From an optimization exercise on the open Yosys and OpenROAD flow, aimed at small area, a short achievable clock period and few clock cycles; shortcuts taken in it are not production practice. In this exercise RTL edits were held to simulation tests only and were not proved equivalent to the original. Not every run is shown, and edits may drop behaviour that the tests do not exercise. No activity file was given, so power comes from the tool's default toggle rates.

===== flow/design.v =====
`timescale 1ns / 1ps
module ALU (
    input      [31:0] A,
    input      [31:0] B,
    input      [ 3:0] aluOp,
    input      [ 4:0] shamt,
    output reg [31:0] R
);
  always @(*) begin
    case (aluOp)
      4'd0: R = A + B;
      4'd1: R = A - B;
      4'd2: R = A & B;
      4'd3: R = A | B;
      4'd4: R = A ^ B;
      4'd5: R = ~(A | B);
      4'd6: R = B << shamt;
      4'd7: R = B >> shamt;
      4'd8: R = ($signed(B)) >>> shamt;
      4'd9: R = (A < B) ? 32'd1 : 32'd0;   
      4'd10: R = ($signed(A) < $signed(B)) ? 32'd1 : 32'd0;   
      4'd11: R = {B[15:0], {16{1'b0}}};   
      default: R = 32'd0;
    endcase
  end
endmodule
`timescale 1ns / 1ps
module CMP (
    input      [31:0] A,
    input      [31:0] B,
    input      [ 2:0] branchType,
    output reg        branchEn
);
  always @(*) begin
    case (branchType)
      3'd0: begin
        branchEn = 0;
      end
      3'd1: begin
        if (A == B) begin
          branchEn = 1;
        end else begin
          branchEn = 0;
        end
      end
      3'd2: begin
        if ($signed(A) > 0) begin
          branchEn = 1;
        end else begin
          branchEn = 0;
        end
      end
      3'd3: begin
        if ($signed(A) <= 0) begin
          branchEn = 1;
        end else begin
          branchEn = 0;
        end
      end
      3'd4: begin
        if ($signed(A) >= 0) begin
          branchEn = 1;
        end else begin
          branchEn = 0;
        end
      end
      3'd5: begin
        if ($signed(A) < 0) begin
          branchEn = 1;
        end else begin
          branchEn = 0;
        end
      end
      3'd6: begin
        if (A == B) begin
          branchEn = 0;
        end else begin
          branchEn = 1;
        end
      end
      default: branchEn = 0;
    endcase
  end
endmodule
`timescale 1ns / 1ps
module Controller (
    input  [31:0] nInstr,
    input  [ 5:0] op,
    input  [ 5:0] fn,
    output [ 1:0] regDst,
    output        aluSrc,
    output        regWrite,
    output        memRead,
    output        memWrite,
    output [ 2:0] memToR,
    output [ 1:0] extOp,
    output [ 2:0] branchType,
    output [ 2:0] jumpOp,
    output [ 3:0] aluOp,
    output        isShamt,
    output [ 2:0] mudiOp,
    output        hiWrite,
    output        loWrite,
    output        hiRead,
    output        loRead,
    output        start,
    output [ 2:0] loadOp,
    output [ 1:0] storeOp
);
  wire nInstr_20_16;
  assign nInstr_20_16 = nInstr[20:16];
  reg Addu, Subu, Sub, Add, And, Or, Xor, Nor, Sll, Sllv, Slt, Sltu, Sra, Srav, Srl, Srlv;
  reg Jr, Jalr, Jal, J;
  reg Lui, Ori, Addi, Addiu, Andi, Xori, Slti, Sltiu;
  reg Beq, Bne, Bgtz, Blez, Bgez, Bltz;
  reg Mfhi, Mflo;
  reg Mthi, Mtlo;
  reg Mult, Multu, Div, Divu;
  reg Lw, Lb, Lbu, Lh, Lhu;
  reg Sw, Sb, Sh;
  reg Nop;
  always @(*) begin
    Addu  = 0;
    Subu  = 0;
    Sub   = 0;
    Add   = 0;
    And   = 0;
    Or    = 0;
    Xor   = 0;
    Nor   = 0;
    Sll   = 0;
    Sllv  = 0;
    Slt   = 0;
    Sltu  = 0;
    Sra   = 0;
    Srav  = 0;
    Srl   = 0;
    Srlv  = 0;
    Beq   = 0;
    Bne   = 0;
    Bgtz  = 0;
    Blez  = 0;
    Bgez  = 0;
    Bltz  = 0;
    Jr    = 0;
    Jalr  = 0;
    Jal   = 0;
    J     = 0;
    Sw    = 0;
    Sb    = 0;
    Sh    = 0;
    Lw    = 0;
    Lb    = 0;
    Lbu   = 0;
    Lh    = 0;
    Lhu   = 0;
    Mfhi  = 0;
    Mflo  = 0;
    Mthi  = 0;
    Mtlo  = 0;
    Mult  = 0;
    Multu = 0;
    Div   = 0;
    Divu  = 0;
    Lui   = 0;
    Ori   = 0;
    Addi  = 0;
    Addiu = 0;
    Andi  = 0;
    Xori  = 0;
    Slti  = 0;
    Sltiu = 0;
    Nop   = 0;
    case (op)
      6'b000000: begin
        case (fn)
          6'b100001: Addu = 1;
          6'b100011: Subu = 1;
          6'b100010: Sub = 1;
          6'b100000: Add = 1;
          6'b100100: And = 1;
          6'b100101: Or = 1;
          6'b100110: Xor = 1;
          6'b100111: Nor = 1;
          6'b000000: begin
            if (nInstr != 32'b0) Sll = 1;
            else Nop = 1;
          end
          6'b000100: Sllv = 1;
          6'b101010: Slt = 1;
          6'b101011: Sltu = 1;
          6'b000011: Sra = 1;
          6'b000111: Srav = 1;
          6'b000010: Srl = 1;
          6'b000110: Srlv = 1;
          6'b001000: Jr = 1;
          6'b001001: Jalr = 1;
          6'b010000: Mfhi = 1;
          6'b010010: Mflo = 1;
          6'b010001: Mthi = 1;
          6'b010011: Mtlo = 1;
          6'b011000: Mult = 1;
          6'b011001: Multu = 1;
          6'b011010: Div = 1;
          6'b011011: Divu = 1;
          default: Nop = 1;
        endcase
      end
      6'b000100: Beq = 1;
      6'b000101: Bne = 1;
      6'b000111: Bgtz = 1;
      6'b000110: Blez = 1;
      6'b000001: begin
        if (nInstr_20_16 == 5'b0) Bltz = 1;
        else if (nInstr_20_16 == 5'b1) Bgez = 1;
      end
      6'b001111: Lui = 1;
      6'b001101: Ori = 1;
      6'b001000: Addi = 1;
      6'b001001: Addiu = 1;
      6'b001100: Andi = 1;
      6'b001110: Xori = 1;
      6'b001010: Slti = 1;
      6'b001011: Sltiu = 1;
      6'b100011: Lw = 1;
      6'b100000: Lb = 1;
      6'b100100: Lbu = 1;
      6'b100001: Lh = 1;
      6'b100101: Lhu = 1;
      6'b101011: Sw = 1;
      6'b101000: Sb = 1;
      6'b101001: Sh = 1;
      6'b000010: J = 1;
      6'b000011: Jal = 1;
      default: Nop = 1;
    endcase
  end
  wire cali, calr, calmudi, store, load, branch, jump1, jump2, writehl, readhl;
  assign cali = Lui | Ori | Addi | Addiu | Andi | Xori | Slti | Sltiu;
  assign calr = Add | Addu | Sub | Subu | And | Or | Xor | Nor | Sll | Sllv | Sra | Srav | Srl | Srlv | Slt | Sltu;
  assign calmudi = Mult | Multu | Div | Divu;
  assign readhl = Mflo | Mfhi;
  assign writehl = Mthi | Mtlo;
  assign jump1 = Jalr | Jr;
  assign jump2 = J | Jal;
  assign branch = Beq | Bgtz | Blez | Bgez | Bltz | Bne;
  assign load = Lw | Lb | Lbu | Lh | Lhu;
  assign store = Sw | Sb | Sh;
  assign regDst = (calr | Jalr | readhl) ? 2'b01 : (Jal) ? 2'b10 : 2'b00;
  assign regWrite = calr | cali | readhl | Jal | Jalr | load;
  assign memWrite = store;
  assign aluSrc = cali | store | load;
  assign memRead = load;
  assign extOp = (Xori | Andi | Ori) ? 2'b00 : 2'b01;
  assign memToR = (load) ? 3'b001 : (Jal | Jalr) ? 3'b010 : (Mfhi | Mflo) ? 3'b011 : 3'b000;
  assign branchType = Beq ? 3'b001 : Bgtz ? 3'b010 : Blez ? 3'b011 : Bgez ? 3'b100 : Bltz ? 3'b101 : Bne ? 3'b110 : 3'b000;
  assign jumpOp = branch ? 3'b001 : jump2 ? 3'b010 : jump1 ? 3'b011 : 3'b000;
  assign aluOp =  (Addu||Add||Addi||Addiu||load||store)?4'b0000:
    (Subu|Sub)?4'b0001:
    (And|Andi)?4'b0010:
						 (Ori|Or)?4'b0011:
						 (Xor|Xori)?4'b0100:
              (Nor)?4'b0101:
						 (Sll|Sllv)?4'b0110:
						 (Srl|Srlv)?4'b0111:
						 (Sra|Srav)?4'b1000:
             (Sltu|Sltiu)?4'b1001:
						 (Slt|Slti)?4'b1010:
						 (Lui)?4'b1011:
						 4'b0000;
  assign isShamt = Srl | Sra | Sll;
  assign loadOp = Lbu ? 3'b001 : Lb ? 3'b010 : Lhu ? 3'b011 : Lh ? 3'b100 : 3'b000;
  assign storeOp = Sh ? 2'b01 : Sb ? 2'b10 : 2'b00;
  assign start = calmudi;
  assign mudiOp = Mult ? 3'b000 : Multu ? 3'b001 : Div ? 3'b010 : Divu ? 3'b011 : 3'b000;
  assign hiRead = Mfhi;
  assign loRead = Mflo;
  assign hiWrite = Mthi;
  assign loWrite = Mtlo;
endmodule
`timescale 1ns / 1ps
module DM (
    input             clk,
    input             reset,
    input             WE,
    input             RE,
    input      [ 1:0] storeOp,
    input      [ 2:0] loadOp,
    input      [31:0] A,
    input      [31:0] m_data_rdata,
    output reg [ 3:0] writeBytesEn,
    output reg [31:0] RD
);
  reg     [31:0] ram   [0:4095];
  wire    [11:0] addr;
  integer        i;
  wire    [ 1:0] A_1_0;
  assign A_1_0 = A[1:0];
  always @(*) begin
    if (WE == 1'b0 || reset) begin
      writeBytesEn = 4'b0000;
    end else begin
      writeBytesEn = 4'b0000;
      case (storeOp)
        2'd0: begin   
          writeBytesEn = 4'b1111;
        end
        2'd1: begin   
          writeBytesEn = (A_1_0[1] == 1'b1) ? 4'b1100 : 4'b0011;
        end
        2'd2: begin   
          writeBytesEn = (A_1_0 == 2'b00) ? 4'b0001 : (A_1_0 == 2'b01) ? 4'b0010 : (A_1_0 == 2'b10) ? 4'b0100 : (A_1_0 == 2'b11) ? 4'b1000 : 4'b0000;
        end
        default: begin
          writeBytesEn = 4'b0000;
        end
      endcase
    end
  end
  always @(*) begin
    if (RE == 1) begin
      case (loadOp)
        3'd0: begin   
          RD = m_data_rdata;
        end
        3'd1: begin   
          case (A_1_0)
            2'b00:   RD = {{24{1'b0}}, m_data_rdata[7:0]};
            2'b01:   RD = {{24{1'b0}}, m_data_rdata[15:8]};
            2'b10:   RD = {{24{1'b0}}, m_data_rdata[23:16]};
            2'b11:   RD = {{24{1'b0}}, m_data_rdata[31:24]};
            default: RD = 32'b0;
          endcase
        end
        3'd2: begin   
          case (A_1_0)
            2'b00:   RD = {{24{m_data_rdata[7]}}, m_data_rdata[7:0]};
            2'b01:   RD = {{24{m_data_rdata[15]}}, m_data_rdata[15:8]};
            2'b10:   RD = {{24{m_data_rdata[23]}}, m_data_rdata[23:16]};
            2'b11:   RD = {{24{m_data_rdata[31]}}, m_data_rdata[31:24]};
            default: RD = 32'b0;
          endcase
        end
        3'd3: begin   
          case (A_1_0[1])
            1'b0: RD = {{16{1'b0}}, m_data_rdata[15:0]};
            1'b1: RD = {{16{1'b0}}, m_data_rdata[31:16]};
            default: RD = 32'b0;
          endcase
        end
        3'd4: begin   
          case (A_1_0[1])
            1'b0: RD = {{16{m_data_rdata[15]}}, m_data_rdata[15:0]};
            1'b1: RD = {{16{m_data_rdata[31]}}, m_data_rdata[31:16]};
            default: RD = 32'b0;
          endcase
        end
        default: RD = 32'b0;
      endcase
    end else begin
      RD = 32'b0;
    end
  end
endmodule
`timescale 1ns / 1ps
module EXT (
    input      [15:0] dataIn,
    input      [ 1:0] extOp,
    output reg [31:0] dataOut
);
  always @(*) begin
    if (extOp == 2'b00) begin
      dataOut = {{16{1'b0}}, dataIn};
    end else if (extOp == 2'b01) begin
      dataOut = {{16{dataIn[15]}}, dataIn};
    end else begin
      dataOut = 0;
    end
  end
endmodule
`timescale 1ns / 1ps
module EX_MEM (
    input             clk,
    input             reset,
    input             enable,
    input      [31:0] E_nInstr,
    input      [31:0] E_pc,
    input      [31:0] E_pcPlus4,
    input      [31:0] E_pcPlus8,
    input      [31:0] E_rtData,
    input      [31:0] E_aluRes,
    input      [31:0] E_extImm,
    input      [31:0] E_hiloData,
    output reg [31:0] nInstr_M,
    output reg [31:0] pc_M,
    output reg [31:0] pcPlus4_M,
    output reg [31:0] pcPlus8_M,
    output reg [31:0] rtData_M,
    output reg [31:0] aluRes_M,
    output reg [31:0] extImm_M,
    output reg [31:0] hiloData_M
);
  always @(posedge clk) begin
    if (reset) begin
      nInstr_M   <= 0;
      pc_M       <= 32'h00003000;
      pcPlus4_M  <= 32'h00003004;
      pcPlus8_M  <= 32'h00003008;
      rtData_M   <= 0;
      aluRes_M   <= 0;
      extImm_M   <= 0;
      hiloData_M <= 0;
    end else if (enable) begin
      nInstr_M   <= E_nInstr;
      pc_M       <= E_pc;
      pcPlus4_M  <= E_pcPlus4;
      pcPlus8_M  <= E_pcPlus8;
      rtData_M   <= E_rtData;
      aluRes_M   <= E_aluRes;
      extImm_M   <= E_extImm;
      hiloData_M <= E_hiloData;
    end
  end
endmodule
`timescale 1ns / 1ps
module GRF (
    input         clk,
    input         reset,
    input         WE,
    input  [ 4:0] A1,
    input  [ 4:0] A2,
    input  [ 4:0] A3,
    input  [31:0] WD,
    input  [31:0] pc,
    output [31:0] RD1,
    output [31:0] RD2
);
  reg     [31:0] regfile[0:31];
  integer        i;
  always @(posedge clk) begin
    if (reset == 1'b1) begin
      for (i = 0; i < 32; i = i + 1) begin
        regfile[i] <= 32'd0;
      end
    end else begin
      if (WE == 1'b1) begin
        if (A3 != 5'd0) begin
          regfile[A3] <= WD;
        end else begin
          regfile[0] <= 32'd0;
        end
      end
    end
  end
  assign RD1 = (WE == 1 && A3 != 5'd0 && A3 == A1) ? WD : regfile[A1];
  assign RD2 = (WE == 1 && A3 != 5'd0 && A3 == A2) ? WD : regfile[A2];
endmodule
`timescale 1ns / 1ps
module Haz_Decoder (
    input      [31:0] nInstr,
    output            cali,
    output            calr,
    output            calmudi,
    output            store,
    output            load,
    output            branch,
    output            writehl,
    output            readhl,
    output            allmudi,
    output reg        Jr,
    output reg        Jalr,
    output reg        Jal
);
  wire nInstr_20_16;
  assign nInstr_20_16 = nInstr[20:16];
  reg Addu, Subu, Sub, Add, And, Or, Xor, Nor, Sll, Sllv, Slt, Sltu, Sra, Srav, Srl, Srlv;
  reg J;
  reg Lui, Ori, Addi, Addiu, Andi, Xori, Slti, Sltiu;
  reg Beq, Bne, Bgtz, Blez, Bgez, Bltz;
  reg Mfhi, Mflo;
  reg Mthi, Mtlo;
  reg Mult, Multu, Div, Divu;
  reg Lw, Lb, Lbu, Lh, Lhu;
  reg Sw, Sb, Sh;
  reg Nop;
  always @(*) begin
    Addu  = 0;
    Subu  = 0;
    Sub   = 0;
    Add   = 0;
    And   = 0;
    Or    = 0;
    Xor   = 0;
    Nor   = 0;
    Sll   = 0;
    Sllv  = 0;
    Slt   = 0;
    Sltu  = 0;
    Sra   = 0;
    Srav  = 0;
    Srl   = 0;
    Srlv  = 0;
    Beq   = 0;
    Bne   = 0;
    Bgtz  = 0;
    Blez  = 0;
    Bgez  = 0;
    Bltz  = 0;
    Jr    = 0;
    Jalr  = 0;
    Jal   = 0;
    J     = 0;
    Sw    = 0;
    Sb    = 0;
    Sh    = 0;
    Lw    = 0;
    Lb    = 0;
    Lbu   = 0;
    Lh    = 0;
    Lhu   = 0;
    Mfhi  = 0;
    Mflo  = 0;
    Mthi  = 0;
    Mtlo  = 0;
    Mult  = 0;
    Multu = 0;
    Div   = 0;
    Divu  = 0;
    Lui   = 0;
    Ori   = 0;
    Addi  = 0;
    Addiu = 0;
    Andi  = 0;
    Xori  = 0;
    Slti  = 0;
    Sltiu = 0;
    Nop   = 0;
    case (nInstr[31:26])
      6'b000000: begin
        case (nInstr[5:0])
          6'b100001: Addu = 1;
          6'b100011: Subu = 1;
          6'b100010: Sub = 1;
          6'b100000: Add = 1;
          6'b100100: And = 1;
          6'b100101: Or = 1;
          6'b100110: Xor = 1;
          6'b100111: Nor = 1;
          6'b000000: begin
            if (nInstr != 32'b0) Sll = 1;
            else Nop = 1;
          end
          6'b000100: Sllv = 1;
          6'b101010: Slt = 1;
          6'b101011: Sltu = 1;
          6'b000011: Sra = 1;
          6'b000111: Srav = 1;
          6'b000010: Srl = 1;
          6'b000110: Srlv = 1;
          6'b001000: Jr = 1;
          6'b001001: Jalr = 1;
          6'b010000: Mfhi = 1;
          6'b010010: Mflo = 1;
          6'b010001: Mthi = 1;
          6'b010011: Mtlo = 1;
          6'b011000: Mult = 1;
          6'b011001: Multu = 1;
          6'b011010: Div = 1;
          6'b011011: Divu = 1;
          default: Nop = 1;
        endcase
      end
      6'b000100: Beq = 1;
      6'b000101: Bne = 1;
      6'b000111: Bgtz = 1;
      6'b000110: Blez = 1;
      6'b000001: begin
        if (nInstr_20_16 == 5'b0) Bltz = 1;
        else if (nInstr_20_16 == 5'b1) Bgez = 1;
      end
      6'b001111: Lui = 1;
      6'b001101: Ori = 1;
      6'b001000: Addi = 1;
      6'b001001: Addiu = 1;
      6'b001100: Andi = 1;
      6'b001110: Xori = 1;
      6'b001010: Slti = 1;
      6'b001011: Sltiu = 1;
      6'b100011: Lw = 1;
      6'b100000: Lb = 1;
      6'b100100: Lbu = 1;
      6'b100001: Lh = 1;
      6'b100101: Lhu = 1;
      6'b101011: Sw = 1;
      6'b101000: Sb = 1;
      6'b101001: Sh = 1;
      6'b000010: J = 1;
      6'b000011: Jal = 1;
      default: Nop = 1;
    endcase
  end
  assign cali    = Lui | Ori | Addi | Addiu | Andi | Xori | Slti | Sltiu;
  assign calr    = Add | Addu | Sub | Subu | And | Or | Xor | Nor | Sll | Sllv | Sra | Srav | Srl | Srlv | Slt | Sltu;
  assign calmudi = Mult | Multu | Div | Divu;
  assign readhl  = Mflo | Mfhi;
  assign writehl = Mthi | Mtlo;
  assign branch  = Beq | Bgtz | Blez | Bgez | Bltz | Bne;
  assign load    = Lw | Lb | Lbu | Lh | Lhu;
  assign store   = Sw | Sb | Sh;
  assign allmudi = calmudi | readhl | writehl;
endmodule
`timescale 1ns / 1ps
module Haz_Processor (
    input  [31:0] D_nInstr,
    input  [31:0] E_nInstr,
    input  [31:0] M_nInstr,
    input  [31:0] W_nInstr,
    input         busy,
    output        enableIFU,
    output        enableD,
    output        clearE,
    output [ 2:0] DrsSel,
    output [ 2:0] DrtSel,
    output [ 2:0] ErsSel,
    output [ 2:0] ErtSel,
    output [ 2:0] MrtSel
);
  wire [4:0] rsD, rsE, rtD, rtE, rsM, rtM, rdM, rsW, rtW, rdW, rdE;
  assign rsD = D_nInstr[25:21];
  assign rtD = D_nInstr[20:16];
  assign rsE = E_nInstr[25:21];
  assign rdE = E_nInstr[15:11];
  assign rtE = E_nInstr[20:16];
  assign rsM = M_nInstr[25:21];
  assign rtM = M_nInstr[20:16];
  assign rdM = M_nInstr[15:11];
  assign rsW = W_nInstr[25:21];
  assign rtW = W_nInstr[20:16];
  assign rdW = W_nInstr[15:11];
  wire branchD, calrD, caliD, loadD, storeD, jrD, jalD, jalrD, allmudiD, calmudiD, readhlD, writehlD;
  Haz_Decoder D_Decoder (
      .nInstr (D_nInstr),
      .cali   (caliD),
      .calr   (calrD),
      .calmudi(calmudiD),
      .store  (storeD),
      .load   (loadD),
      .branch (branchD),
      .writehl(writehlD),
      .readhl (readhlD),
      .allmudi(allmudiD),
      .Jr     (jrD),
      .Jalr   (jalrD),
      .Jal    (jalD)
  );
  wire branchE, calrE, caliE, loadE, storeE, jrE, jalE, jalrE, allmudiE, calmudiE, readhlE;
  Haz_Decoder E_Decoder (
      .nInstr (E_nInstr),
      .cali   (caliE),
      .calr   (calrE),
      .calmudi(calmudiE),
      .store  (storeE),
      .load   (loadE),
      .branch (branchE),
      .readhl (readhlE),
      .allmudi(allmudiE),
      .Jr     (jrE),
      .Jalr   (jalrE),
      .Jal    (jalE)
  );
  wire branchM, calrM, caliM, loadM, storeM, jrM, jalM, jalrM, allmudiM, calmudiM, readhlM;
  Haz_Decoder M_Decoder (
      .nInstr (M_nInstr),
      .cali   (caliM),
      .calr   (calrM),
      .calmudi(calmudiM),
      .store  (storeM),
      .load   (loadM),
      .branch (branchM),
      .readhl (readhlM),
      .allmudi(allmudiM),
      .Jr     (jrM),
      .Jalr   (jalrM),
      .Jal    (jalM)
  );
  wire branchW, calrW, caliW, loadW, storeW, jrW, jalW, jalrW, allmudiW, calmudiW, readhlW;
  Haz_Decoder W_Decoder (
      .nInstr (W_nInstr),
      .cali   (caliW),
      .calr   (calrW),
      .calmudi(calmudiW),
      .store  (storeW),
      .load   (loadW),
      .branch (branchW),
      .readhl (readhlW),
      .allmudi(allmudiW),
      .Jr     (jrW),
      .Jalr   (jalrW),
      .Jal    (jalW)
  );
  wire stall_rs;
  wire stall_rt;
  wire stall_mudi;
  wire stall;
  assign stall_rt = (branchD && loadE && rtE == rtD && rtD) || (branchD && caliE && rtE == rtD && rtD) || (branchD && calrE && rdE == rtD && rtD) || (branchD && loadM && rtM == rtD && rtD) || (calrD && loadE && rtD == rtE && rtE) || (calmudiD && loadE && rtD == rtE && rtD);
  assign stall_rs = (branchD && loadE && rtE == rsD && rsD) ||
                        (branchD && caliE && rtE == rsD && rsD) ||
                        (branchD && calrE && rdE == rsD && rsD) ||
                        (branchD && loadM && rtM == rsD && rsD) ||
                        (calrD && loadE && rsD == rtE && rsD) ||
                        (caliD && loadE && rsD == rtE && rsD) ||
                        (loadD && loadE && rsD == rtE && rsD) ||
                        (storeD && loadE && rsD == rtE && rsD) ||
                        (calmudiD && loadE && rsD==rtE && rsD) ||
                        (jrD && loadE && rtE == rsD && rsD) ||
                        (jrD && caliE && rtE == rsD && rsD) ||
                        (jrD && calrE && rdE == rsD && rsD) ||
                        (jrD && loadM && rtM == rsD && rsD)||
                        ((jalrD || writehlD) && loadE && rtE == rsD && rsD)||
                        (jalrD && caliE && rtE==rsD && rsD)||
                        (jalrD && calrE && rdE==rsD && rsD)||
                        (jalrD && loadM && rtM==rsD && rsD);
  assign stall_mudi = (allmudiD && busy) || (allmudiD && calmudiE);
  assign stall = stall_rs || stall_rt || stall_mudi;
  assign enableIFU = ~stall;
  assign enableD = ~stall;
  assign clearE = stall;
  assign DrsSel = (rsD == rdE && readhlE && rsD) ? 1 : (rsD == 5'd31 && jalE && rsD || rsD == rdE && jalrE && rsD) ? 2 : (rsD == rtM && (caliM||loadM) && rsD) || (rsD == rdM && calrM && rsD) ? 3 : (rsD == 5'd31 && jalM && rsD || rsD == rdM&& jalrM && rsD) ? 4 : (rsD==rdM && readhlM && rsD)? 5 :(rsD == rtW && (loadW || caliW) && rsD) || (rsD == rdW && calrW && rsD) || (rsD==rdW && readhlW && rsD)? 6 : (rsD == 31 && jalW && rsD|| rsD==rdW && jalrW && rsD) ? 7 : 0;
  assign DrtSel = (rtD == rdE && readhlE && rtD) ? 1 : (rtD == 5'd31 && jalE && rtD || rtD == rdE && jalrE && rtD) ? 2 : (rtD == rtM && (caliM||loadM) && rtD) || (rtD == rdM && calrM && rtD) ? 3 : (rtD == 5'd31 && jalM && rtD || rtD == rdM&& jalrM && rtD) ? 4 : (rtD==rdM && readhlM && rtD)? 5 :(rtD == rtW && (loadW || caliW) && rtD) || (rtD == rdW && calrW && rtD) || (rtD==rdW && readhlW && rtD)? 6 : (rtD == 31 && jalW && rtD|| rtD==rdW && jalrW && rtD) ? 7 : 0;
  assign ErsSel = (rsE == rtM && (caliM || loadM) && rsE) || (rsE == rdM && calrM && rsE) ? 1 : (rsE == 31 && jalM && rsE || rsE == rdM && jalrM && rsE) ? 2 : (rsE == rdM && readhlM && rsE ) ? 3 : (rsE == rtW && (loadW || caliW) && rsE) || (rsE == rdW && calrW && rsE) || (rsE == rdW && readhlW && rsE) ? 4 : (rsE == 31 && jalW && rsE||rsE == rdW && jalrW && rsE) ? 5 : 0;
  assign ErtSel = (rtE == rtM && (caliM || loadM) && rtE) || (rtE == rdM && calrM && rtE) ? 1 : (rtE == 31 && jalM && rtE || rtE == rdM && jalrM && rtE) ? 2 : (rtE == rdM && readhlM && rtE ) ? 3 : (rtE == rtW && (loadW || caliW) && rtE) || (rtE == rdW && calrW && rtE) || (rtE == rdW && readhlW && rtE) ? 4 : (rtE == 31 && jalW && rtE||rtE == rdW && jalrW && rtE) ? 5 : 0;
  assign MrtSel = (rtM == rtW && (loadW || caliW) && rtM) || (rtM == rdW && calrW && rtM) || (rtM == rdW && readhlW && rtM) ? 1 : (rtM == 31 && jalW && rtM || rtM == rdW && jalrW && rtM) ? 2 : 0;
endmodule
`timescale 1ns / 1ps
module ID_EX (
    input             clk,
    input             reset,
    input             enable,
    input      [31:0] D_nInstr,
    input      [31:0] D_pc,
    input      [31:0] D_pcPlus4,
    input      [31:0] D_pcPlus8,
    input      [31:0] D_RD1,
    input      [31:0] D_RD2,
    input      [31:0] D_dataOut,
    output reg [31:0] nInstr_E,
    output reg [31:0] pc_E,
    output reg [31:0] pcPlus4_E,
    output reg [31:0] pcPlus8_E,
    output reg [31:0] rsData_E,
    output reg [31:0] rtData_E,
    output reg [31:0] extImm_E
);
  always @(posedge clk) begin
    if (reset) begin
      nInstr_E  <= 0;
      pc_E      <= 32'h00003000;
      pcPlus4_E <= 32'h00003004;
      pcPlus8_E <= 32'h00003008;
      rsData_E  <= 0;
      rtData_E  <= 0;
      extImm_E  <= 0;
    end else if (enable) begin
      nInstr_E  <= D_nInstr;
      pc_E      <= D_pc;
      pcPlus4_E <= D_pcPlus4;
      pcPlus8_E <= D_pcPlus8;
      rsData_E  <= D_RD1;
      rtData_E  <= D_RD2;
      extImm_E  <= D_dataOut;
    end
  end
endmodule
`timescale 1ns / 1ps
module IFU (
    input             clk,
    input             reset,
    input             enable,
    input             branchEn,
    input      [15:0] offset,
    input      [25:0] instr_index,
    input      [31:0] rsIn,
    input      [31:0] D_pcPlus4,
    input      [ 2:0] jumpOp,
    output reg [31:0] pc
);
  reg [31:0] rom  [0:4095];
  reg [31:0] pc_;
  reg [11:0] addr;
  reg [31:0] npc;
  always @(*) begin
    case (jumpOp)
      3'd0: begin
        npc = pc + 4;
      end
      3'd1: begin
        if (branchEn == 1'b1) begin
          npc = D_pcPlus4 + ({{16{offset[15]}}, offset} << 2);
        end else begin
          npc = pc + 4;
        end
      end
      3'd2: begin
        npc = {D_pcPlus4[31:28], instr_index, {2{1'b0}}};
      end
      3'd3: begin
        npc = rsIn;
      end
      default: npc = pc + 4;
    endcase
  end
  always @(posedge clk) begin
    if (reset == 1'b1) begin
      pc <= 32'h00003000;
    end else if (enable) begin
      pc <= npc;
    end
  end
endmodule
`timescale 1ns / 1ps
module IF_ID (
    input             clk,
    input             reset,
    input             enable,
    input      [31:0] F_pc,
    input      [31:0] F_nInstr,
    output reg [31:0] pc_D,
    output reg [31:0] pcPlus4_D,
    output reg [31:0] pcPlus8_D,
    output reg [31:0] nInstr_D
);
  always @(posedge clk) begin
    if (reset == 1) begin
      pc_D      <= 32'h00003000;
      pcPlus4_D <= 32'h00003004;
      pcPlus8_D <= 32'h00003008;
      nInstr_D  <= 32'h00000000;
    end else if (enable) begin
      pc_D      <= F_pc;
      pcPlus4_D <= F_pc + 4;
      pcPlus8_D <= F_pc + 8;
      nInstr_D  <= F_nInstr;
    end
  end
endmodule
`timescale 1ns / 1ps
module MEM_WB (
    input             clk,
    input             reset,
    input             enable,
    input      [31:0] M_nInstr,
    input      [31:0] M_pc,
    input      [31:0] M_pcPlus4,
    input      [31:0] M_pcPlus8,
    input      [31:0] M_rtData,
    input      [31:0] M_aluRes,
    input      [31:0] M_extImm,
    input      [31:0] M_dmData,
    input      [31:0] M_hiloData,
    output reg [31:0] nInstr_W,
    output reg [31:0] pc_W,
    output reg [31:0] pcPlus4_W,
    output reg [31:0] pcPlus8_W,
    output reg [31:0] rtData_W,
    output reg [31:0] aluRes_W,
    output reg [31:0] extImm_W,
    output reg [31:0] dmData_W,
    output reg [31:0] hiloData_W
);
  always @(posedge clk) begin
    if (reset) begin
      nInstr_W   <= 0;
      pc_W       <= 32'h00003000;
      pcPlus4_W  <= 32'h00003004;
      pcPlus8_W  <= 32'h00003008;
      rtData_W   <= 0;
      aluRes_W   <= 0;
      extImm_W   <= 0;
      dmData_W   <= 0;
      hiloData_W <= 0;
    end else if (enable) begin
      nInstr_W   <= M_nInstr;
      pc_W       <= M_pc;
      pcPlus4_W  <= M_pcPlus4;
      pcPlus8_W  <= M_pcPlus8;
      rtData_W   <= M_rtData;
      aluRes_W   <= M_aluRes;
      extImm_W   <= M_extImm;
      dmData_W   <= M_dmData;
      hiloData_W <= M_hiloData;
    end
  end
endmodule
`timescale 1ns / 1ps
module MUDI_Processor (
    input              clk,
    input              reset,
    input       [31:0] A,
    input       [31:0] B,
    input              start,
    input       [ 2:0] mudiOp,
    input              hiWrite,
    input              loWrite,
    input              hiRead,
    input              loRead,
    output reg  [31:0] HI,
    output reg  [31:0] LO,
    output wire        busy,
    output wire [31:0] mudiRD
);
  reg [31:0] hi;
  reg [31:0] lo;
  reg [ 5:0] cnt;
  reg        isDiv;
  reg        negQ;
  reg        negR;
  reg [31:0] dvsr;
  wire [32:0] trial = {hi, lo[31]} - {1'b0, dvsr};
  wire [31:0] absA = (mudiOp == 3'd2 && A[31]) ? (~A + 32'd1) : A;
  wire [31:0] absB = (mudiOp == 3'd2 && B[31]) ? (~B + 32'd1) : B;
  always @(posedge clk) begin
    if (reset) begin
      HI    = 0;
      LO    = 0;
      hi    = 0;
      lo    = 0;
      cnt   = 0;
      isDiv = 0;
      negQ  = 0;
      negR  = 0;
      dvsr  = 0;
    end else if (start) begin
      case (mudiOp)
        3'd0: begin
          {hi, lo} <= $signed(A) * $signed(B);
          cnt      <= 5;
          isDiv    <= 0;
        end
        3'd1: begin
          {hi, lo} <= A * B;
          cnt      <= 5;
          isDiv    <= 0;
        end
        3'd2, 3'd3: begin
          hi    <= 0;
          lo    <= absA;
          dvsr  <= absB;
          negQ  <= (mudiOp == 3'd2) && (A[31] ^ B[31]);
          negR  <= (mudiOp == 3'd2) && A[31];
          isDiv <= 1;
          cnt   <= 33;
        end
      endcase
    end else if (hiWrite) begin
      HI <= A;
    end else if (loWrite) begin
      LO <= A;
    end else if (cnt != 0) begin
      if (cnt == 6'd1) begin
        if (isDiv) begin
          LO <= negQ ? (~lo + 32'd1) : lo;
          HI <= negR ? (~hi + 32'd1) : hi;
        end else begin
          LO <= lo;
          HI <= hi;
        end
      end else if (isDiv) begin
        if (!trial[32]) begin
          hi <= trial[31:0];
          lo <= {lo[30:0], 1'b1};
        end else begin
          hi <= {hi[30:0], lo[31]};
          lo <= {lo[30:0], 1'b0};
        end
      end
      cnt <= cnt - 1;
    end
  end
  assign busy   = (start || (cnt) != 0) ? 1 : 0;
  assign mudiRD = (hiRead) ? HI : (loRead) ? LO : 0;
endmodule
`timescale 1ns / 1ps
module regDst_sel (
    input      [4:0] rt,
    input      [4:0] rd,
    input      [1:0] regDst,
    output reg [4:0] A3
);
  always @(*) begin
    case (regDst)
      2'b00: begin
        A3 = rt;
      end
      2'b01: begin
        A3 = rd;
      end
      2'b10: begin
        A3 = 5'd31;
      end
      default: begin
        A3 = 5'd0;
      end
    endcase
  end
endmodule
module aluSrc_sel (
    input  [31:0] RD2,
    input  [31:0] dataOut,
    input         aluSrc,
    output [31:0] B
);
  assign B = (aluSrc) ? dataOut : RD2;
endmodule
module memToR_sel (
    input      [31:0] aluRes,
    input      [31:0] dmData,
    input      [31:0] W_pcPlus8,
    input      [31:0] W_hiloData,
    input      [ 2:0] memToR,
    output reg [31:0] WD
);
  always @(*) begin
    case (memToR)
      3'b000: begin
        WD = aluRes;
      end
      3'b001: begin
        WD = dmData;
      end
      3'b010: begin
        WD = W_pcPlus8;
      end
      3'b011: begin
        WD = W_hiloData;
      end
      default: begin
        WD = 0;
      end
    endcase
  end
endmodule
module isShamt_sel (
    input  [4:0] shamt,
    input  [4:0] rs_4_0,
    input        isShamt,
    output [4:0] shamtData
);
  assign shamtData = (isShamt == 1) ? shamt : rs_4_0;
endmodule
`timescale 1ns / 1ps
module Drs_fsel (
    input      [ 2:0] DrsSel,
    input      [31:0] RD1,
    input      [31:0] E_pcPlus8,
    input      [31:0] M_aluRes,
    input      [31:0] M_pcPlus8,
    input      [31:0] WD,
    input      [31:0] W_pcPlus8,
    input      [31:0] E_hiloData,
    input      [31:0] M_hiloData,
    output reg [31:0] Drs_f
);
  always @(*) begin
    case (DrsSel)
      3'd0: Drs_f = RD1;
      3'd1: Drs_f = E_hiloData;
      3'd2: Drs_f = E_pcPlus8;
      3'd3: Drs_f = M_aluRes;
      3'd4: Drs_f = M_pcPlus8;
      3'd5: Drs_f = M_hiloData;
      3'd6: Drs_f = WD;
      3'd7: Drs_f = W_pcPlus8;
      default: Drs_f = 0;
    endcase
  end
endmodule
module Drt_fsel (
    input      [ 2:0] DrtSel,
    input      [31:0] RD2,
    input      [31:0] E_pcPlus8,
    input      [31:0] M_aluRes,
    input      [31:0] M_pcPlus8,
    input      [31:0] WD,
    input      [31:0] W_pcPlus8,
    input      [31:0] E_hiloData,
    input      [31:0] M_hiloData,
    output reg [31:0] Drt_f
);
  always @(*) begin
    case (DrtSel)
      3'd0: Drt_f = RD2;
      3'd1: Drt_f = E_hiloData;
      3'd2: Drt_f = E_pcPlus8;
      3'd3: Drt_f = M_aluRes;
      3'd4: Drt_f = M_pcPlus8;
      3'd5: Drt_f = M_hiloData;
      3'd6: Drt_f = WD;
      3'd7: Drt_f = W_pcPlus8;
      default: Drt_f = 0;
    endcase
  end
endmodule
module Ers_fsel (
    input      [ 2:0] ErsSel,
    input      [31:0] E_rsData,
    input      [31:0] M_aluRes,
    input      [31:0] M_pcPlus8,
    input      [31:0] WD,
    input      [31:0] W_pcPlus8,
    input      [31:0] M_hiloData,
    output reg [31:0] Ers_f
);
  always @(*) begin
    case (ErsSel)
      3'd0: Ers_f = E_rsData;
      3'd1: Ers_f = M_aluRes;
      3'd2: Ers_f = M_pcPlus8;
      3'd3: Ers_f = M_hiloData;
      3'd4: Ers_f = WD;
      3'd5: Ers_f = W_pcPlus8;
      default: Ers_f = 0;
    endcase
  end
endmodule
module Ert_fsel (
    input      [ 2:0] ErtSel,
    input      [31:0] E_rtData,
    input      [31:0] M_aluRes,
    input      [31:0] M_pcPlus8,
    input      [31:0] WD,
    input      [31:0] W_pcPlus8,
    input      [31:0] M_hiloData,
    output reg [31:0] Ert_f
);
  always @(*) begin
    case (ErtSel)
      3'd0: Ert_f = E_rtData;
      3'd1: Ert_f = M_aluRes;
      3'd2: Ert_f = M_pcPlus8;
      3'd3: Ert_f = M_hiloData;
      3'd4: Ert_f = WD;
      3'd5: Ert_f = W_pcPlus8;
      default: Ert_f = 0;
    endcase
  end
endmodule
module Mrt_fsel (
    input      [ 2:0] MrtSel,
    input      [31:0] M_rtData,
    input      [31:0] WD,
    input      [31:0] W_pcPlus8,
    output reg [31:0] Mrt_f
);
  always @(*) begin
    case (MrtSel)
      3'd0: Mrt_f = M_rtData;
      3'd1: Mrt_f = WD;
      3'd2: Mrt_f = W_pcPlus8;
      default: Mrt_f = 0;
    endcase
  end
endmodule
`timescale 1ns / 1ps
module mips (
    input          reset,
    input          clk,
    input  [ 31:0] i_inst_rdata,
    input  [ 31:0] m_data_rdata,
    output [ 31:0] i_inst_addr,
    output [ 31:0] m_data_addr,
    output [ 31:0] m_data_wdata,
    output [3 : 0] m_data_byteen,
    output [ 31:0] m_inst_addr,
    output         w_grf_we,
    output [  4:0] w_grf_addr,
    output [ 31:0] w_grf_wdata,
    output [ 31:0] w_inst_addr
);
  wire enableIFU, branchEn;
  wire [31:0] Drs_f, pcPlus4_D, nInstr_F, nInstr_D, pc_F;
  wire [2:0] jumpOpD;
  assign nInstr_F = i_inst_rdata;
  IFU mips_IFU (
      .clk        (clk),
      .reset      (reset),
      .enable     (enableIFU),
      .branchEn   (branchEn),
      .offset     (nInstr_D[15:0]),
      .instr_index(nInstr_D[25:0]),
      .rsIn       (Drs_f),
      .D_pcPlus4  (pcPlus4_D),
      .jumpOp     (jumpOpD),
      .pc         (pc_F)
  );
  assign i_inst_addr = reset ? 32'h00003000 : pc_F;
  wire enableD;
  wire [31:0] pc_D, pcPlus8_D;
  IF_ID mips_Dreg (
      .clk      (clk),
      .reset    (reset),
      .enable   (enableD),
      .F_pc     (pc_F),
      .F_nInstr (nInstr_F),
      .pc_D     (pc_D),
      .pcPlus4_D(pcPlus4_D),
      .pcPlus8_D(pcPlus8_D),
      .nInstr_D (nInstr_D)
  );
  wire [1:0] regDstD, extOpD;
  wire [2:0] branchTypeD;
  Controller mips_CtrlD (
      .nInstr    (nInstr_D),
      .op        (nInstr_D[31:26]),
      .fn        (nInstr_D[5:0]),
      .regDst    (regDstD),
      .extOp     (extOpD),
      .jumpOp    (jumpOpD),
      .branchType(branchTypeD)
  );
  wire [31:0] RD1, RD2, WD, pc_W;
  wire [4:0] A3;
  wire       regWriteW;
  assign w_grf_we    = reset ? 1'b0 : regWriteW;
  assign w_grf_addr  = reset ? 5'd0 : A3;
  assign w_grf_wdata = reset ? 32'd0 : WD;
  assign w_inst_addr = reset ? 32'h00003000 : pc_W;
  GRF mips_GRF (
      .clk  (clk),
      .reset(reset),
      .WE   (regWriteW),
      .A1   (nInstr_D[25:21]),
      .A2   (nInstr_D[20:16]),
      .A3   (A3),
      .WD   (WD),
      .pc   (pc_W),
      .RD1  (RD1),
      .RD2  (RD2)
  );
  wire [31:0] extImmD;
  EXT mips_EXT (
      .dataIn (nInstr_D[15:0]),
      .extOp  (extOpD),
      .dataOut(extImmD)
  );
  wire [31:0] Drt_f;
  CMP mips_CMP (
      .A         (Drs_f),
      .B         (Drt_f),
      .branchType(branchTypeD),
      .branchEn  (branchEn)
  );
  wire clearE;
  wire [31:0] nInstr_E, pc_E, pcPlus4_E, pcPlus8_E, rsData_E, rtData_E, extImm_E;
  ID_EX mips_Ereg (
      .clk      (clk),
      .reset    (reset || clearE),
      .enable   (1'b1),
      .D_nInstr (nInstr_D),
      .D_pc     (pc_D),
      .D_pcPlus4(pcPlus4_D),
      .D_pcPlus8(pcPlus8_D),
      .D_RD1    (Drs_f),
      .D_RD2    (Drt_f),
      .D_dataOut(extImmD),
      .nInstr_E (nInstr_E),
      .pc_E     (pc_E),
      .pcPlus4_E(pcPlus4_E),
      .pcPlus8_E(pcPlus8_E),
      .rsData_E (rsData_E),
      .rtData_E (rtData_E),
      .extImm_E (extImm_E)
  );
  wire aluSrcE, isShamtE, hiWriteE, loWriteE, hiReadE, loReadE, startE;
  wire [2:0] memToRE, mudiOpE;
  wire [3:0] aluOpE;
  Controller mips_CtrlE (
      .nInstr (nInstr_E),
      .op     (nInstr_E[31:26]),
      .fn     (nInstr_E[5:0]),
      .aluSrc (aluSrcE),
      .aluOp  (aluOpE),
      .isShamt(isShamtE),
      .mudiOp (mudiOpE),
      .hiWrite(hiWriteE),
      .loWrite(loWriteE),
      .hiRead (hiReadE),
      .loRead (loReadE),
      .start  (startE),
      .memToR (memToRE)
  );
  wire [31:0] Ert_f, B;
  aluSrc_sel mips_aluSrc_sel (
      .RD2    (Ert_f),
      .dataOut(extImm_E),
      .aluSrc (aluSrcE),
      .B      (B)
  );
  wire [31:0] Ers_f, aluResE;
  wire       zero;
  wire [4:0] shamtE;
  isShamt_sel mips_isShamt_sel (
      .shamt    (nInstr_E[10:6]),
      .rs_4_0   (Ers_f[4:0]),
      .isShamt  (isShamtE),
      .shamtData(shamtE)
  );
  ALU mips_ALU (
      .A    (Ers_f),
      .B    (B),
      .aluOp(aluOpE),
      .shamt(shamtE),
      .R    (aluResE)
  );
  wire busyE;
  wire [31:0] HIE, LOE, hiloDataE;
  MUDI_Processor mips_MUDIP (
      .clk    (clk),
      .reset  (reset),
      .A      (Ers_f),
      .B      (Ert_f),
      .start  (startE),
      .mudiOp (mudiOpE),
      .hiWrite(hiWriteE),
      .loWrite(loWriteE),
      .hiRead (hiReadE),
      .loRead (loReadE),
      .HI     (HIE),
      .LO     (LOE),
      .busy   (busyE),
      .mudiRD (hiloDataE)
  );
  wire [31:0] hiloData_M, nInstr_M, pc_M, pcPlus4_M, pcPlus8_M, rtData_M, aluRes_M, extImm_M;
  EX_MEM mips_Mreg (
      .clk       (clk),
      .reset     (reset),
      .enable    (1'b1),
      .E_nInstr  (nInstr_E),
      .E_pc      (pc_E),
      .E_pcPlus4 (pcPlus4_E),
      .E_pcPlus8 (pcPlus8_E),
      .E_rtData  (Ert_f),
      .E_aluRes  (aluResE),
      .E_extImm  (extImm_E),
      .E_hiloData(hiloDataE),
      .nInstr_M  (nInstr_M),
      .pc_M      (pc_M),
      .pcPlus4_M (pcPlus4_M),
      .pcPlus8_M (pcPlus8_M),
      .rtData_M  (rtData_M),
      .aluRes_M  (aluRes_M),
      .extImm_M  (extImm_M),
      .hiloData_M(hiloData_M)
  );
  wire memReadM, memWriteM;
  wire [1:0] storeOpM;
  wire [2:0] loadOpM;
  Controller mips_CtrlM (
      .nInstr  (nInstr_M),
      .op      (nInstr_M[31:26]),
      .fn      (nInstr_M[5:0]),
      .memRead (memReadM),
      .memWrite(memWriteM),
      .storeOp (storeOpM),
      .loadOp  (loadOpM)
  );
  wire [31:0] Mrt_f, RD;
  assign m_data_wdata = reset ? 32'd0 : (memWriteM && storeOpM == 2'd1) ? {2{Mrt_f[15:0]}} : (memWriteM && storeOpM == 2'd2) ? {4{Mrt_f[7:0]}} : Mrt_f;
  assign m_data_addr  = reset ? 32'd0 : aluRes_M;
  assign m_inst_addr  = reset ? 32'h00003000 : pc_M;
  DM mips_DM (
      .clk         (clk),
      .reset       (reset),
      .WE          (memWriteM),
      .RE          (memReadM),
      .storeOp     (storeOpM),
      .loadOp      (loadOpM),
      .A           (aluRes_M),
      .m_data_rdata(m_data_rdata),
      .writeBytesEn(m_data_byteen),
      .RD          (RD)
  );
  wire [31:0] nInstr_W, pcPlus4_W, pcPlus8_W, rtData_W, aluRes_W, extImm_W, dmData_W, hiloData_W;
  MEM_WB mips_Wreg (
      .clk       (clk),
      .reset     (reset),
      .enable    (1'b1),
      .M_nInstr  (nInstr_M),
      .M_pc      (pc_M),
      .M_pcPlus4 (pcPlus4_M),
      .M_pcPlus8 (pcPlus8_M),
      .M_rtData  (rtData_M),
      .M_aluRes  (aluRes_M),
      .M_extImm  (extImm_M),
      .M_dmData  (RD),
      .M_hiloData(hiloData_M),
      .nInstr_W  (nInstr_W),
      .pc_W      (pc_W),
      .pcPlus4_W (pcPlus4_W),
      .pcPlus8_W (pcPlus8_W),
      .rtData_W  (rtData_W),
      .aluRes_W  (aluRes_W),
      .extImm_W  (extImm_W),
      .dmData_W  (dmData_W),
      .hiloData_W(hiloData_W)
  );
  wire [1:0] regDstW;
  wire [2:0] memToRW;
  Controller mips_CtrlW (
      .nInstr  (nInstr_W),
      .op      (nInstr_W[31:26]),
      .fn      (nInstr_W[5:0]),
      .regDst  (regDstW),
      .regWrite(regWriteW),
      .memToR  (memToRW)
  );
  regDst_sel mips_regDst_sel (
      .rt    (nInstr_W[20:16]),
      .rd    (nInstr_W[15:11]),
      .regDst(regDstW),
      .A3    (A3)
  );
  memToR_sel mips_memToR_sel (
      .aluRes    (aluRes_W),
      .dmData    (dmData_W),
      .W_hiloData(hiloData_W),
      .W_pcPlus8 (pcPlus8_W),
      .memToR    (memToRW),
      .WD        (WD)
  );
  wire [2:0] DrsSel, DrtSel, ErsSel, ErtSel, MrtSel;
  Haz_Processor mips_HazP (
      .D_nInstr (nInstr_D),
      .E_nInstr (nInstr_E),
      .M_nInstr (nInstr_M),
      .W_nInstr (nInstr_W),
      .busy     (busyE),
      .enableIFU(enableIFU),
      .enableD  (enableD),
      .clearE   (clearE),
      .DrsSel   (DrsSel),
      .DrtSel   (DrtSel),
      .ErsSel   (ErsSel),
      .ErtSel   (ErtSel),
      .MrtSel   (MrtSel)
  );
  Drs_fsel mips_Drs_fsel (
      .DrsSel    (DrsSel),
      .RD1       (RD1),
      .E_pcPlus8 (pcPlus8_E),
      .M_aluRes  (aluRes_M),
      .M_pcPlus8 (pcPlus8_M),
      .WD        (WD),
      .W_pcPlus8 (pcPlus8_W),
      .E_hiloData(hiloDataE),
      .M_hiloData(hiloData_M),
      .Drs_f     (Drs_f)
  );
  Drt_fsel mips_Drt_fsel (
      .DrtSel    (DrtSel),
      .RD2       (RD2),
      .E_pcPlus8 (pcPlus8_E),
      .M_aluRes  (aluRes_M),
      .M_pcPlus8 (pcPlus8_M),
      .WD        (WD),
      .W_pcPlus8 (pcPlus8_W),
      .E_hiloData(hiloDataE),
      .M_hiloData(hiloData_M),
      .Drt_f     (Drt_f)
  );
  Ers_fsel mips_Ers_fsel (
      .ErsSel    (ErsSel),
      .E_rsData  (rsData_E),
      .M_aluRes  (aluRes_M),
      .M_pcPlus8 (pcPlus8_M),
      .WD        (WD),
      .W_pcPlus8 (pcPlus8_W),
      .M_hiloData(hiloData_M),
      .Ers_f     (Ers_f)
  );
  Ert_fsel mips_Ert_fsel (
      .ErtSel    (ErtSel),
      .E_rtData  (rtData_E),
      .M_aluRes  (aluRes_M),
      .M_pcPlus8 (pcPlus8_M),
      .WD        (WD),
      .W_pcPlus8 (pcPlus8_W),
      .M_hiloData(hiloData_M),
      .Ert_f     (Ert_f)
  );
  Mrt_fsel mips_Mrt_fsel (
      .MrtSel   (MrtSel),
      .M_rtData (rtData_M),
      .WD       (WD),
      .W_pcPlus8(pcPlus8_W),
      .Mrt_f    (Mrt_f)
  );
endmodule

===== flow/run.sh =====
#!/bin/bash
# synth_recipe.tcl (not shown) runs the flow's synth.tcl, then flattens the netlist and writes it again
# the make line also repeats each setting of config.mk as NAME=value (left out here)
make -C /OpenROAD-flow-scripts/flow DESIGN_CONFIG=/design/flow/config.mk WORK_HOME=/design/flow/orfs CLKGATE_MAP_FILE= SYNTH_SCRIPT=/design/flow/synth_recipe.tcl finish

===== flow/config.mk =====
export PLATFORM = sky130hd
export DESIGN_NAME = mips
export DESIGN_NICKNAME = mips
export VERILOG_FILES = /design/flow/design.v
export SDC_FILE = /design/flow/constraint.sdc
export NUM_CORES = 4
export LEC_CHECK = 0
export CAP_MARGIN = 20
export CORE_MARGIN = 2
export CORE_UTILIZATION = 40
export PLACE_DENSITY = 0.6
export SLEW_MARGIN = 20

===== flow/constraint.sdc =====
create_clock -name core_clock -period 20.0 [get_ports {clk}]
set_input_delay 4.0000 -clock core_clock [delete_from_list [all_inputs] [get_ports {clk}]]
set_output_delay 4.0000 -clock core_clock [all_outputs]
set_load 0.01 [all_outputs]

Figure 1. Metal 1 (run 1).
Scale: 1 px per µm.
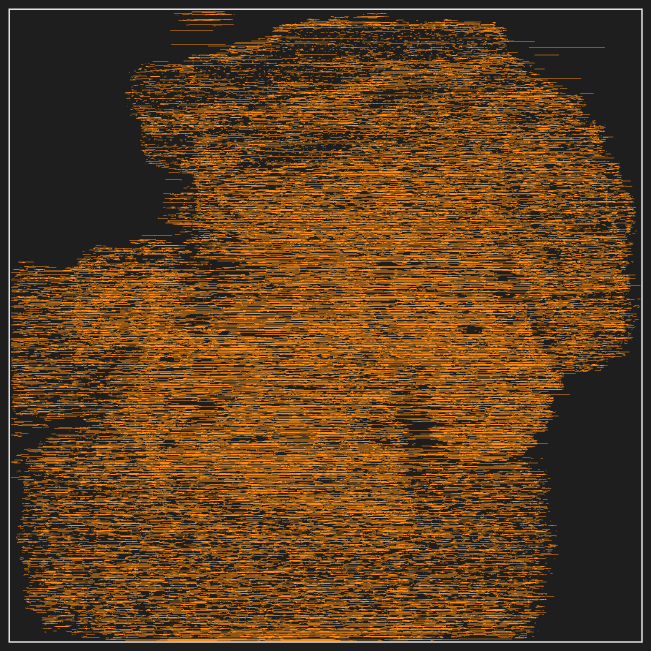
- main direction: horizontal
- longest straight run: 199 µm
- wire length on this layer: 269 mm
- nets with wire on the layer: 16837

Figure 2. M2 wires (run 1).
Scale: 1 px per µm.
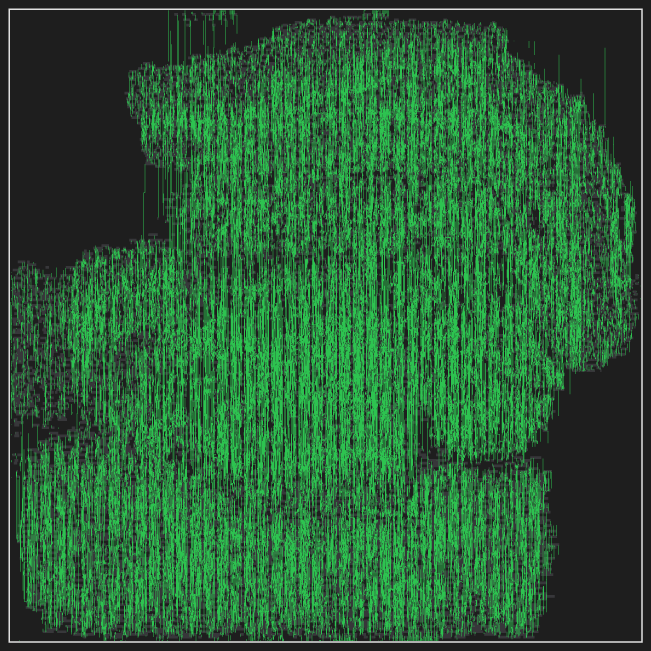
- main direction: vertical
- wire length on this layer: 301 mm
- longest straight run: 145 µm
- share of all routed wire: 41%
- nets with wire on the layer: 14860

Figure 3. Signal wires on met3 (run 1).
Scale: 1 px per µm.
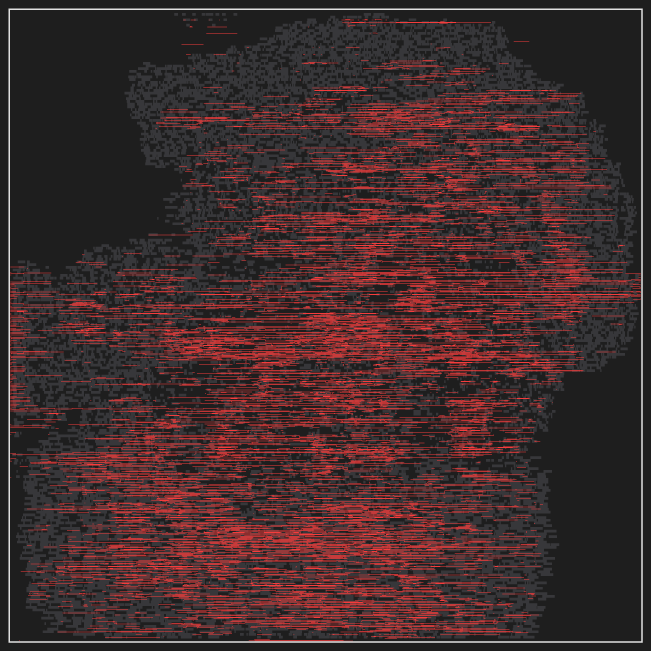
- longest straight run: 300 µm
- main direction: horizontal
- share of all routed wire: 14%

==> flow_summary_export.csv, run 1 <==
group,metric,value,unit
synthesis,yosysTopAreaCell,"edfxtp_1",
die,io_pins,268,
global_routing,grt_use_total,36.5,%
clock_network,cts_tree,"done",
global_routing,grt_overflow,0,
run_status,status,"timing/DRC/antenna clean",
worst_hold_path,hp-class,"register to register",
placed_design,gp_congestion,1.07,
critical_path,worst_setup_path_start_kind,"register",
synthesis,synthCells,15800,
detailed_routing,dr_wl_met3,102,mm
synthesis,synth.top_cell.area_share,19.5,%
synthesis,synthArstFlopShare,0,%
timing,finalSetupTns,0,ns
critical_path,timing.rr.end,"mips_MUDIP.hi[31]",
cells_and_area,layout_common_cells,"nor2_1, inv_1, fa_1",
timing,fin_crit,14.49,ns
synthesis,ys_ff_latch,1897,
die,core,392000,µm²
pwr,power_leader,"combinational cells",
worst_hold_path,hold_end,"mips_Wreg.nInstr_W[7]",
synthesis,yosysMostFrequentCell,"nor2_1",
synthesis,synth_edf_count,1024,
cells_and_area,layout_commonest_cell,"nor2_1",
detailed_routing,drtPass1Iterations,10,
clock_network,cts_resized,0,
die,rows,230,
clock_network,cts_hold_buffers,0,
detailed_routing,drt-initial-drc-count,20200,
clock_network,cts_buffer_depth,4,
synthesis,synth_compound_area_share,11.0,%
cells_and_area,layoutNonFillerInstCount,21100,
timing,rsz0062_at_grt,"no",
placed_design,dp_slack,5.40,ns
detailed_routing,top_layer,"met5",
pwr,power.leakage,0.0696,µW
global_routing,use_met2,51.7,%
critical_path,crit_path_start,"mips_Mreg.nInstr_M[28]",
pwr,pg_comb,18900,µW
critical_path,r2r_cells,44,
global_routing,grt_pass1_wl,1020,mm
detailed_routing,m1WireLength,269,mm
cells_and_area,nets,17800,
timing,skew,0.0832,ns
cells_and_area,syn_to_final_growth,10.9,%
detailed_routing,vias,133000,
timing,post-route-period-util,72.4,%
critical_path,crit_type,"register to register",
timing,slew_violations,0,
critical_path,reg2reg_from,"mips_Mreg.nInstr_M[28]",
Testbench counts for the RTL of run 1, summed over its fixed seeds: cycles 68,684.
[run 1: critical path: cells and delay by family (launching register included)]
kind | cells | cell delay (ns)
buffers and inverters | 9 | 2.52
AO/OA/AOI/OAI | 15 | 4.19
AND/OR/NAND/NOR | 10 | 2.66
adder cells (fa/ha/maj) | 9 | 4.18
flip-flops | 1 | 0.44
XOR/XNOR | 1 | 0.34
[run 1: through the flow]
stage          cell area, µm²  hold WS [ns]  utilization [%]  power [µW]
6_report               175000         0.399             44.5       27500
5_1_grt                174000         0.428             44.5       29200
4_1_cts                174000         0.415             44.5       27100
3_5_place_dp           168000         0.403             42.7       23100
3_3_place_gp           167000         0.414             42.7       23000
2_1_floorplan          158000         0.389                -       16400
[run 1: cell type report]
| class | count | area [µm²] | share of cell area (%) |
|---|---|---|---|
| inverters | 1844 | 6930 | 3.97 |
| well taps | 5220 | 6530 | 3.74 |
| diodes | 45 | 113 | 0.0645 |
| flip-flops and latches | 1897 | 48300 | 27.6 |
| clock buffers | 287 | 5960 | 3.42 |
| repair buffers | 741 | 6370 | 3.65 |
| clock inverters | 94 | 905 | 0.518 |
| multi-input cells | 11000 | 99500 | 57.0 |
Figure 4. Met4 routing (run 1).
Scale: 1 px per µm.
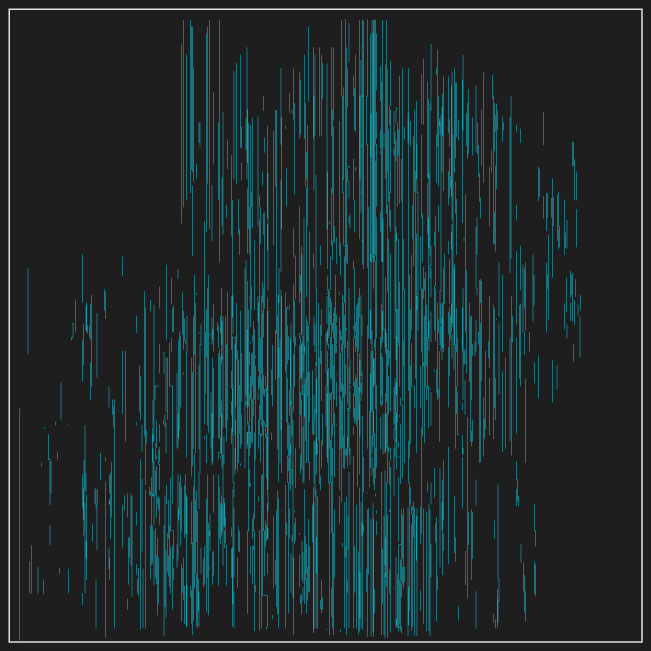

--- run 2 (changed files replaced; the others as in run 1) ---
==> flow/design.v <==
`timescale 1ns / 1ps
module mips (
    input          reset,
    input          clk,
    input  [ 31:0] i_inst_rdata,
    input  [ 31:0] m_data_rdata,
    output [ 31:0] i_inst_addr,
    output [ 31:0] m_data_addr,
    output [ 31:0] m_data_wdata,
    output [3 : 0] m_data_byteen,
    output [ 31:0] m_inst_addr,
    output         w_grf_we,
    output [  4:0] w_grf_addr,
    output [ 31:0] w_grf_wdata,
    output [ 31:0] w_inst_addr
);
  reg rq;
  always @(posedge clk) rq <= reset;
  reg  [31:0] pcF;
  assign i_inst_addr = pcF;
  reg  [31:0] irX, pcX;
  wire [ 5:0] op = irX[31:26];
  wire [ 5:0] fn = irX[5:0];
  wire [ 4:0] rs = irX[25:21];
  wire [ 4:0] rt = irX[20:16];
  wire [ 4:0] rd = irX[15:11];
  wire [15:0] imm = irX[15:0];
  wire opR = op == 6'b000000;
  wire opRegimm = op == 6'b000001;
  wire opJ = op == 6'b000010;
  wire opJal = op == 6'b000011;
  wire opBeq = op == 6'b000100;
  wire opBne = op == 6'b000101;
  wire opBlez = op == 6'b000110;
  wire opBgtz = op == 6'b000111;
  wire opImm = op[5:3] == 3'b001;
  wire opLoad = op[5:3] == 3'b100;
  wire opStore = op[5:3] == 3'b101;
  wire opLui = op == 6'b001111;
  wire opLogImm = opImm & op[2] & ~(op[1] & op[0]);   
  wire rShift = opR & (fn[5:3] == 3'b000);
  wire rJr = opR & (fn[5:1] == 5'b00100);
  wire rJalr = opR & (fn == 6'b001001);
  wire rMf = opR & (fn[5:3] == 3'b010) & ~fn[0];
  wire rMt = opR & (fn[5:3] == 3'b010) & fn[0];
  wire rMd = opR & (fn[5:3] == 3'b011);
  wire rAlu = opR & fn[5];
  wire regWrite = rAlu | rShift | rJalr | rMf | opImm | opLoad | opJal;
  wire [4:0] dest = (opImm | opLoad) ? rt : opJal ? 5'd31 : rd;
  wire usesRs = ~(opJ | opJal);
  wire usesRt = opR | opBeq | opBne | opStore;
  reg         weM, ldM;
  reg  [ 4:0] rdM;
  reg  [31:0] resM;
  wire [31:0] wdM;
  wire [31:0] rfq[0:31];
  assign rfq[0] = 32'd0;
  wire [31:0] rfD = rq ? 32'd0 : wdM;
  genvar g;
  generate
    for (g = 1; g < 32; g = g + 1) begin : RF
      reg [31:0] r;
      wire en = rq | (weM && rdM == g);
      always @(posedge clk) if (en) r <= rfD;
      assign rfq[g] = r;
    end
  endgenerate
  wire hitS = weM && (rdM == rs);
  wire hitT = weM && (rdM == rt);
  wire ldStall = ldM & ((hitS & usesRs) | (hitT & usesRt));
  wire [31:0] rsv = hitS ? resM : rfq[rs];
  wire [31:0] rtv = hitT ? resM : rfq[rt];
  wire eq = rsv == rtv;
  wire rsNeg = rsv[31];
  wire rsZero = rsv == 32'd0;
  wire taken = (opBeq & eq) | (opBne & ~eq) | (opBlez & (rsNeg | rsZero)) |
               (opBgtz & ~rsNeg & ~rsZero) | (opRegimm & (rsNeg ^ rt[0]));
  wire [31:0] pcX4 = pcX + 32'd4;
  wire [31:0] brTarget = pcX4 + {{14{imm[15]}}, imm, 2'b00};
  reg [31:0] HI, LO, MD;
  reg nHI, nLO;   
  reg [1:0] mdState;   
  wire busy = mdState != 2'd0;
  wire stall = (busy & (rMd | rMf | rMt)) | ldStall;
  wire [31:0] immExt = opLui ? {imm, 16'd0} : opLogImm ? {16'd0, imm} : {{16{imm[15]}}, imm};
  wire useImm = opImm | opLoad | opStore;
  wire [31:0] A = rsv;
  wire [31:0] B = useImm ? immExt : rtv;
  wire isSlt = (opR & (fn[5:1] == 5'b10101)) | (opImm & (op[2:1] == 2'b01));
  wire doSub = (opR & (fn[5:1] == 5'b10001)) | isSlt;
  wire [32:0] sum = {1'b0, A} + {1'b0, doSub ? ~B : B} + {32'd0, doSub};
  wire ltu = ~sum[32];
  wire lts = (A[31] ^ B[31]) ? A[31] : sum[31];
  wire sltUns = opR ? fn[0] : op[0];
  wire [1:0] lop = opR ? fn[1:0] : op[1:0];
  reg [31:0] logicR;
  always @(*) begin
    case (lop)
      2'd0: logicR = A & B;
      2'd1: logicR = A | B;
      2'd2: logicR = A ^ B;
      default: logicR = opR ? ~(A | B) : B;   
    endcase
  end
  wire [4:0] shamt = fn[2] ? rsv[4:0] : irX[10:6];
  wire shLeft = ~fn[1];
  wire shArith = fn[0];
  reg [31:0] shIn, shOutR;
  integer k;
  always @(*) begin
    for (k = 0; k < 32; k = k + 1) shIn[k] = shLeft ? rtv[31-k] : rtv[k];
  end
  wire [32:0] shTmp = $signed({shArith & rtv[31], shIn}) >>> shamt;
  always @(*) begin
    for (k = 0; k < 32; k = k + 1) shOutR[k] = shLeft ? shTmp[31-k] : shTmp[k];
  end
  wire [31:0] link = pcX + 32'd8;
  wire [31:0] hlMag = fn[1] ? LO : HI;
  wire hlNeg = fn[1] ? nLO : nHI;
  wire [31:0] hlVal = hlNeg ? (~hlMag + 32'd1) : hlMag;
  wire selLogic = (opR & (fn[5:2] == 4'b1001)) | opLogImm | opLui;
  wire selLink = opJal | rJalr;
  reg [31:0] resX;
  always @(*) begin
    if (rShift) resX = shOutR;
    else if (isSlt) resX = {31'd0, sltUns ? ltu : lts};
    else if (selLogic) resX = logicR;
    else if (selLink) resX = link;
    else if (rMf) resX = hlVal;
    else resX = sum[31:0];
  end
  wire [1:0] ea = sum[1:0];
  reg [3:0] beX;
  always @(*) begin
    if (!opStore) beX = 4'b0000;
    else if (op[1]) beX = 4'b1111;
    else if (op[0]) beX = ea[1] ? 4'b1100 : 4'b0011;
    else beX = 4'b0001 << ea;
  end
  wire [31:0] sdX = op[1] ? rtv : op[0] ? {2{rtv[15:0]}} : {4{rtv[7:0]}};
  reg [31:0] sdM, pcM;
  reg [3:0] beM;
  reg lsM;   
  reg [1:0] lzM;   
  assign m_data_addr = resM;
  assign m_data_wdata = sdM;
  assign m_inst_addr = pcM;
  assign m_data_byteen = reset ? 4'd0 : beM;
  wire [7:0] ldB = resM[1] ? (resM[0] ? m_data_rdata[31:24] : m_data_rdata[23:16]) :
                             (resM[0] ? m_data_rdata[15:8] : m_data_rdata[7:0]);
  wire [15:0] ldH = resM[1] ? m_data_rdata[31:16] : m_data_rdata[15:0];
  wire [31:0] ldV = lzM[1] ? m_data_rdata :
                    lzM[0] ? {{16{~lsM & ldH[15]}}, ldH} : {{24{~lsM & ldB[7]}}, ldB};
  assign wdM = ldM ? ldV : resM;
  reg        weW;
  reg [ 4:0] rdW;
  reg [31:0] wdW, pcW;
  assign w_grf_we = reset ? 1'b0 : weW;
  assign w_grf_addr = rdW;
  assign w_grf_wdata = wdW;
  assign w_inst_addr = pcW;
  always @(posedge clk) begin
    if (rq) begin
      pcF <= 32'h00003000;
      irX <= 32'd0;
    end else if (!stall) begin
      irX <= i_inst_rdata;
      pcX <= pcF;
      if (taken) pcF <= brTarget;
      else if (opJ | opJal) pcF <= {pcX4[31:28], irX[25:0], 2'b00};
      else if (rJr) pcF <= rsv;
      else pcF <= pcF + 32'd4;
    end
  end
  always @(posedge clk) begin
    if (rq) begin
      weM <= 1'b0;
      beM <= 4'd0;
      ldM <= 1'b0;
    end else begin
      weM <= ~stall & regWrite & (dest != 5'd0);
      beM <= (stall | reset) ? 4'd0 : beX;
      ldM <= ~stall & opLoad;
    end
    rdM  <= dest;
    resM <= resX;
    sdM  <= sdX;
    pcM  <= pcX;
    lsM  <= op[2];
    lzM  <= op[1:0];
  end
  always @(posedge clk) begin
    if (rq | reset) weW <= 1'b0;
    else weW <= weM;
    rdW <= rdM;
    wdW <= wdM;
    pcW <= pcM;
  end
  reg [5:0] cnt;
  reg mdSigned, mPrev;
  wire mLast = cnt == 6'd0;
  wire [32:0] mA = {mdSigned & MD[31], MD};
  wire [8:0] mBits = {LO[7:0], mPrev};
  wire [41:0] mRow[0:3];
  wire [3:0] mNeg;
  generate
    for (g = 0; g < 4; g = g + 1) begin : BOOTH
      wire b0 = mBits[2*g];
      wire b1 = mBits[2*g+1];
      wire b2 = mBits[2*g+2];
      wire one = b0 ^ b1;
      wire two = (b2 & ~b1 & ~b0) | (~b2 & b1 & b0);
      wire neg = b2 & ~(b1 & b0);
      wire [33:0] x = one ? {mA[32], mA} : two ? {mA, 1'b0} : 34'd0;
      wire [33:0] y = neg ? ~x : x;
      assign mRow[g] = {8'd0, ~y[33], y[32:0]} << (2 * g);
      assign mNeg[g] = neg;
    end
  endgenerate
  wire [41:0] mNegRow = {35'd0, mNeg[3], 1'b0, mNeg[2], 1'b0, mNeg[1], 1'b0, mNeg[0]};
  wire [41:0] mHiRow = {10'd0, ~HI[31], HI[30:0]};
  wire [41:0] mTopRow = (mLast & ~mdSigned & LO[7]) ? {2'd0, MD, 8'd0} : 42'd0;
  wire [41:0] mAcc = mHiRow + mRow[0] + mRow[1] + mRow[2] + mRow[3] + mNegRow + mTopRow +
                     42'h355_8000_0000;
  wire dSA = ~fn[0] & rsv[31];
  wire dSB = ~fn[0] & rtv[31];
  wire [31:0] dA = dSA ? (~rsv + 32'd1) : rsv;
  wire [31:0] dB = dSB ? (~rtv + 32'd1) : rtv;
  function [5:0] clz32(input [31:0] v);
    integer j;
    begin
      clz32 = 6'd32;
      for (j = 0; j < 32; j = j + 1) if (v[j]) clz32 = 6'd31 - j[5:0];
    end
  endfunction
  wire [5:0] zA = clz32(HI);
  wire [5:0] zB = clz32(MD);
  wire [5:0] dN = zB - zA;
  wire dZero = zB < zA;   
  wire [32:0] dDiff = {1'b0, HI} - {1'b0, MD};
  wire dGe = ~dDiff[32];
  wire mdGo = ~stall & ~busy;
  always @(posedge clk) begin
    if (rq) begin
      HI <= 32'd0;
      LO <= 32'd0;
      nHI <= 1'b0;
      nLO <= 1'b0;
      mdState <= 2'd0;
    end else begin
      case (mdState)
        2'd0: begin
          if (mdGo & rMd) begin
            mdSigned <= ~fn[0];
            if (fn[1]) begin
              HI <= dA;
              MD <= dB;
              nHI <= dSA;
              nLO <= dSA ^ dSB;
              mdState <= 2'd2;
            end else begin
              MD <= rsv;
              HI <= 32'd0;
              LO <= rtv;
              nHI <= 1'b0;
              nLO <= 1'b0;
              mPrev <= 1'b0;
              cnt <= 6'd3;
              mdState <= 2'd1;
            end
          end else if (mdGo & rMt) begin
            if (fn[1]) begin
              LO  <= rsv;
              nLO <= 1'b0;
            end else begin
              HI  <= rsv;
              nHI <= 1'b0;
            end
          end
        end
        2'd1: begin
          HI <= mAcc[39:8];
          LO <= {mAcc[7:0], LO[31:8]};
          mPrev <= LO[7];
          cnt <= cnt - 6'd1;
          if (mLast) mdState <= 2'd0;
        end
        2'd2: begin
          LO <= 32'd0;
          if (dZero) begin
            mdState <= 2'd0;
          end else begin
            MD <= MD << dN;
            cnt <= dN;
            mdState <= 2'd3;
          end
        end
        default: begin
          if (dGe) HI <= dDiff[31:0];
          LO <= {LO[30:0], dGe};
          MD <= MD >> 1;
          cnt <= cnt - 6'd1;
          if (mLast) mdState <= 2'd0;
        end
      endcase
    end
  end
endmodule
Figure 5. Met4 routing (run 2).
Scale: 1 px per µm.
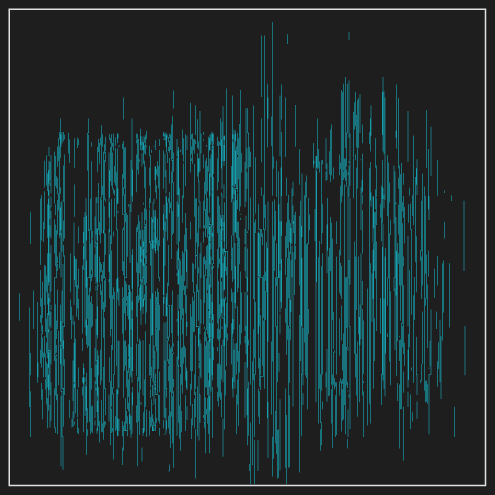
- main direction: vertical
- share of all routed wire: 10%

Figure 6. Metal 1 (run 2).
Scale: 1 px per µm.
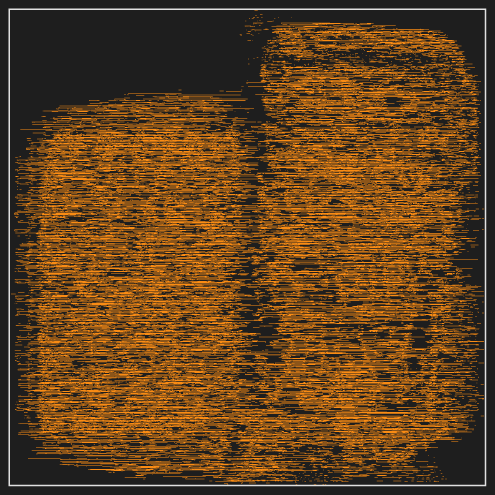
- main direction: horizontal
- wire length on this layer: 166 mm
- longest straight run: 104 µm
- share of all routed wire: 34%
- nets with wire on the layer: 9060

==> flow_summary_export.csv, run 2 <==
group,metric,value,unit
synthesis,synthArstFlopShare,0,%
cells_and_area,buf_share,5.49,%
synthesis,yosysMostFrequentCell,"edfxtp_1",
synthesis,ys_ff_latch,1377,
timing,fin_crit,9.67,ns
timing,finalSetupTns,0,ns
cells_and_area,seq_area,38200,µm²
worst_hold_path,hp-class,"register to register",
cells_and_area,area_share_clock_buf_inv,5.37,%
detailed_routing,drt-initial-drc-count,16600,
cells_and_area,layoutNonFillerInstCount,12300,
cells_and_area,syn_to_final_growth,14.5,%
cells_and_area,inverters,328,
run_status,status,"timing/DRC/antenna clean",
placed_design,dp_slack,10.34,ns
timing,slew_violations,0,
clock_network,cts_hold_buffers,0,
synthesis,synth.top_cell.area_share,36.0,%
pwr,finalPower,11400,µW
pwr,power.density,112,nW/µm²
placed_design,gp_congestion,1.04,
critical_path,worst_setup_path_start_kind,"input port",
cells_and_area,n_all_buffers,637,
cells_and_area,antenna-diode-count,42,
die,io_pins,268,
timing,skew,0.0784,ns
cells_and_area,multi_input_area,47200,µm²
cells_and_area,sh_seq_area,37.7,%
clock_network,cts_tree,"done",
die,tap_cells,2958,
clock_network,cts_resized,0,
cells_and_area,dominant_cells,"multi-input combinational cells",
die,core,220000,µm²
detailed_routing,drtPass1Iterations,13,
cells_and_area,multi_input_area_share,46.5,%
cells_and_area,layout_commonest_cell,"edfxtp_1",
timing,rsz0062_at_grt,"no",
pwr,power.leakage,0.0412,µW
cells_and_area,layout_common_cells,"edfxtp_1, and3_1, nand2_1",
timing,timing.fmax,0.103,GHz
cells_and_area,fin_area,102000,µm²
synthesis,synth-main-ff-cell,"edfxtp_1",
detailed_routing,vias,88400,
cells_and_area,clock_buffers,184,
timing,hold_ws,0.350,ns
cells_and_area,multi_input_cells,6644,
die,rows,172,
synthesis,synthCells,9088,
cells_and_area,nets,9601,
global_routing,grt_use_total,41.7,%
timing,post-route-period-util,48.3,%
Testbench counts for the RTL of run 2, summed over its fixed seeds: cycles 41,537.
Figure 7. Signal wires on met3 (run 2).
Scale: 1 px per µm.
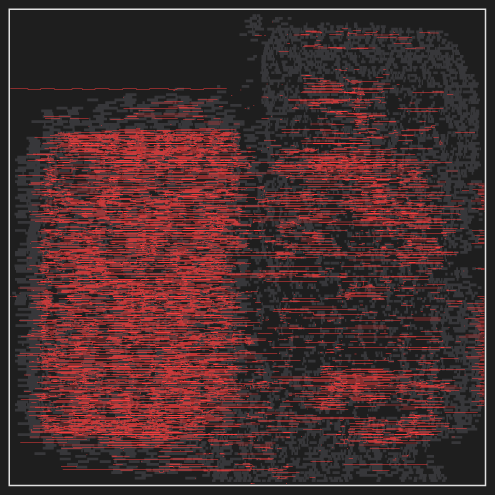
- longest straight run: 215 µm
- nets with wire on the layer: 1678

[run 2: kinds of logic after synthesis]
kind of cell	Yosys count	synth area share (%)
AO/OA/AOI/OAI	2354	18.8
AND/OR/NAND/NOR	3136	18.3
buffers and inverters	1067	4.65
adder cells (fa/ha/maj)	390	6.58
XOR/XNOR	430	4.25
flip-flops	1377	43.1
multiplexers	334	4.31
[run 2: report_power, final]
group          internal [µW]  switching (µW)  total [µW]
Sequential              3730             427        4150
Combinational           1320            2800        4120
Clock                   1770            1340        3110
[run 2: worst max-delay path, delay by kind of cell]
family	cells	cell delay, ns
buf+inv	2	1.38
simple gates	1	0.27
[run 2: final timing paths]
kind | from | to | slack [ns] | cells after the start
min reg2reg | pcM[4] | pcW[4] | 0.35 | 0
min | pcM[4] | pcW[4] | 0.35 | 0
max | reset | m_data_byteen[3] | 10.34 | 3
max reg2reg | irX[16] | resM[0] | 10.82 | 25
[run 2: per-layer routing]
metal / track usage [%] / vias up / part of all wire [%]
met5: 1.32 / - / 0.22
met4: 33.7 / 47 / 10
met3: 17.3 / 2705 / 15
met2: 59.3 / 8471 / 41
met1: 49.1 / 42400 / 34
li1: - / 34700 / -
Figure 8. Top view of the die (run 2).
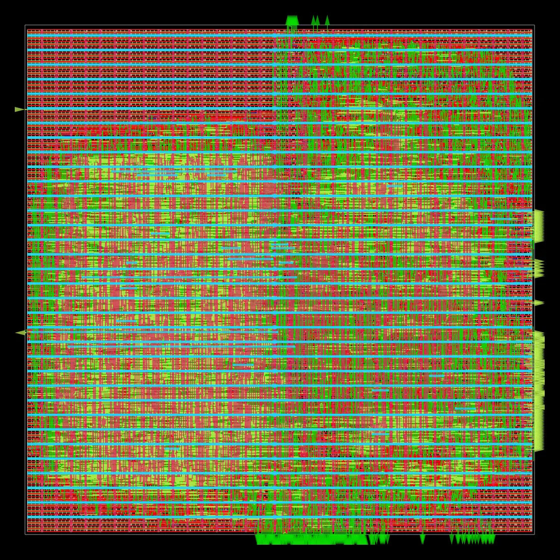

--- run 3 (diff from run 2) ---
==> flow/flow/run.sh (new file) <==
#!/bin/bash
# Standard ORFS flow (standard.sh, unchanged synthesis, floorplan,
# power grid and routing), with timing repair aimed at the period the
# design can reach instead of the 20 ns clock, full-size port buffers,
# and sizing not limited to same-footprint cells.
set -euo pipefail
bash standard.sh \
  SETUP_SLACK_MARGIN=11.5 \
  MATCH_CELL_FOOTPRINT=0 \
  "BUFFER_PORTS_ARGS=-buffer_cell sky130_fd_sc_hd__buf_2" \
  finish > flow.log 2>&1
==> flow/standard.sh (new file) <==
#!/bin/bash
# synth_recipe.tcl (not shown) runs the flow's synth.tcl, then flattens the netlist and writes it again
# the make line also repeats each setting of config.mk as NAME=value (left out here)
make -C /OpenROAD-flow-scripts/flow DESIGN_CONFIG=/design/flow/config.mk WORK_HOME=/design/flow/orfs CLKGATE_MAP_FILE= SYNTH_SCRIPT=/design/flow/synth_recipe.tcl "${@:-finish}"
removed: flow/run.sh
Figure 9. Top view of the die (run 3).
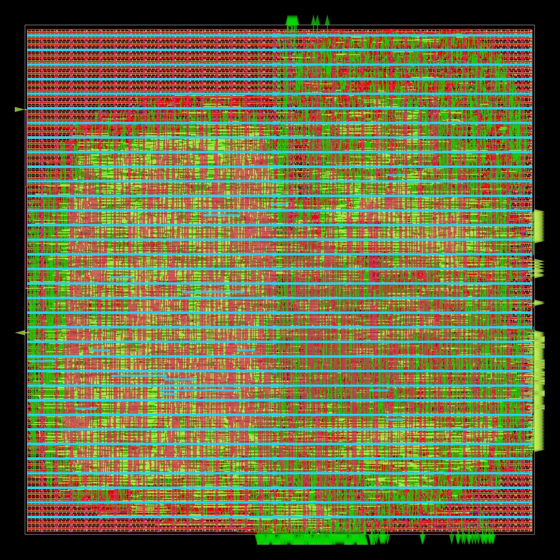
cell row count: 172
Die ar.: 225000 µm²

Figure 10. M2 wires (run 3).
Scale: 1.5 px per µm.
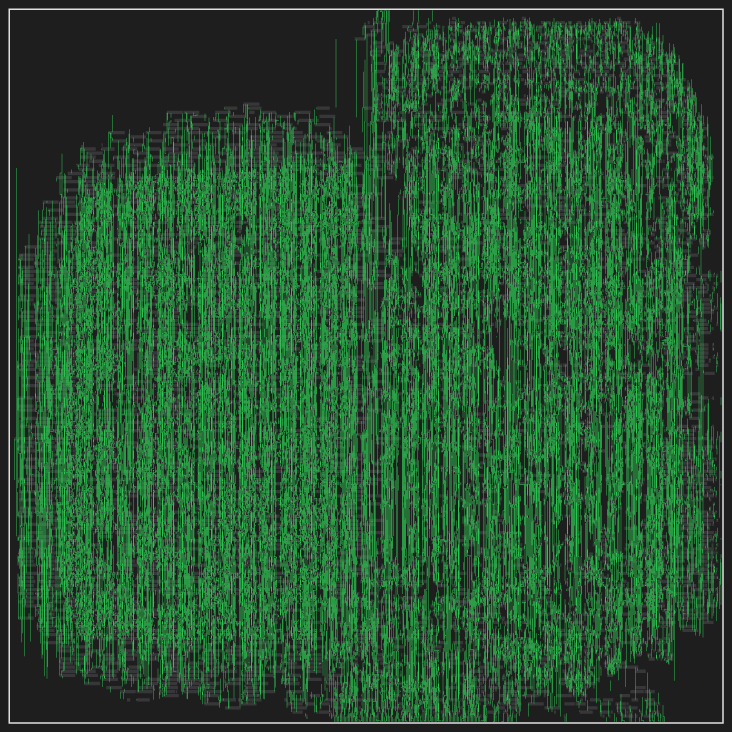
- longest straight run: 245 µm
- nets with wire on the layer: 8056

==> flow_summary_export.csv, run 3 <==
group,metric,value,unit
run_status,status,"timing/DRC/antenna clean",
global_routing,use_met1,50.2,%
global_routing,grt_use_total,42.9,%
critical_path,r2r_cells,25,
detailed_routing,wl_met2,205,mm
global_routing,grt_overflow,0,
detailed_routing,m1WireLength,171,mm
synthesis,synthArstFlopShare,0,%
cells_and_area,fin_area,100000,µm²
global_routing,gr-max-usage-layer,"met2",
critical_path,timing.rr.end,"resM[0]",
timing,rsz0062_at_grt,"yes",
critical_path,crit_buf_inv,3,
synthesis,synth-simple-area-share,18.3,%
pwr,power.leakage,0.0413,µW
timing,slew_violations,0,
clock_network,cts_hold_buffers,0,
critical_path,crit_path_start,"irX[17]",
clock_network,cts_tree,"done",
pwr,power.density,113,nW/µm²
synthesis,synthCells,9088,
detailed_routing,drtPass1Iterations,11,
timing,fin_crit,8.69,ns
placed_design,gp_congestion,1.08,
timing,finalSetupTns,0,ns
synthesis,yosysMostFrequentCell,"edfxtp_1",
synthesis,synth_compound_area_share,18.8,%
detailed_routing,dr_wl_met3,72.2,mm
critical_path,cp.depth,25,
detailed_routing,vias,89100,
synthesis,synth_top_family_by_area,"compound AO/OA/AOI/OAI gates",
global_routing,gr-usage-met3,17.6,%
cells_and_area,layoutNonFillerInstCount,12300,
placed_design,place_area,94400,µm²
critical_path,cp-endpoint,"resM[0]",
placed_design,dp_slack,11.42,ns
global_routing,use_met2,61.2,%
synthesis,yosysTopAreaCell,"edfxtp_1",
synthesis,synthAdderAreaFrac,6.58,%
Figure 11. Signal wires on met3 (run 3).
Scale: 1 px per µm.
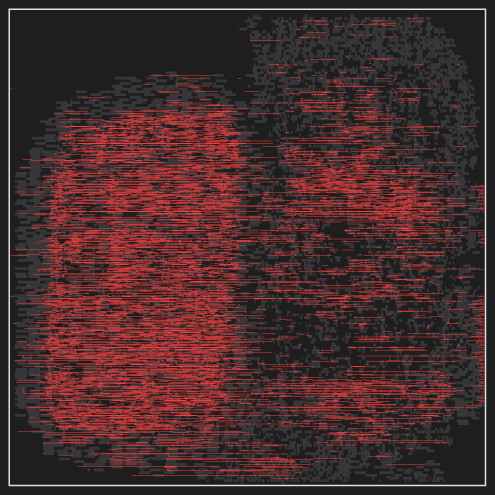
- longest straight run: 178 µm
- main direction: horizontal
- share of all routed wire: 14%

-- run 3: cell counts after synthesis --
No cell type changed its count.
-- run 3: power by group --
group | internal (µW) | switching (µW)
registers | 3730 | 484
clock network | 1770 | 1340
logic | 1220 | 2820
-- run 3: cell type report --
cell class                 instances  area [µm²]  area share (%)
inverter                         328        1230            1.23
multi-input combinational       6645       47300            47.2
clock inverter                   109        1330            1.33
timing repair buffer             630        4100            4.09
clock buffer                     178        4130            4.13
tap                             2958        3700            3.70
sequential                      1377       38200            38.2
antenna                           63         158           0.157
-- run 3: what timing repair did --
action                                  CTS  global route
resized for setup                         3             5
endpoints found under the setup margin    6             9
setup buffers                             0             0
cloned                                    0             1
-- run 3: worst min path at each step --
stage | cells past startpoint | slack [ns] | from | to
floorplan | 0 | 0.33 | irX[27] | lzM[1]
global placement | 0 | 0.33 | pcM[2] | pcW[2]
detailed placement | 0 | 0.33 | pcM[3] | pcW[3]
CTS | 0 | 0.35 | pcM[3] | pcW[3]
global route | 0 | 0.35 | pcM[25] | pcW[25]
finish | 0 | 0.34 | pcM[25] | pcW[25]
Figure 12. Met4 routing (run 3).
Scale: 1 px per µm.
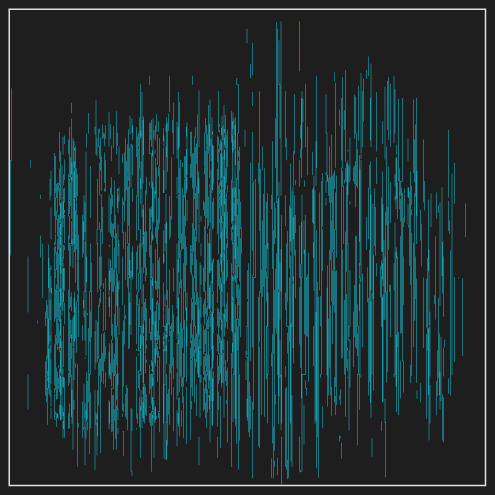

--- run 4 (diff from run 3) ---
==> flow/flow/run.sh (replaced) <==
#!/bin/bash
# Standard ORFS flow (standard.sh: unchanged synthesis, floorplan,
# power grid and routing), with timing repair aimed at the period the
# design can reach instead of the 20 ns clock (setup margin), plain port
# buffers, sizing not limited to same-footprint cells, and cell padding
# for pin access. make's output goes to flow.log; each ORFS step keeps its
# own log under orfs/logs.
set -euo pipefail
bash standard.sh \
  SETUP_SLACK_MARGIN=12.2 \
  MATCH_CELL_FOOTPRINT=0 \
  "BUFFER_PORTS_ARGS=-buffer_cell sky130_fd_sc_hd__buf_2" \
  CELL_PAD_IN_SITES_GLOBAL_PLACEMENT=2 \
  CELL_PAD_IN_SITES_DETAIL_PLACEMENT=1 \
  finish > flow.log 2>&1
Figure 13. Met4 routing (run 4).
Scale: 1 px per µm.
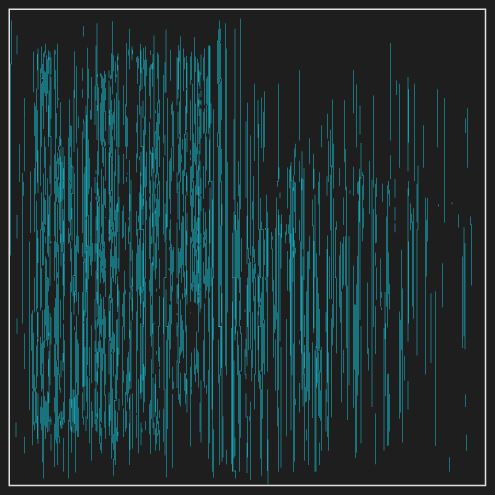
- share of all routed wire: 9.8%
- main direction: vertical

Figure 14. Metal 1 (run 4).
Scale: 1 px per µm.
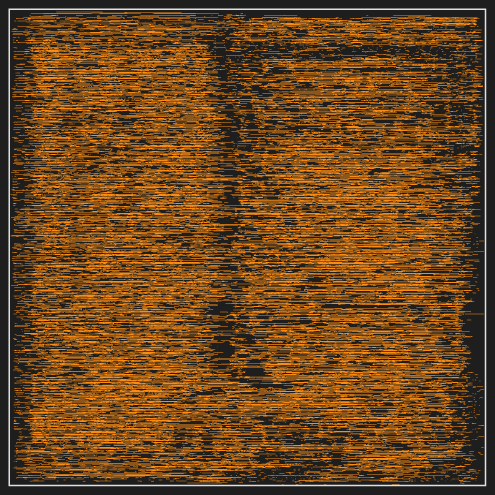
- nets with wire on the layer: 9120
- main direction: horizontal
- wire length on this layer: 193 mm
- longest straight run: 107 µm

==> flow_summary_export.csv, run 4 <==
group,metric,value,unit
synthesis,synth_compound_area_share,18.8,%
pwr,internal-power,6810,µW
run_status,status,"timing/DRC/antenna clean",
pwr,pwr-share-clk,28.0,%
cells_and_area,antenna-diode-count,97,
cells_and_area,post-route-util,46.0,%
cells_and_area,seq_cells,1377,
synthesis,synth-simple-area-share,18.3,%
timing,slew_violations,0,
timing,finalSetupTns,0,ns
timing,skew,0.124,ns
critical_path,reg2reg_from,"irX[17]",
detailed_routing,vias,89500,
pwr,p_sw_share,41.6,%
cells_and_area,multi_input_area,47500,µm²
pwr,pwr.group.clock,3270,µW
cells_and_area,area_share_clock_buf_inv,5.72,%
critical_path,crit_type,"input port to primary output",
timing,hold_ws,0.343,ns
cells_and_area,sh_seq_area,37.8,%
synthesis,synth_edf_count,1064,
synthesis,yosysTopAreaCell,"edfxtp_1",
cells_and_area,layoutNonFillerInstCount,12400,
cells_and_area,multi_input_cells,6648,
die,rows,172,
cells_and_area,dominant_cells,"multi-input combinational cells",
die,io_pins,268,
critical_path,crit_path_start,"reset",
pwr,power_switching,4860,µW
pwr,comb_power_share,35.6,%
placed_design,place_area,94500,µm²
pwr,finalPower,11700,µW
synthesis,synth.top_cell.area_share,36.0,%
detailed_routing,drt-initial-drc-count,14200,
clock_network,cts_buffer_depth,3,
worst_hold_path,hp-class,"register to register",
cells_and_area,layout_common_cells,"edfxtp_1, and3_1, nand2_1",
critical_path,rrSetupSlack,12.09,ns
synthesis,yosysMostFrequentCell,"edfxtp_1",
global_routing,grt_pass1_wl,729,mm
timing,rsz0062_at_grt,"yes",
worst_hold_path,hp-start,"pcM[10]",
synthesis,synthAdderAreaFrac,6.58,%
timing,post-route-period-util,41.7,%
timing,fin_crit,8.34,ns
die,tap_cells,2958,
clock_network,cts_tree,"done",
synthesis,ys_ff_latch,1377,
cells_and_area,fin_area,101000,µm²
cells_and_area,buf_share,4.43,%
placed_design,gp_congestion,1.01,
detailed_routing,drtPass1Iterations,10,
cells_and_area,n_all_buffers,647,
timing,timing.fmax,0.120,GHz
die,die_area,225000,µm²
global_routing,grt_overflow,0,
pwr,pg_seq,4250,µW
pwr,pg_comb,4150,µW
Figure 15. M2 wires (run 4).
Scale: 1.5 px per µm.
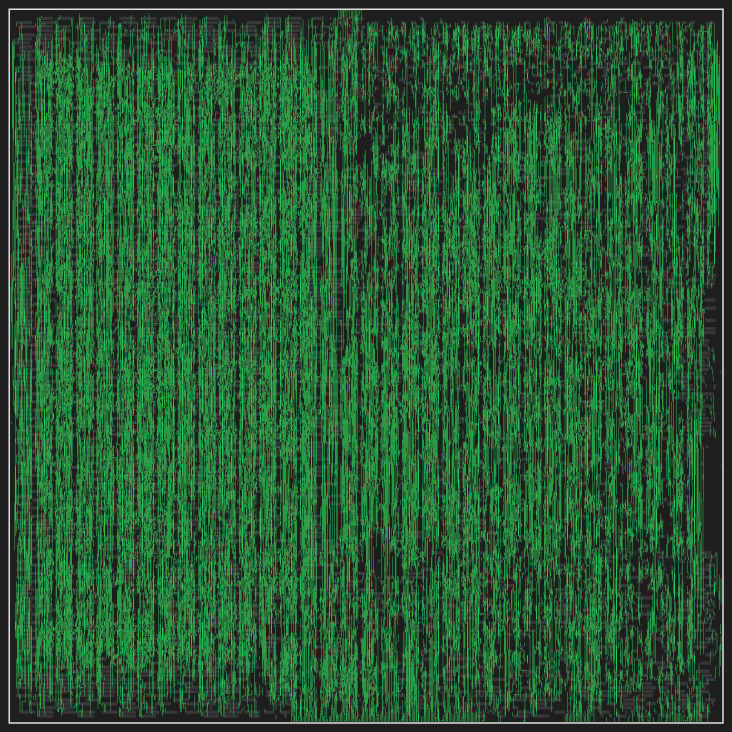
- longest straight run: 187 µm
- main direction: vertical
- nets with wire on the layer: 8520

[run 4: cell counts after synthesis]
Identical to the previous run, type by type.
[run 4: repair_timing]
action                                  CTS  global route
gates resized for setup                  35            69
hold buffers                              0             0
gates cloned                              0             5
pin swaps                                 2             5
endpoints found under the setup margin   26            29
buffers inserted                          6            14
[run 4: final timing paths]
check | end | depth (start not counted)
setup / recovery | m_data_byteen[3] | 3
hold reg to reg | pcW[10] | 0
hold / removal | pcW[10] | 0
setup reg to reg | resM[0] | 27
[run 4: routing by layer]
| layer | track usage, % | wire, µm | vias to the layer above |
|---|---|---|---|
| met5 | 0.411 | 303 | - |
| met4 | 38.2 | 53300 | 24 |
| met3 | 14.8 | 67200 | 2440 |
| met2 | 68.7 | 231000 | 7518 |
| met1 | 56.1 | 193000 | 44700 |
| li1 | - | - | 34800 |
[run 4: worst max-delay path: cells and delay by family]
family | cells | cell delay [ns]
buffers and inverters | 2 | 0.24
and+or+nand+nor | 1 | 0.11
[run 4: cell families after synthesis]
| group | after synthesis |
|---|---|
| buf+inv | 1067 |
| mux | 334 |
| flops | 1377 |
| simple gates | 3136 |
| fa+ha+maj | 390 |
| xor+xnor | 430 |
| compound gates | 2354 |
Figure 16. Signal wires on met3 (run 4).
Scale: 1 px per µm.
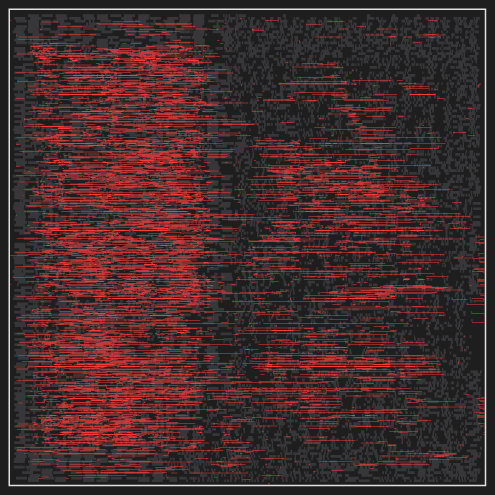

--- run 5 (diff from run 4) ---
==> flow/flow/run.sh (replaced) <==
#!/bin/bash
# Standard ORFS flow (standard.sh: unchanged synthesis, floorplan,
# power grid and routing), with timing repair aimed at the period the
# design can reach instead of the 20 ns clock (setup margin), plain port
# buffers and sizing not limited to same-footprint cells. make's output
# goes to flow.log; each ORFS step keeps its own log under orfs/logs.
set -euo pipefail
bash standard.sh \
  SETUP_SLACK_MARGIN=12.2 \
  MATCH_CELL_FOOTPRINT=0 \
  "BUFFER_PORTS_ARGS=-buffer_cell sky130_fd_sc_hd__buf_2" \
  finish > flow.log 2>&1
--- a/flow/config.mk
+++ b/flow/config.mk
@@ -7,6 +7,6 @@
 export LEC_CHECK = 0
 export CAP_MARGIN = 20
 export CORE_MARGIN = 2
-export CORE_UTILIZATION = 40
-export PLACE_DENSITY = 0.6
+export CORE_UTILIZATION = 50
+export PLACE_DENSITY = 0.65
 export SLEW_MARGIN = 20
Figure 17. Signal wires on met3 (run 5).
Scale: 1 px per µm.
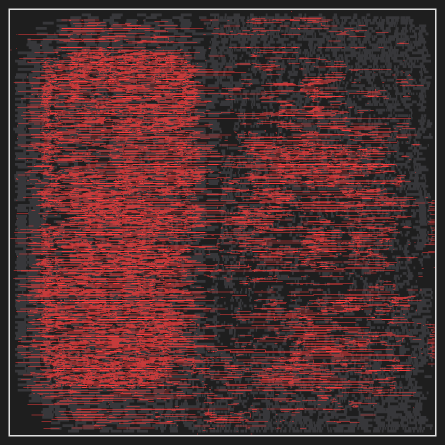
- main direction: horizontal
- nets with wire on the layer: 1811
- share of all routed wire: 16%

Figure 18. Top view of the die (run 5).
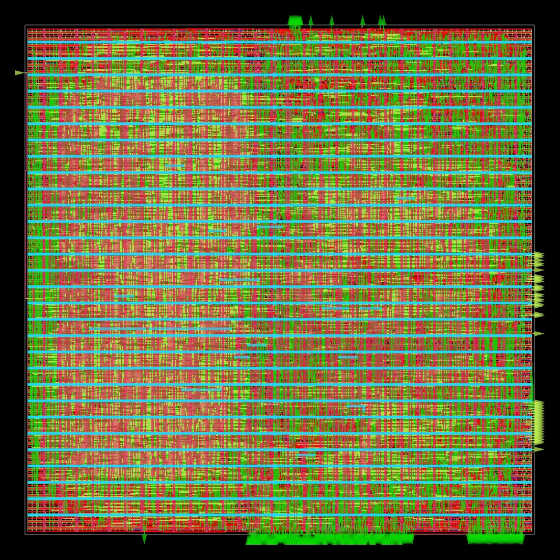
Die Y: 425 µm
Die ar.: 181000 µm²
cell row count: 154
num ports: 268
design area: 99300 µm²

==> flow_summary_export.csv, run 5 <==
group,metric,value,unit
run_status,status,"timing/DRC/antenna clean",
pwr,power_switching,4610,µW
pwr,power.density,113,nW/µm²
critical_path,reg2reg_from,"irX[20]",
pwr,power.leakage,0.0412,µW
pwr,pwr-share-seq,37.7,%
cells_and_area,layout_common_cells,"edfxtp_1, and3_1, nand2_1",
placed_design,dp_slack,11.51,ns
global_routing,use_met1,59.9,%
cells_and_area,inverters,328,
timing,post-route-period-util,41.7,%
synthesis,synth_edf_count,1064,
timing,finalSetupTns,0,ns
global_routing,grt_overflow,0,
detailed_routing,top_layer,"met5",
synthesis,synthAdderAreaFrac,6.58,%
cells_and_area,antenna-diode-count,41,
cells_and_area,seq_area,38200,µm²
synthesis,synthCells,9088,
cells_and_area,seq_cells,1377,
timing,skew,0.0731,ns
synthesis,synthArstFlopShare,0,%
pwr,comb_power_share,35.8,%
synthesis,yosysMostFrequentCell,"edfxtp_1",
synthesis,ys_ff_latch,1377,
cells_and_area,clock_buffers,187,
worst_hold_path,hp-start,"pcM[9]",
cells_and_area,n_all_buffers,631,
worst_hold_path,whs_path_depth,0,
die,core,176000,µm²
critical_path,rrSetupSlack,12.16,ns
pwr,internal-power,6630,µW
pwr,finalPower,11200,µW
synthesis,synth_xor_area_share,4.25,%
cells_and_area,multi_input_area_share,47.7,%
timing,slew_violations,0,
critical_path,crit_type,"input port to primary output",
cells_and_area,buf_share,4.28,%
synthesis,yosysTopAreaCell,"edfxtp_1",
synthesis,synth-main-ff-cell,"edfxtp_1",
synthesis,synth.top_cell.area_share,36.0,%
clock_network,cts_hold_buffers,0,
detailed_routing,drtPass1Iterations,13,
timing,rsz0062_at_grt,"yes",
cells_and_area,layout_commonest_cell,"edfxtp_1",
cells_and_area,nets,9591,
worst_hold_path,hold_end,"pcW[9]",
global_routing,gr-usage-met3,23.0,%
detailed_routing,m1WireLength,158,mm
placed_design,gp_congestion,1.09,
global_routing,grt_pass1_wl,654,mm
die,tap_cells,2340,
synthesis,synth_top_family_by_area,"compound AO/OA/AOI/OAI gates",
pwr,power_leader,"registers",
cells_and_area,multi_input_cells,6644,
cells_and_area,syn_to_final_growth,12.0,%
clock_network,cts_buffer_depth,3,
critical_path,r2r_cells,23,
Figure 19. M2 wires (run 5).
Scale: 1.5 px per µm.
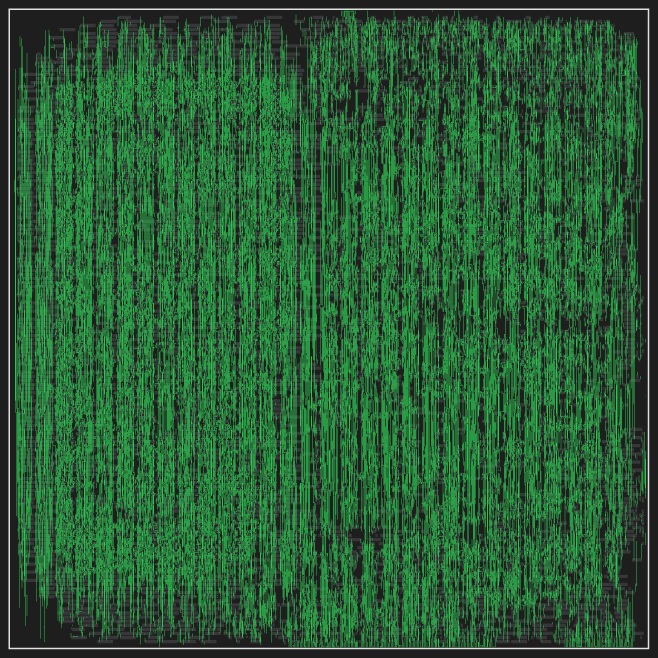
- share of all routed wire: 40%
- wire length on this layer: 194 mm

## run 5: changes by cell type in the layout (fill, tap and decap cells not counted), moves of 8 or more
cell / change
and2_1: +8
clkinv_16: -8
nor2_1: +8
clkbuf_8: -11
buf_6: -9
diode_2: -56
nor2_4: -9
## run 5: worst max-delay path: stages
cell     delay, ns
buf_12        0.13
nor2b_4       0.11
buf_6         0.11
## run 5: stage by stage
| step | hold slack (ns) | instances | utilization, % |
|---|---|---|---|
| CTS | 0.348 | 11600 | 56.2 |
| detailed placement | 0.333 | 11300 | 53.2 |
| floorplan | 0.329 | 9088 | - |
| finish | 0.345 | 11600 | 56.4 |
| global route | 0.352 | 11600 | 56.3 |
| global placement | 0.330 | 11300 | 53.2 |
## run 5: worst max-delay path by stage
| stage | startpoint | to | slack, ns | cells past startpoint |
|---|---|---|---|---|
| after detailed placement | reset | w_grf_we | 11.51 | 3 |
| after CTS | reset | w_grf_we | 11.66 | 3 |
| final | reset | w_grf_we | 11.65 | 3 |
| after global placement | reset | m_data_byteen[3] | 11.52 | 3 |
| after floorplan | reset | m_data_byteen[0] | 11.89 | 1 |
| after global routing | reset | w_grf_we | 11.65 | 3 |
Figure 20. Metal 1 (run 5).
Scale: 1.5 px per µm.
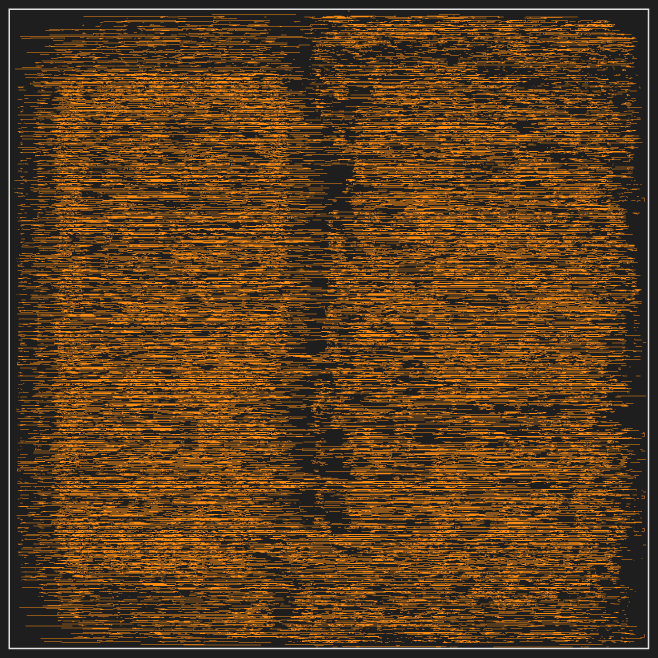

--- run 6 (diff from run 5) ---
==> flow/flow/run.sh (replaced) <==
#!/bin/bash
# Standard ORFS flow (standard.sh: unchanged synthesis, floorplan,
# power grid and routing), with timing repair aimed at the period the
# design can reach instead of the 20 ns clock (setup margin), plain port
# buffers, sizing not limited to same-footprint cells, cell padding for pin
# access, and a clock tree with larger sink clusters and no dummy loads.
# make's output goes to flow.log; each ORFS step keeps its own log under
# orfs/logs.
set -euo pipefail
bash standard.sh \
  SETUP_SLACK_MARGIN=12.2 \
  MATCH_CELL_FOOTPRINT=0 \
  "BUFFER_PORTS_ARGS=-buffer_cell sky130_fd_sc_hd__buf_2" \
  CELL_PAD_IN_SITES_GLOBAL_PLACEMENT=2 \
  CELL_PAD_IN_SITES_DETAIL_PLACEMENT=1 \
  "CTS_ARGS=-sink_clustering_enable -repair_clock_nets -sink_clustering_size 18 -sink_clustering_max_diameter 100 -dont_use_dummy_load" \
  finish > flow.log 2>&1
--- a/flow/config.mk
+++ b/flow/config.mk
@@ -7,6 +7,6 @@
 export LEC_CHECK = 0
 export CAP_MARGIN = 20
 export CORE_MARGIN = 2
-export CORE_UTILIZATION = 50
-export PLACE_DENSITY = 0.65
+export CORE_UTILIZATION = 40
+export PLACE_DENSITY = 0.6
 export SLEW_MARGIN = 20
Figure 21. Metal 1 (run 6).
Scale: 1 px per µm.
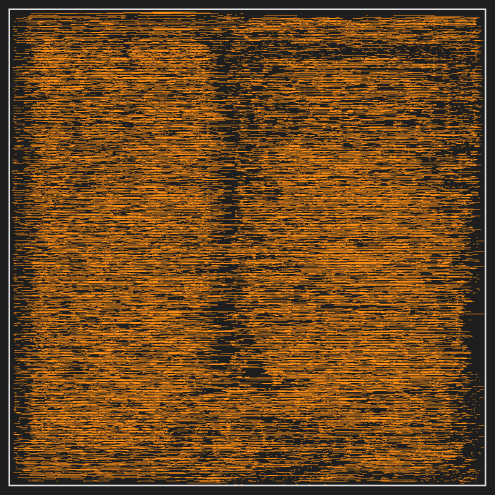
- longest straight run: 115 µm
- wire length on this layer: 190 mm

Figure 22. M2 wires (run 6).
Scale: 1.5 px per µm.
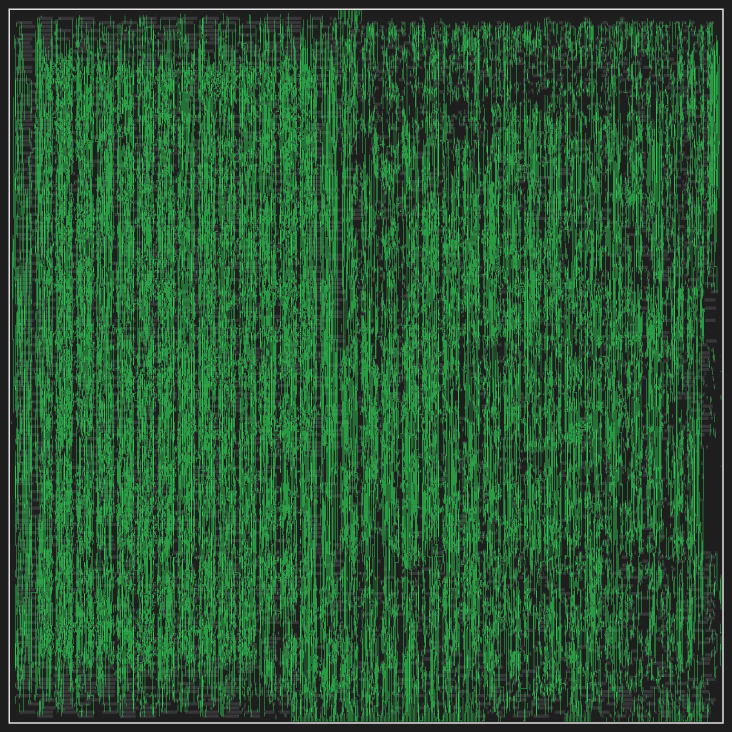
- share of all routed wire: 43%
- main direction: vertical
- nets with wire on the layer: 8418
- longest straight run: 186 µm
- wire length on this layer: 231 mm

Figure 23. Met4 routing (run 6).
Scale: 1 px per µm.
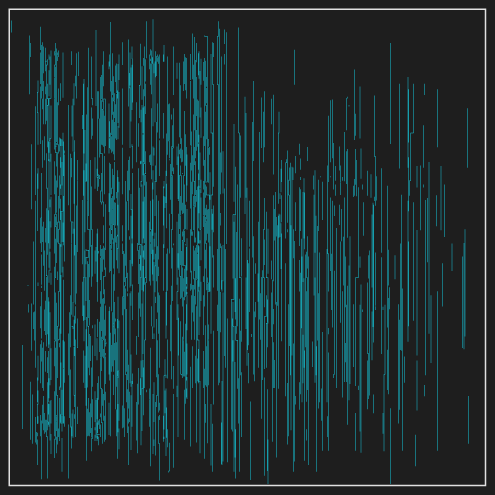
- wire length on this layer: 51.5 mm
- share of all routed wire: 9.5%
- nets with wire on the layer: 532
- longest straight run: 354 µm
- main direction: vertical

==> flow_summary_export.csv, run 6 <==
group,metric,value,unit
critical_path,worst_setup_path_start_kind,"input port",
cells_and_area,buf_share,4.55,%
worst_hold_path,hold_end,"pcW[10]",
critical_path,cp_slowest_cell,"buf_12",
clock_network,cts_tree,"done",
detailed_routing,drtPass1Iterations,7,
cells_and_area,area_share_clock_buf_inv,2.38,%
timing,skew,0.154,ns
die,rows,172,
pwr,pg_seq,4240,µW
cells_and_area,multi_input_area_share,48.6,%
critical_path,crit_chain,"buf_12 -> nor2b_4 -> buf_6",
cells_and_area,n_all_buffers,643,
timing,fin_crit,8.34,ns
timing,timing.fmax,0.120,GHz
synthesis,yosysMostFrequentCell,"edfxtp_1",
cells_and_area,dominant_cells,"multi-input combinational cells",
timing,slew_violations,0,
pwr,power.leakage,0.0400,µW
placed_design,gp_congestion,1.01,
cells_and_area,multi_input_area,47500,µm²
critical_path,cp-endpoint,"m_data_byteen[3]",
timing,rsz0062_at_grt,"yes",
run_status,status,"timing/DRC/antenna clean",
pwr,power_switching,4470,µW
critical_path,cp.depth,3,
pwr,comb_power_share,40.3,%
synthesis,synth-main-ff-cell,"edfxtp_1",
cells_and_area,syn_to_final_growth,10.1,%
==> run 6: stage by stage <==
| step | std cells | power (µW) | setup slack [ns] |
|---|---|---|---|
| finish | 12100 | 10200 | 11.66 |
| global route | 12100 | 10500 | 11.64 |
| CTS | 12000 | 10000 | 11.65 |
| detailed placement | 11900 | 8190 | 11.02 |
| global placement | 11900 | 8170 | 11.00 |
| floorplan | 9088 | 6210 | 11.89 |
==> run 6: routing by layer <==
metal | GRT usage (%) | share of wire [%]
met4 | 36.9 | 9.5
met1 | 56.2 | 35
met2 | 68.9 | 43
met3 | 13.6 | 12
met5 | 0 | 0.035
==> run 6: cells by family (layout without fill, tap and decap cells) <==
group | Yosys count | count (layout) | synth area share, %
and+or+nand+nor | 3136 | 3139 | 18.3
AOI/OAI and AO/OA | 2354 | 2354 | 18.8
DFF | 1377 | 1377 | 43.1
buffers and inverters | 1067 | 1064 | 4.65
xor gates and xnor gates | 430 | 430 | 4.25
adders and majority gates | 390 | 390 | 6.58
muxes | 334 | 334 | 4.31
other | 0 | 87 | 0
==> run 6: what timing repair did <==
action                     CTS  global route
pin swaps                    1             6
gates resized for setup     39            67
setup endpoints to repair   24            27
buffers inserted             6            13
cloned                       0             3

==> what the ideal ports hide <==
How much do the figures lean on ideal ports? The routed layouts below were timed once more, with nothing changed but the port constraints.
Step 1: set_driving_cell puts a clkbuf_16 on clk and a buf_2 on each other input, an assumption about the parent block.
Step 2 adds t to the input delays and takes it off the output delays; t is the mean of the earliest and latest rising clock arrival at the registers after step 1. Input paths then give back, and output paths get back, about the clock's delay inside the block.
Slacks: no drivers / after step 1 / after step 2; pairs: no drivers / after step 1.
run | t, ns | setup slack, ns | pins driven straight from the clock port
run 1 | 1.010 | 5.511 / 5.511 / 5.511 | 1
run 2 | 0.929 | 10.335 / 10.311 / 10.311 | 1
run 3 | 0.923 | 11.306 / 11.306 / 11.306 | 1
run 4 | 0.975 | 11.655 / 11.610 / 11.610 | 1
run 5 | 0.942 | 11.653 / 11.605 / 11.605 | 1
run 6 | 0.887 | 11.655 / 11.610 / 11.610 | 1
After both steps every run listed still meets setup and hold. For run 5, which loses most, drivers alone change the setup slack by -0.048 ns; drivers and shift together by -0.048 ns.
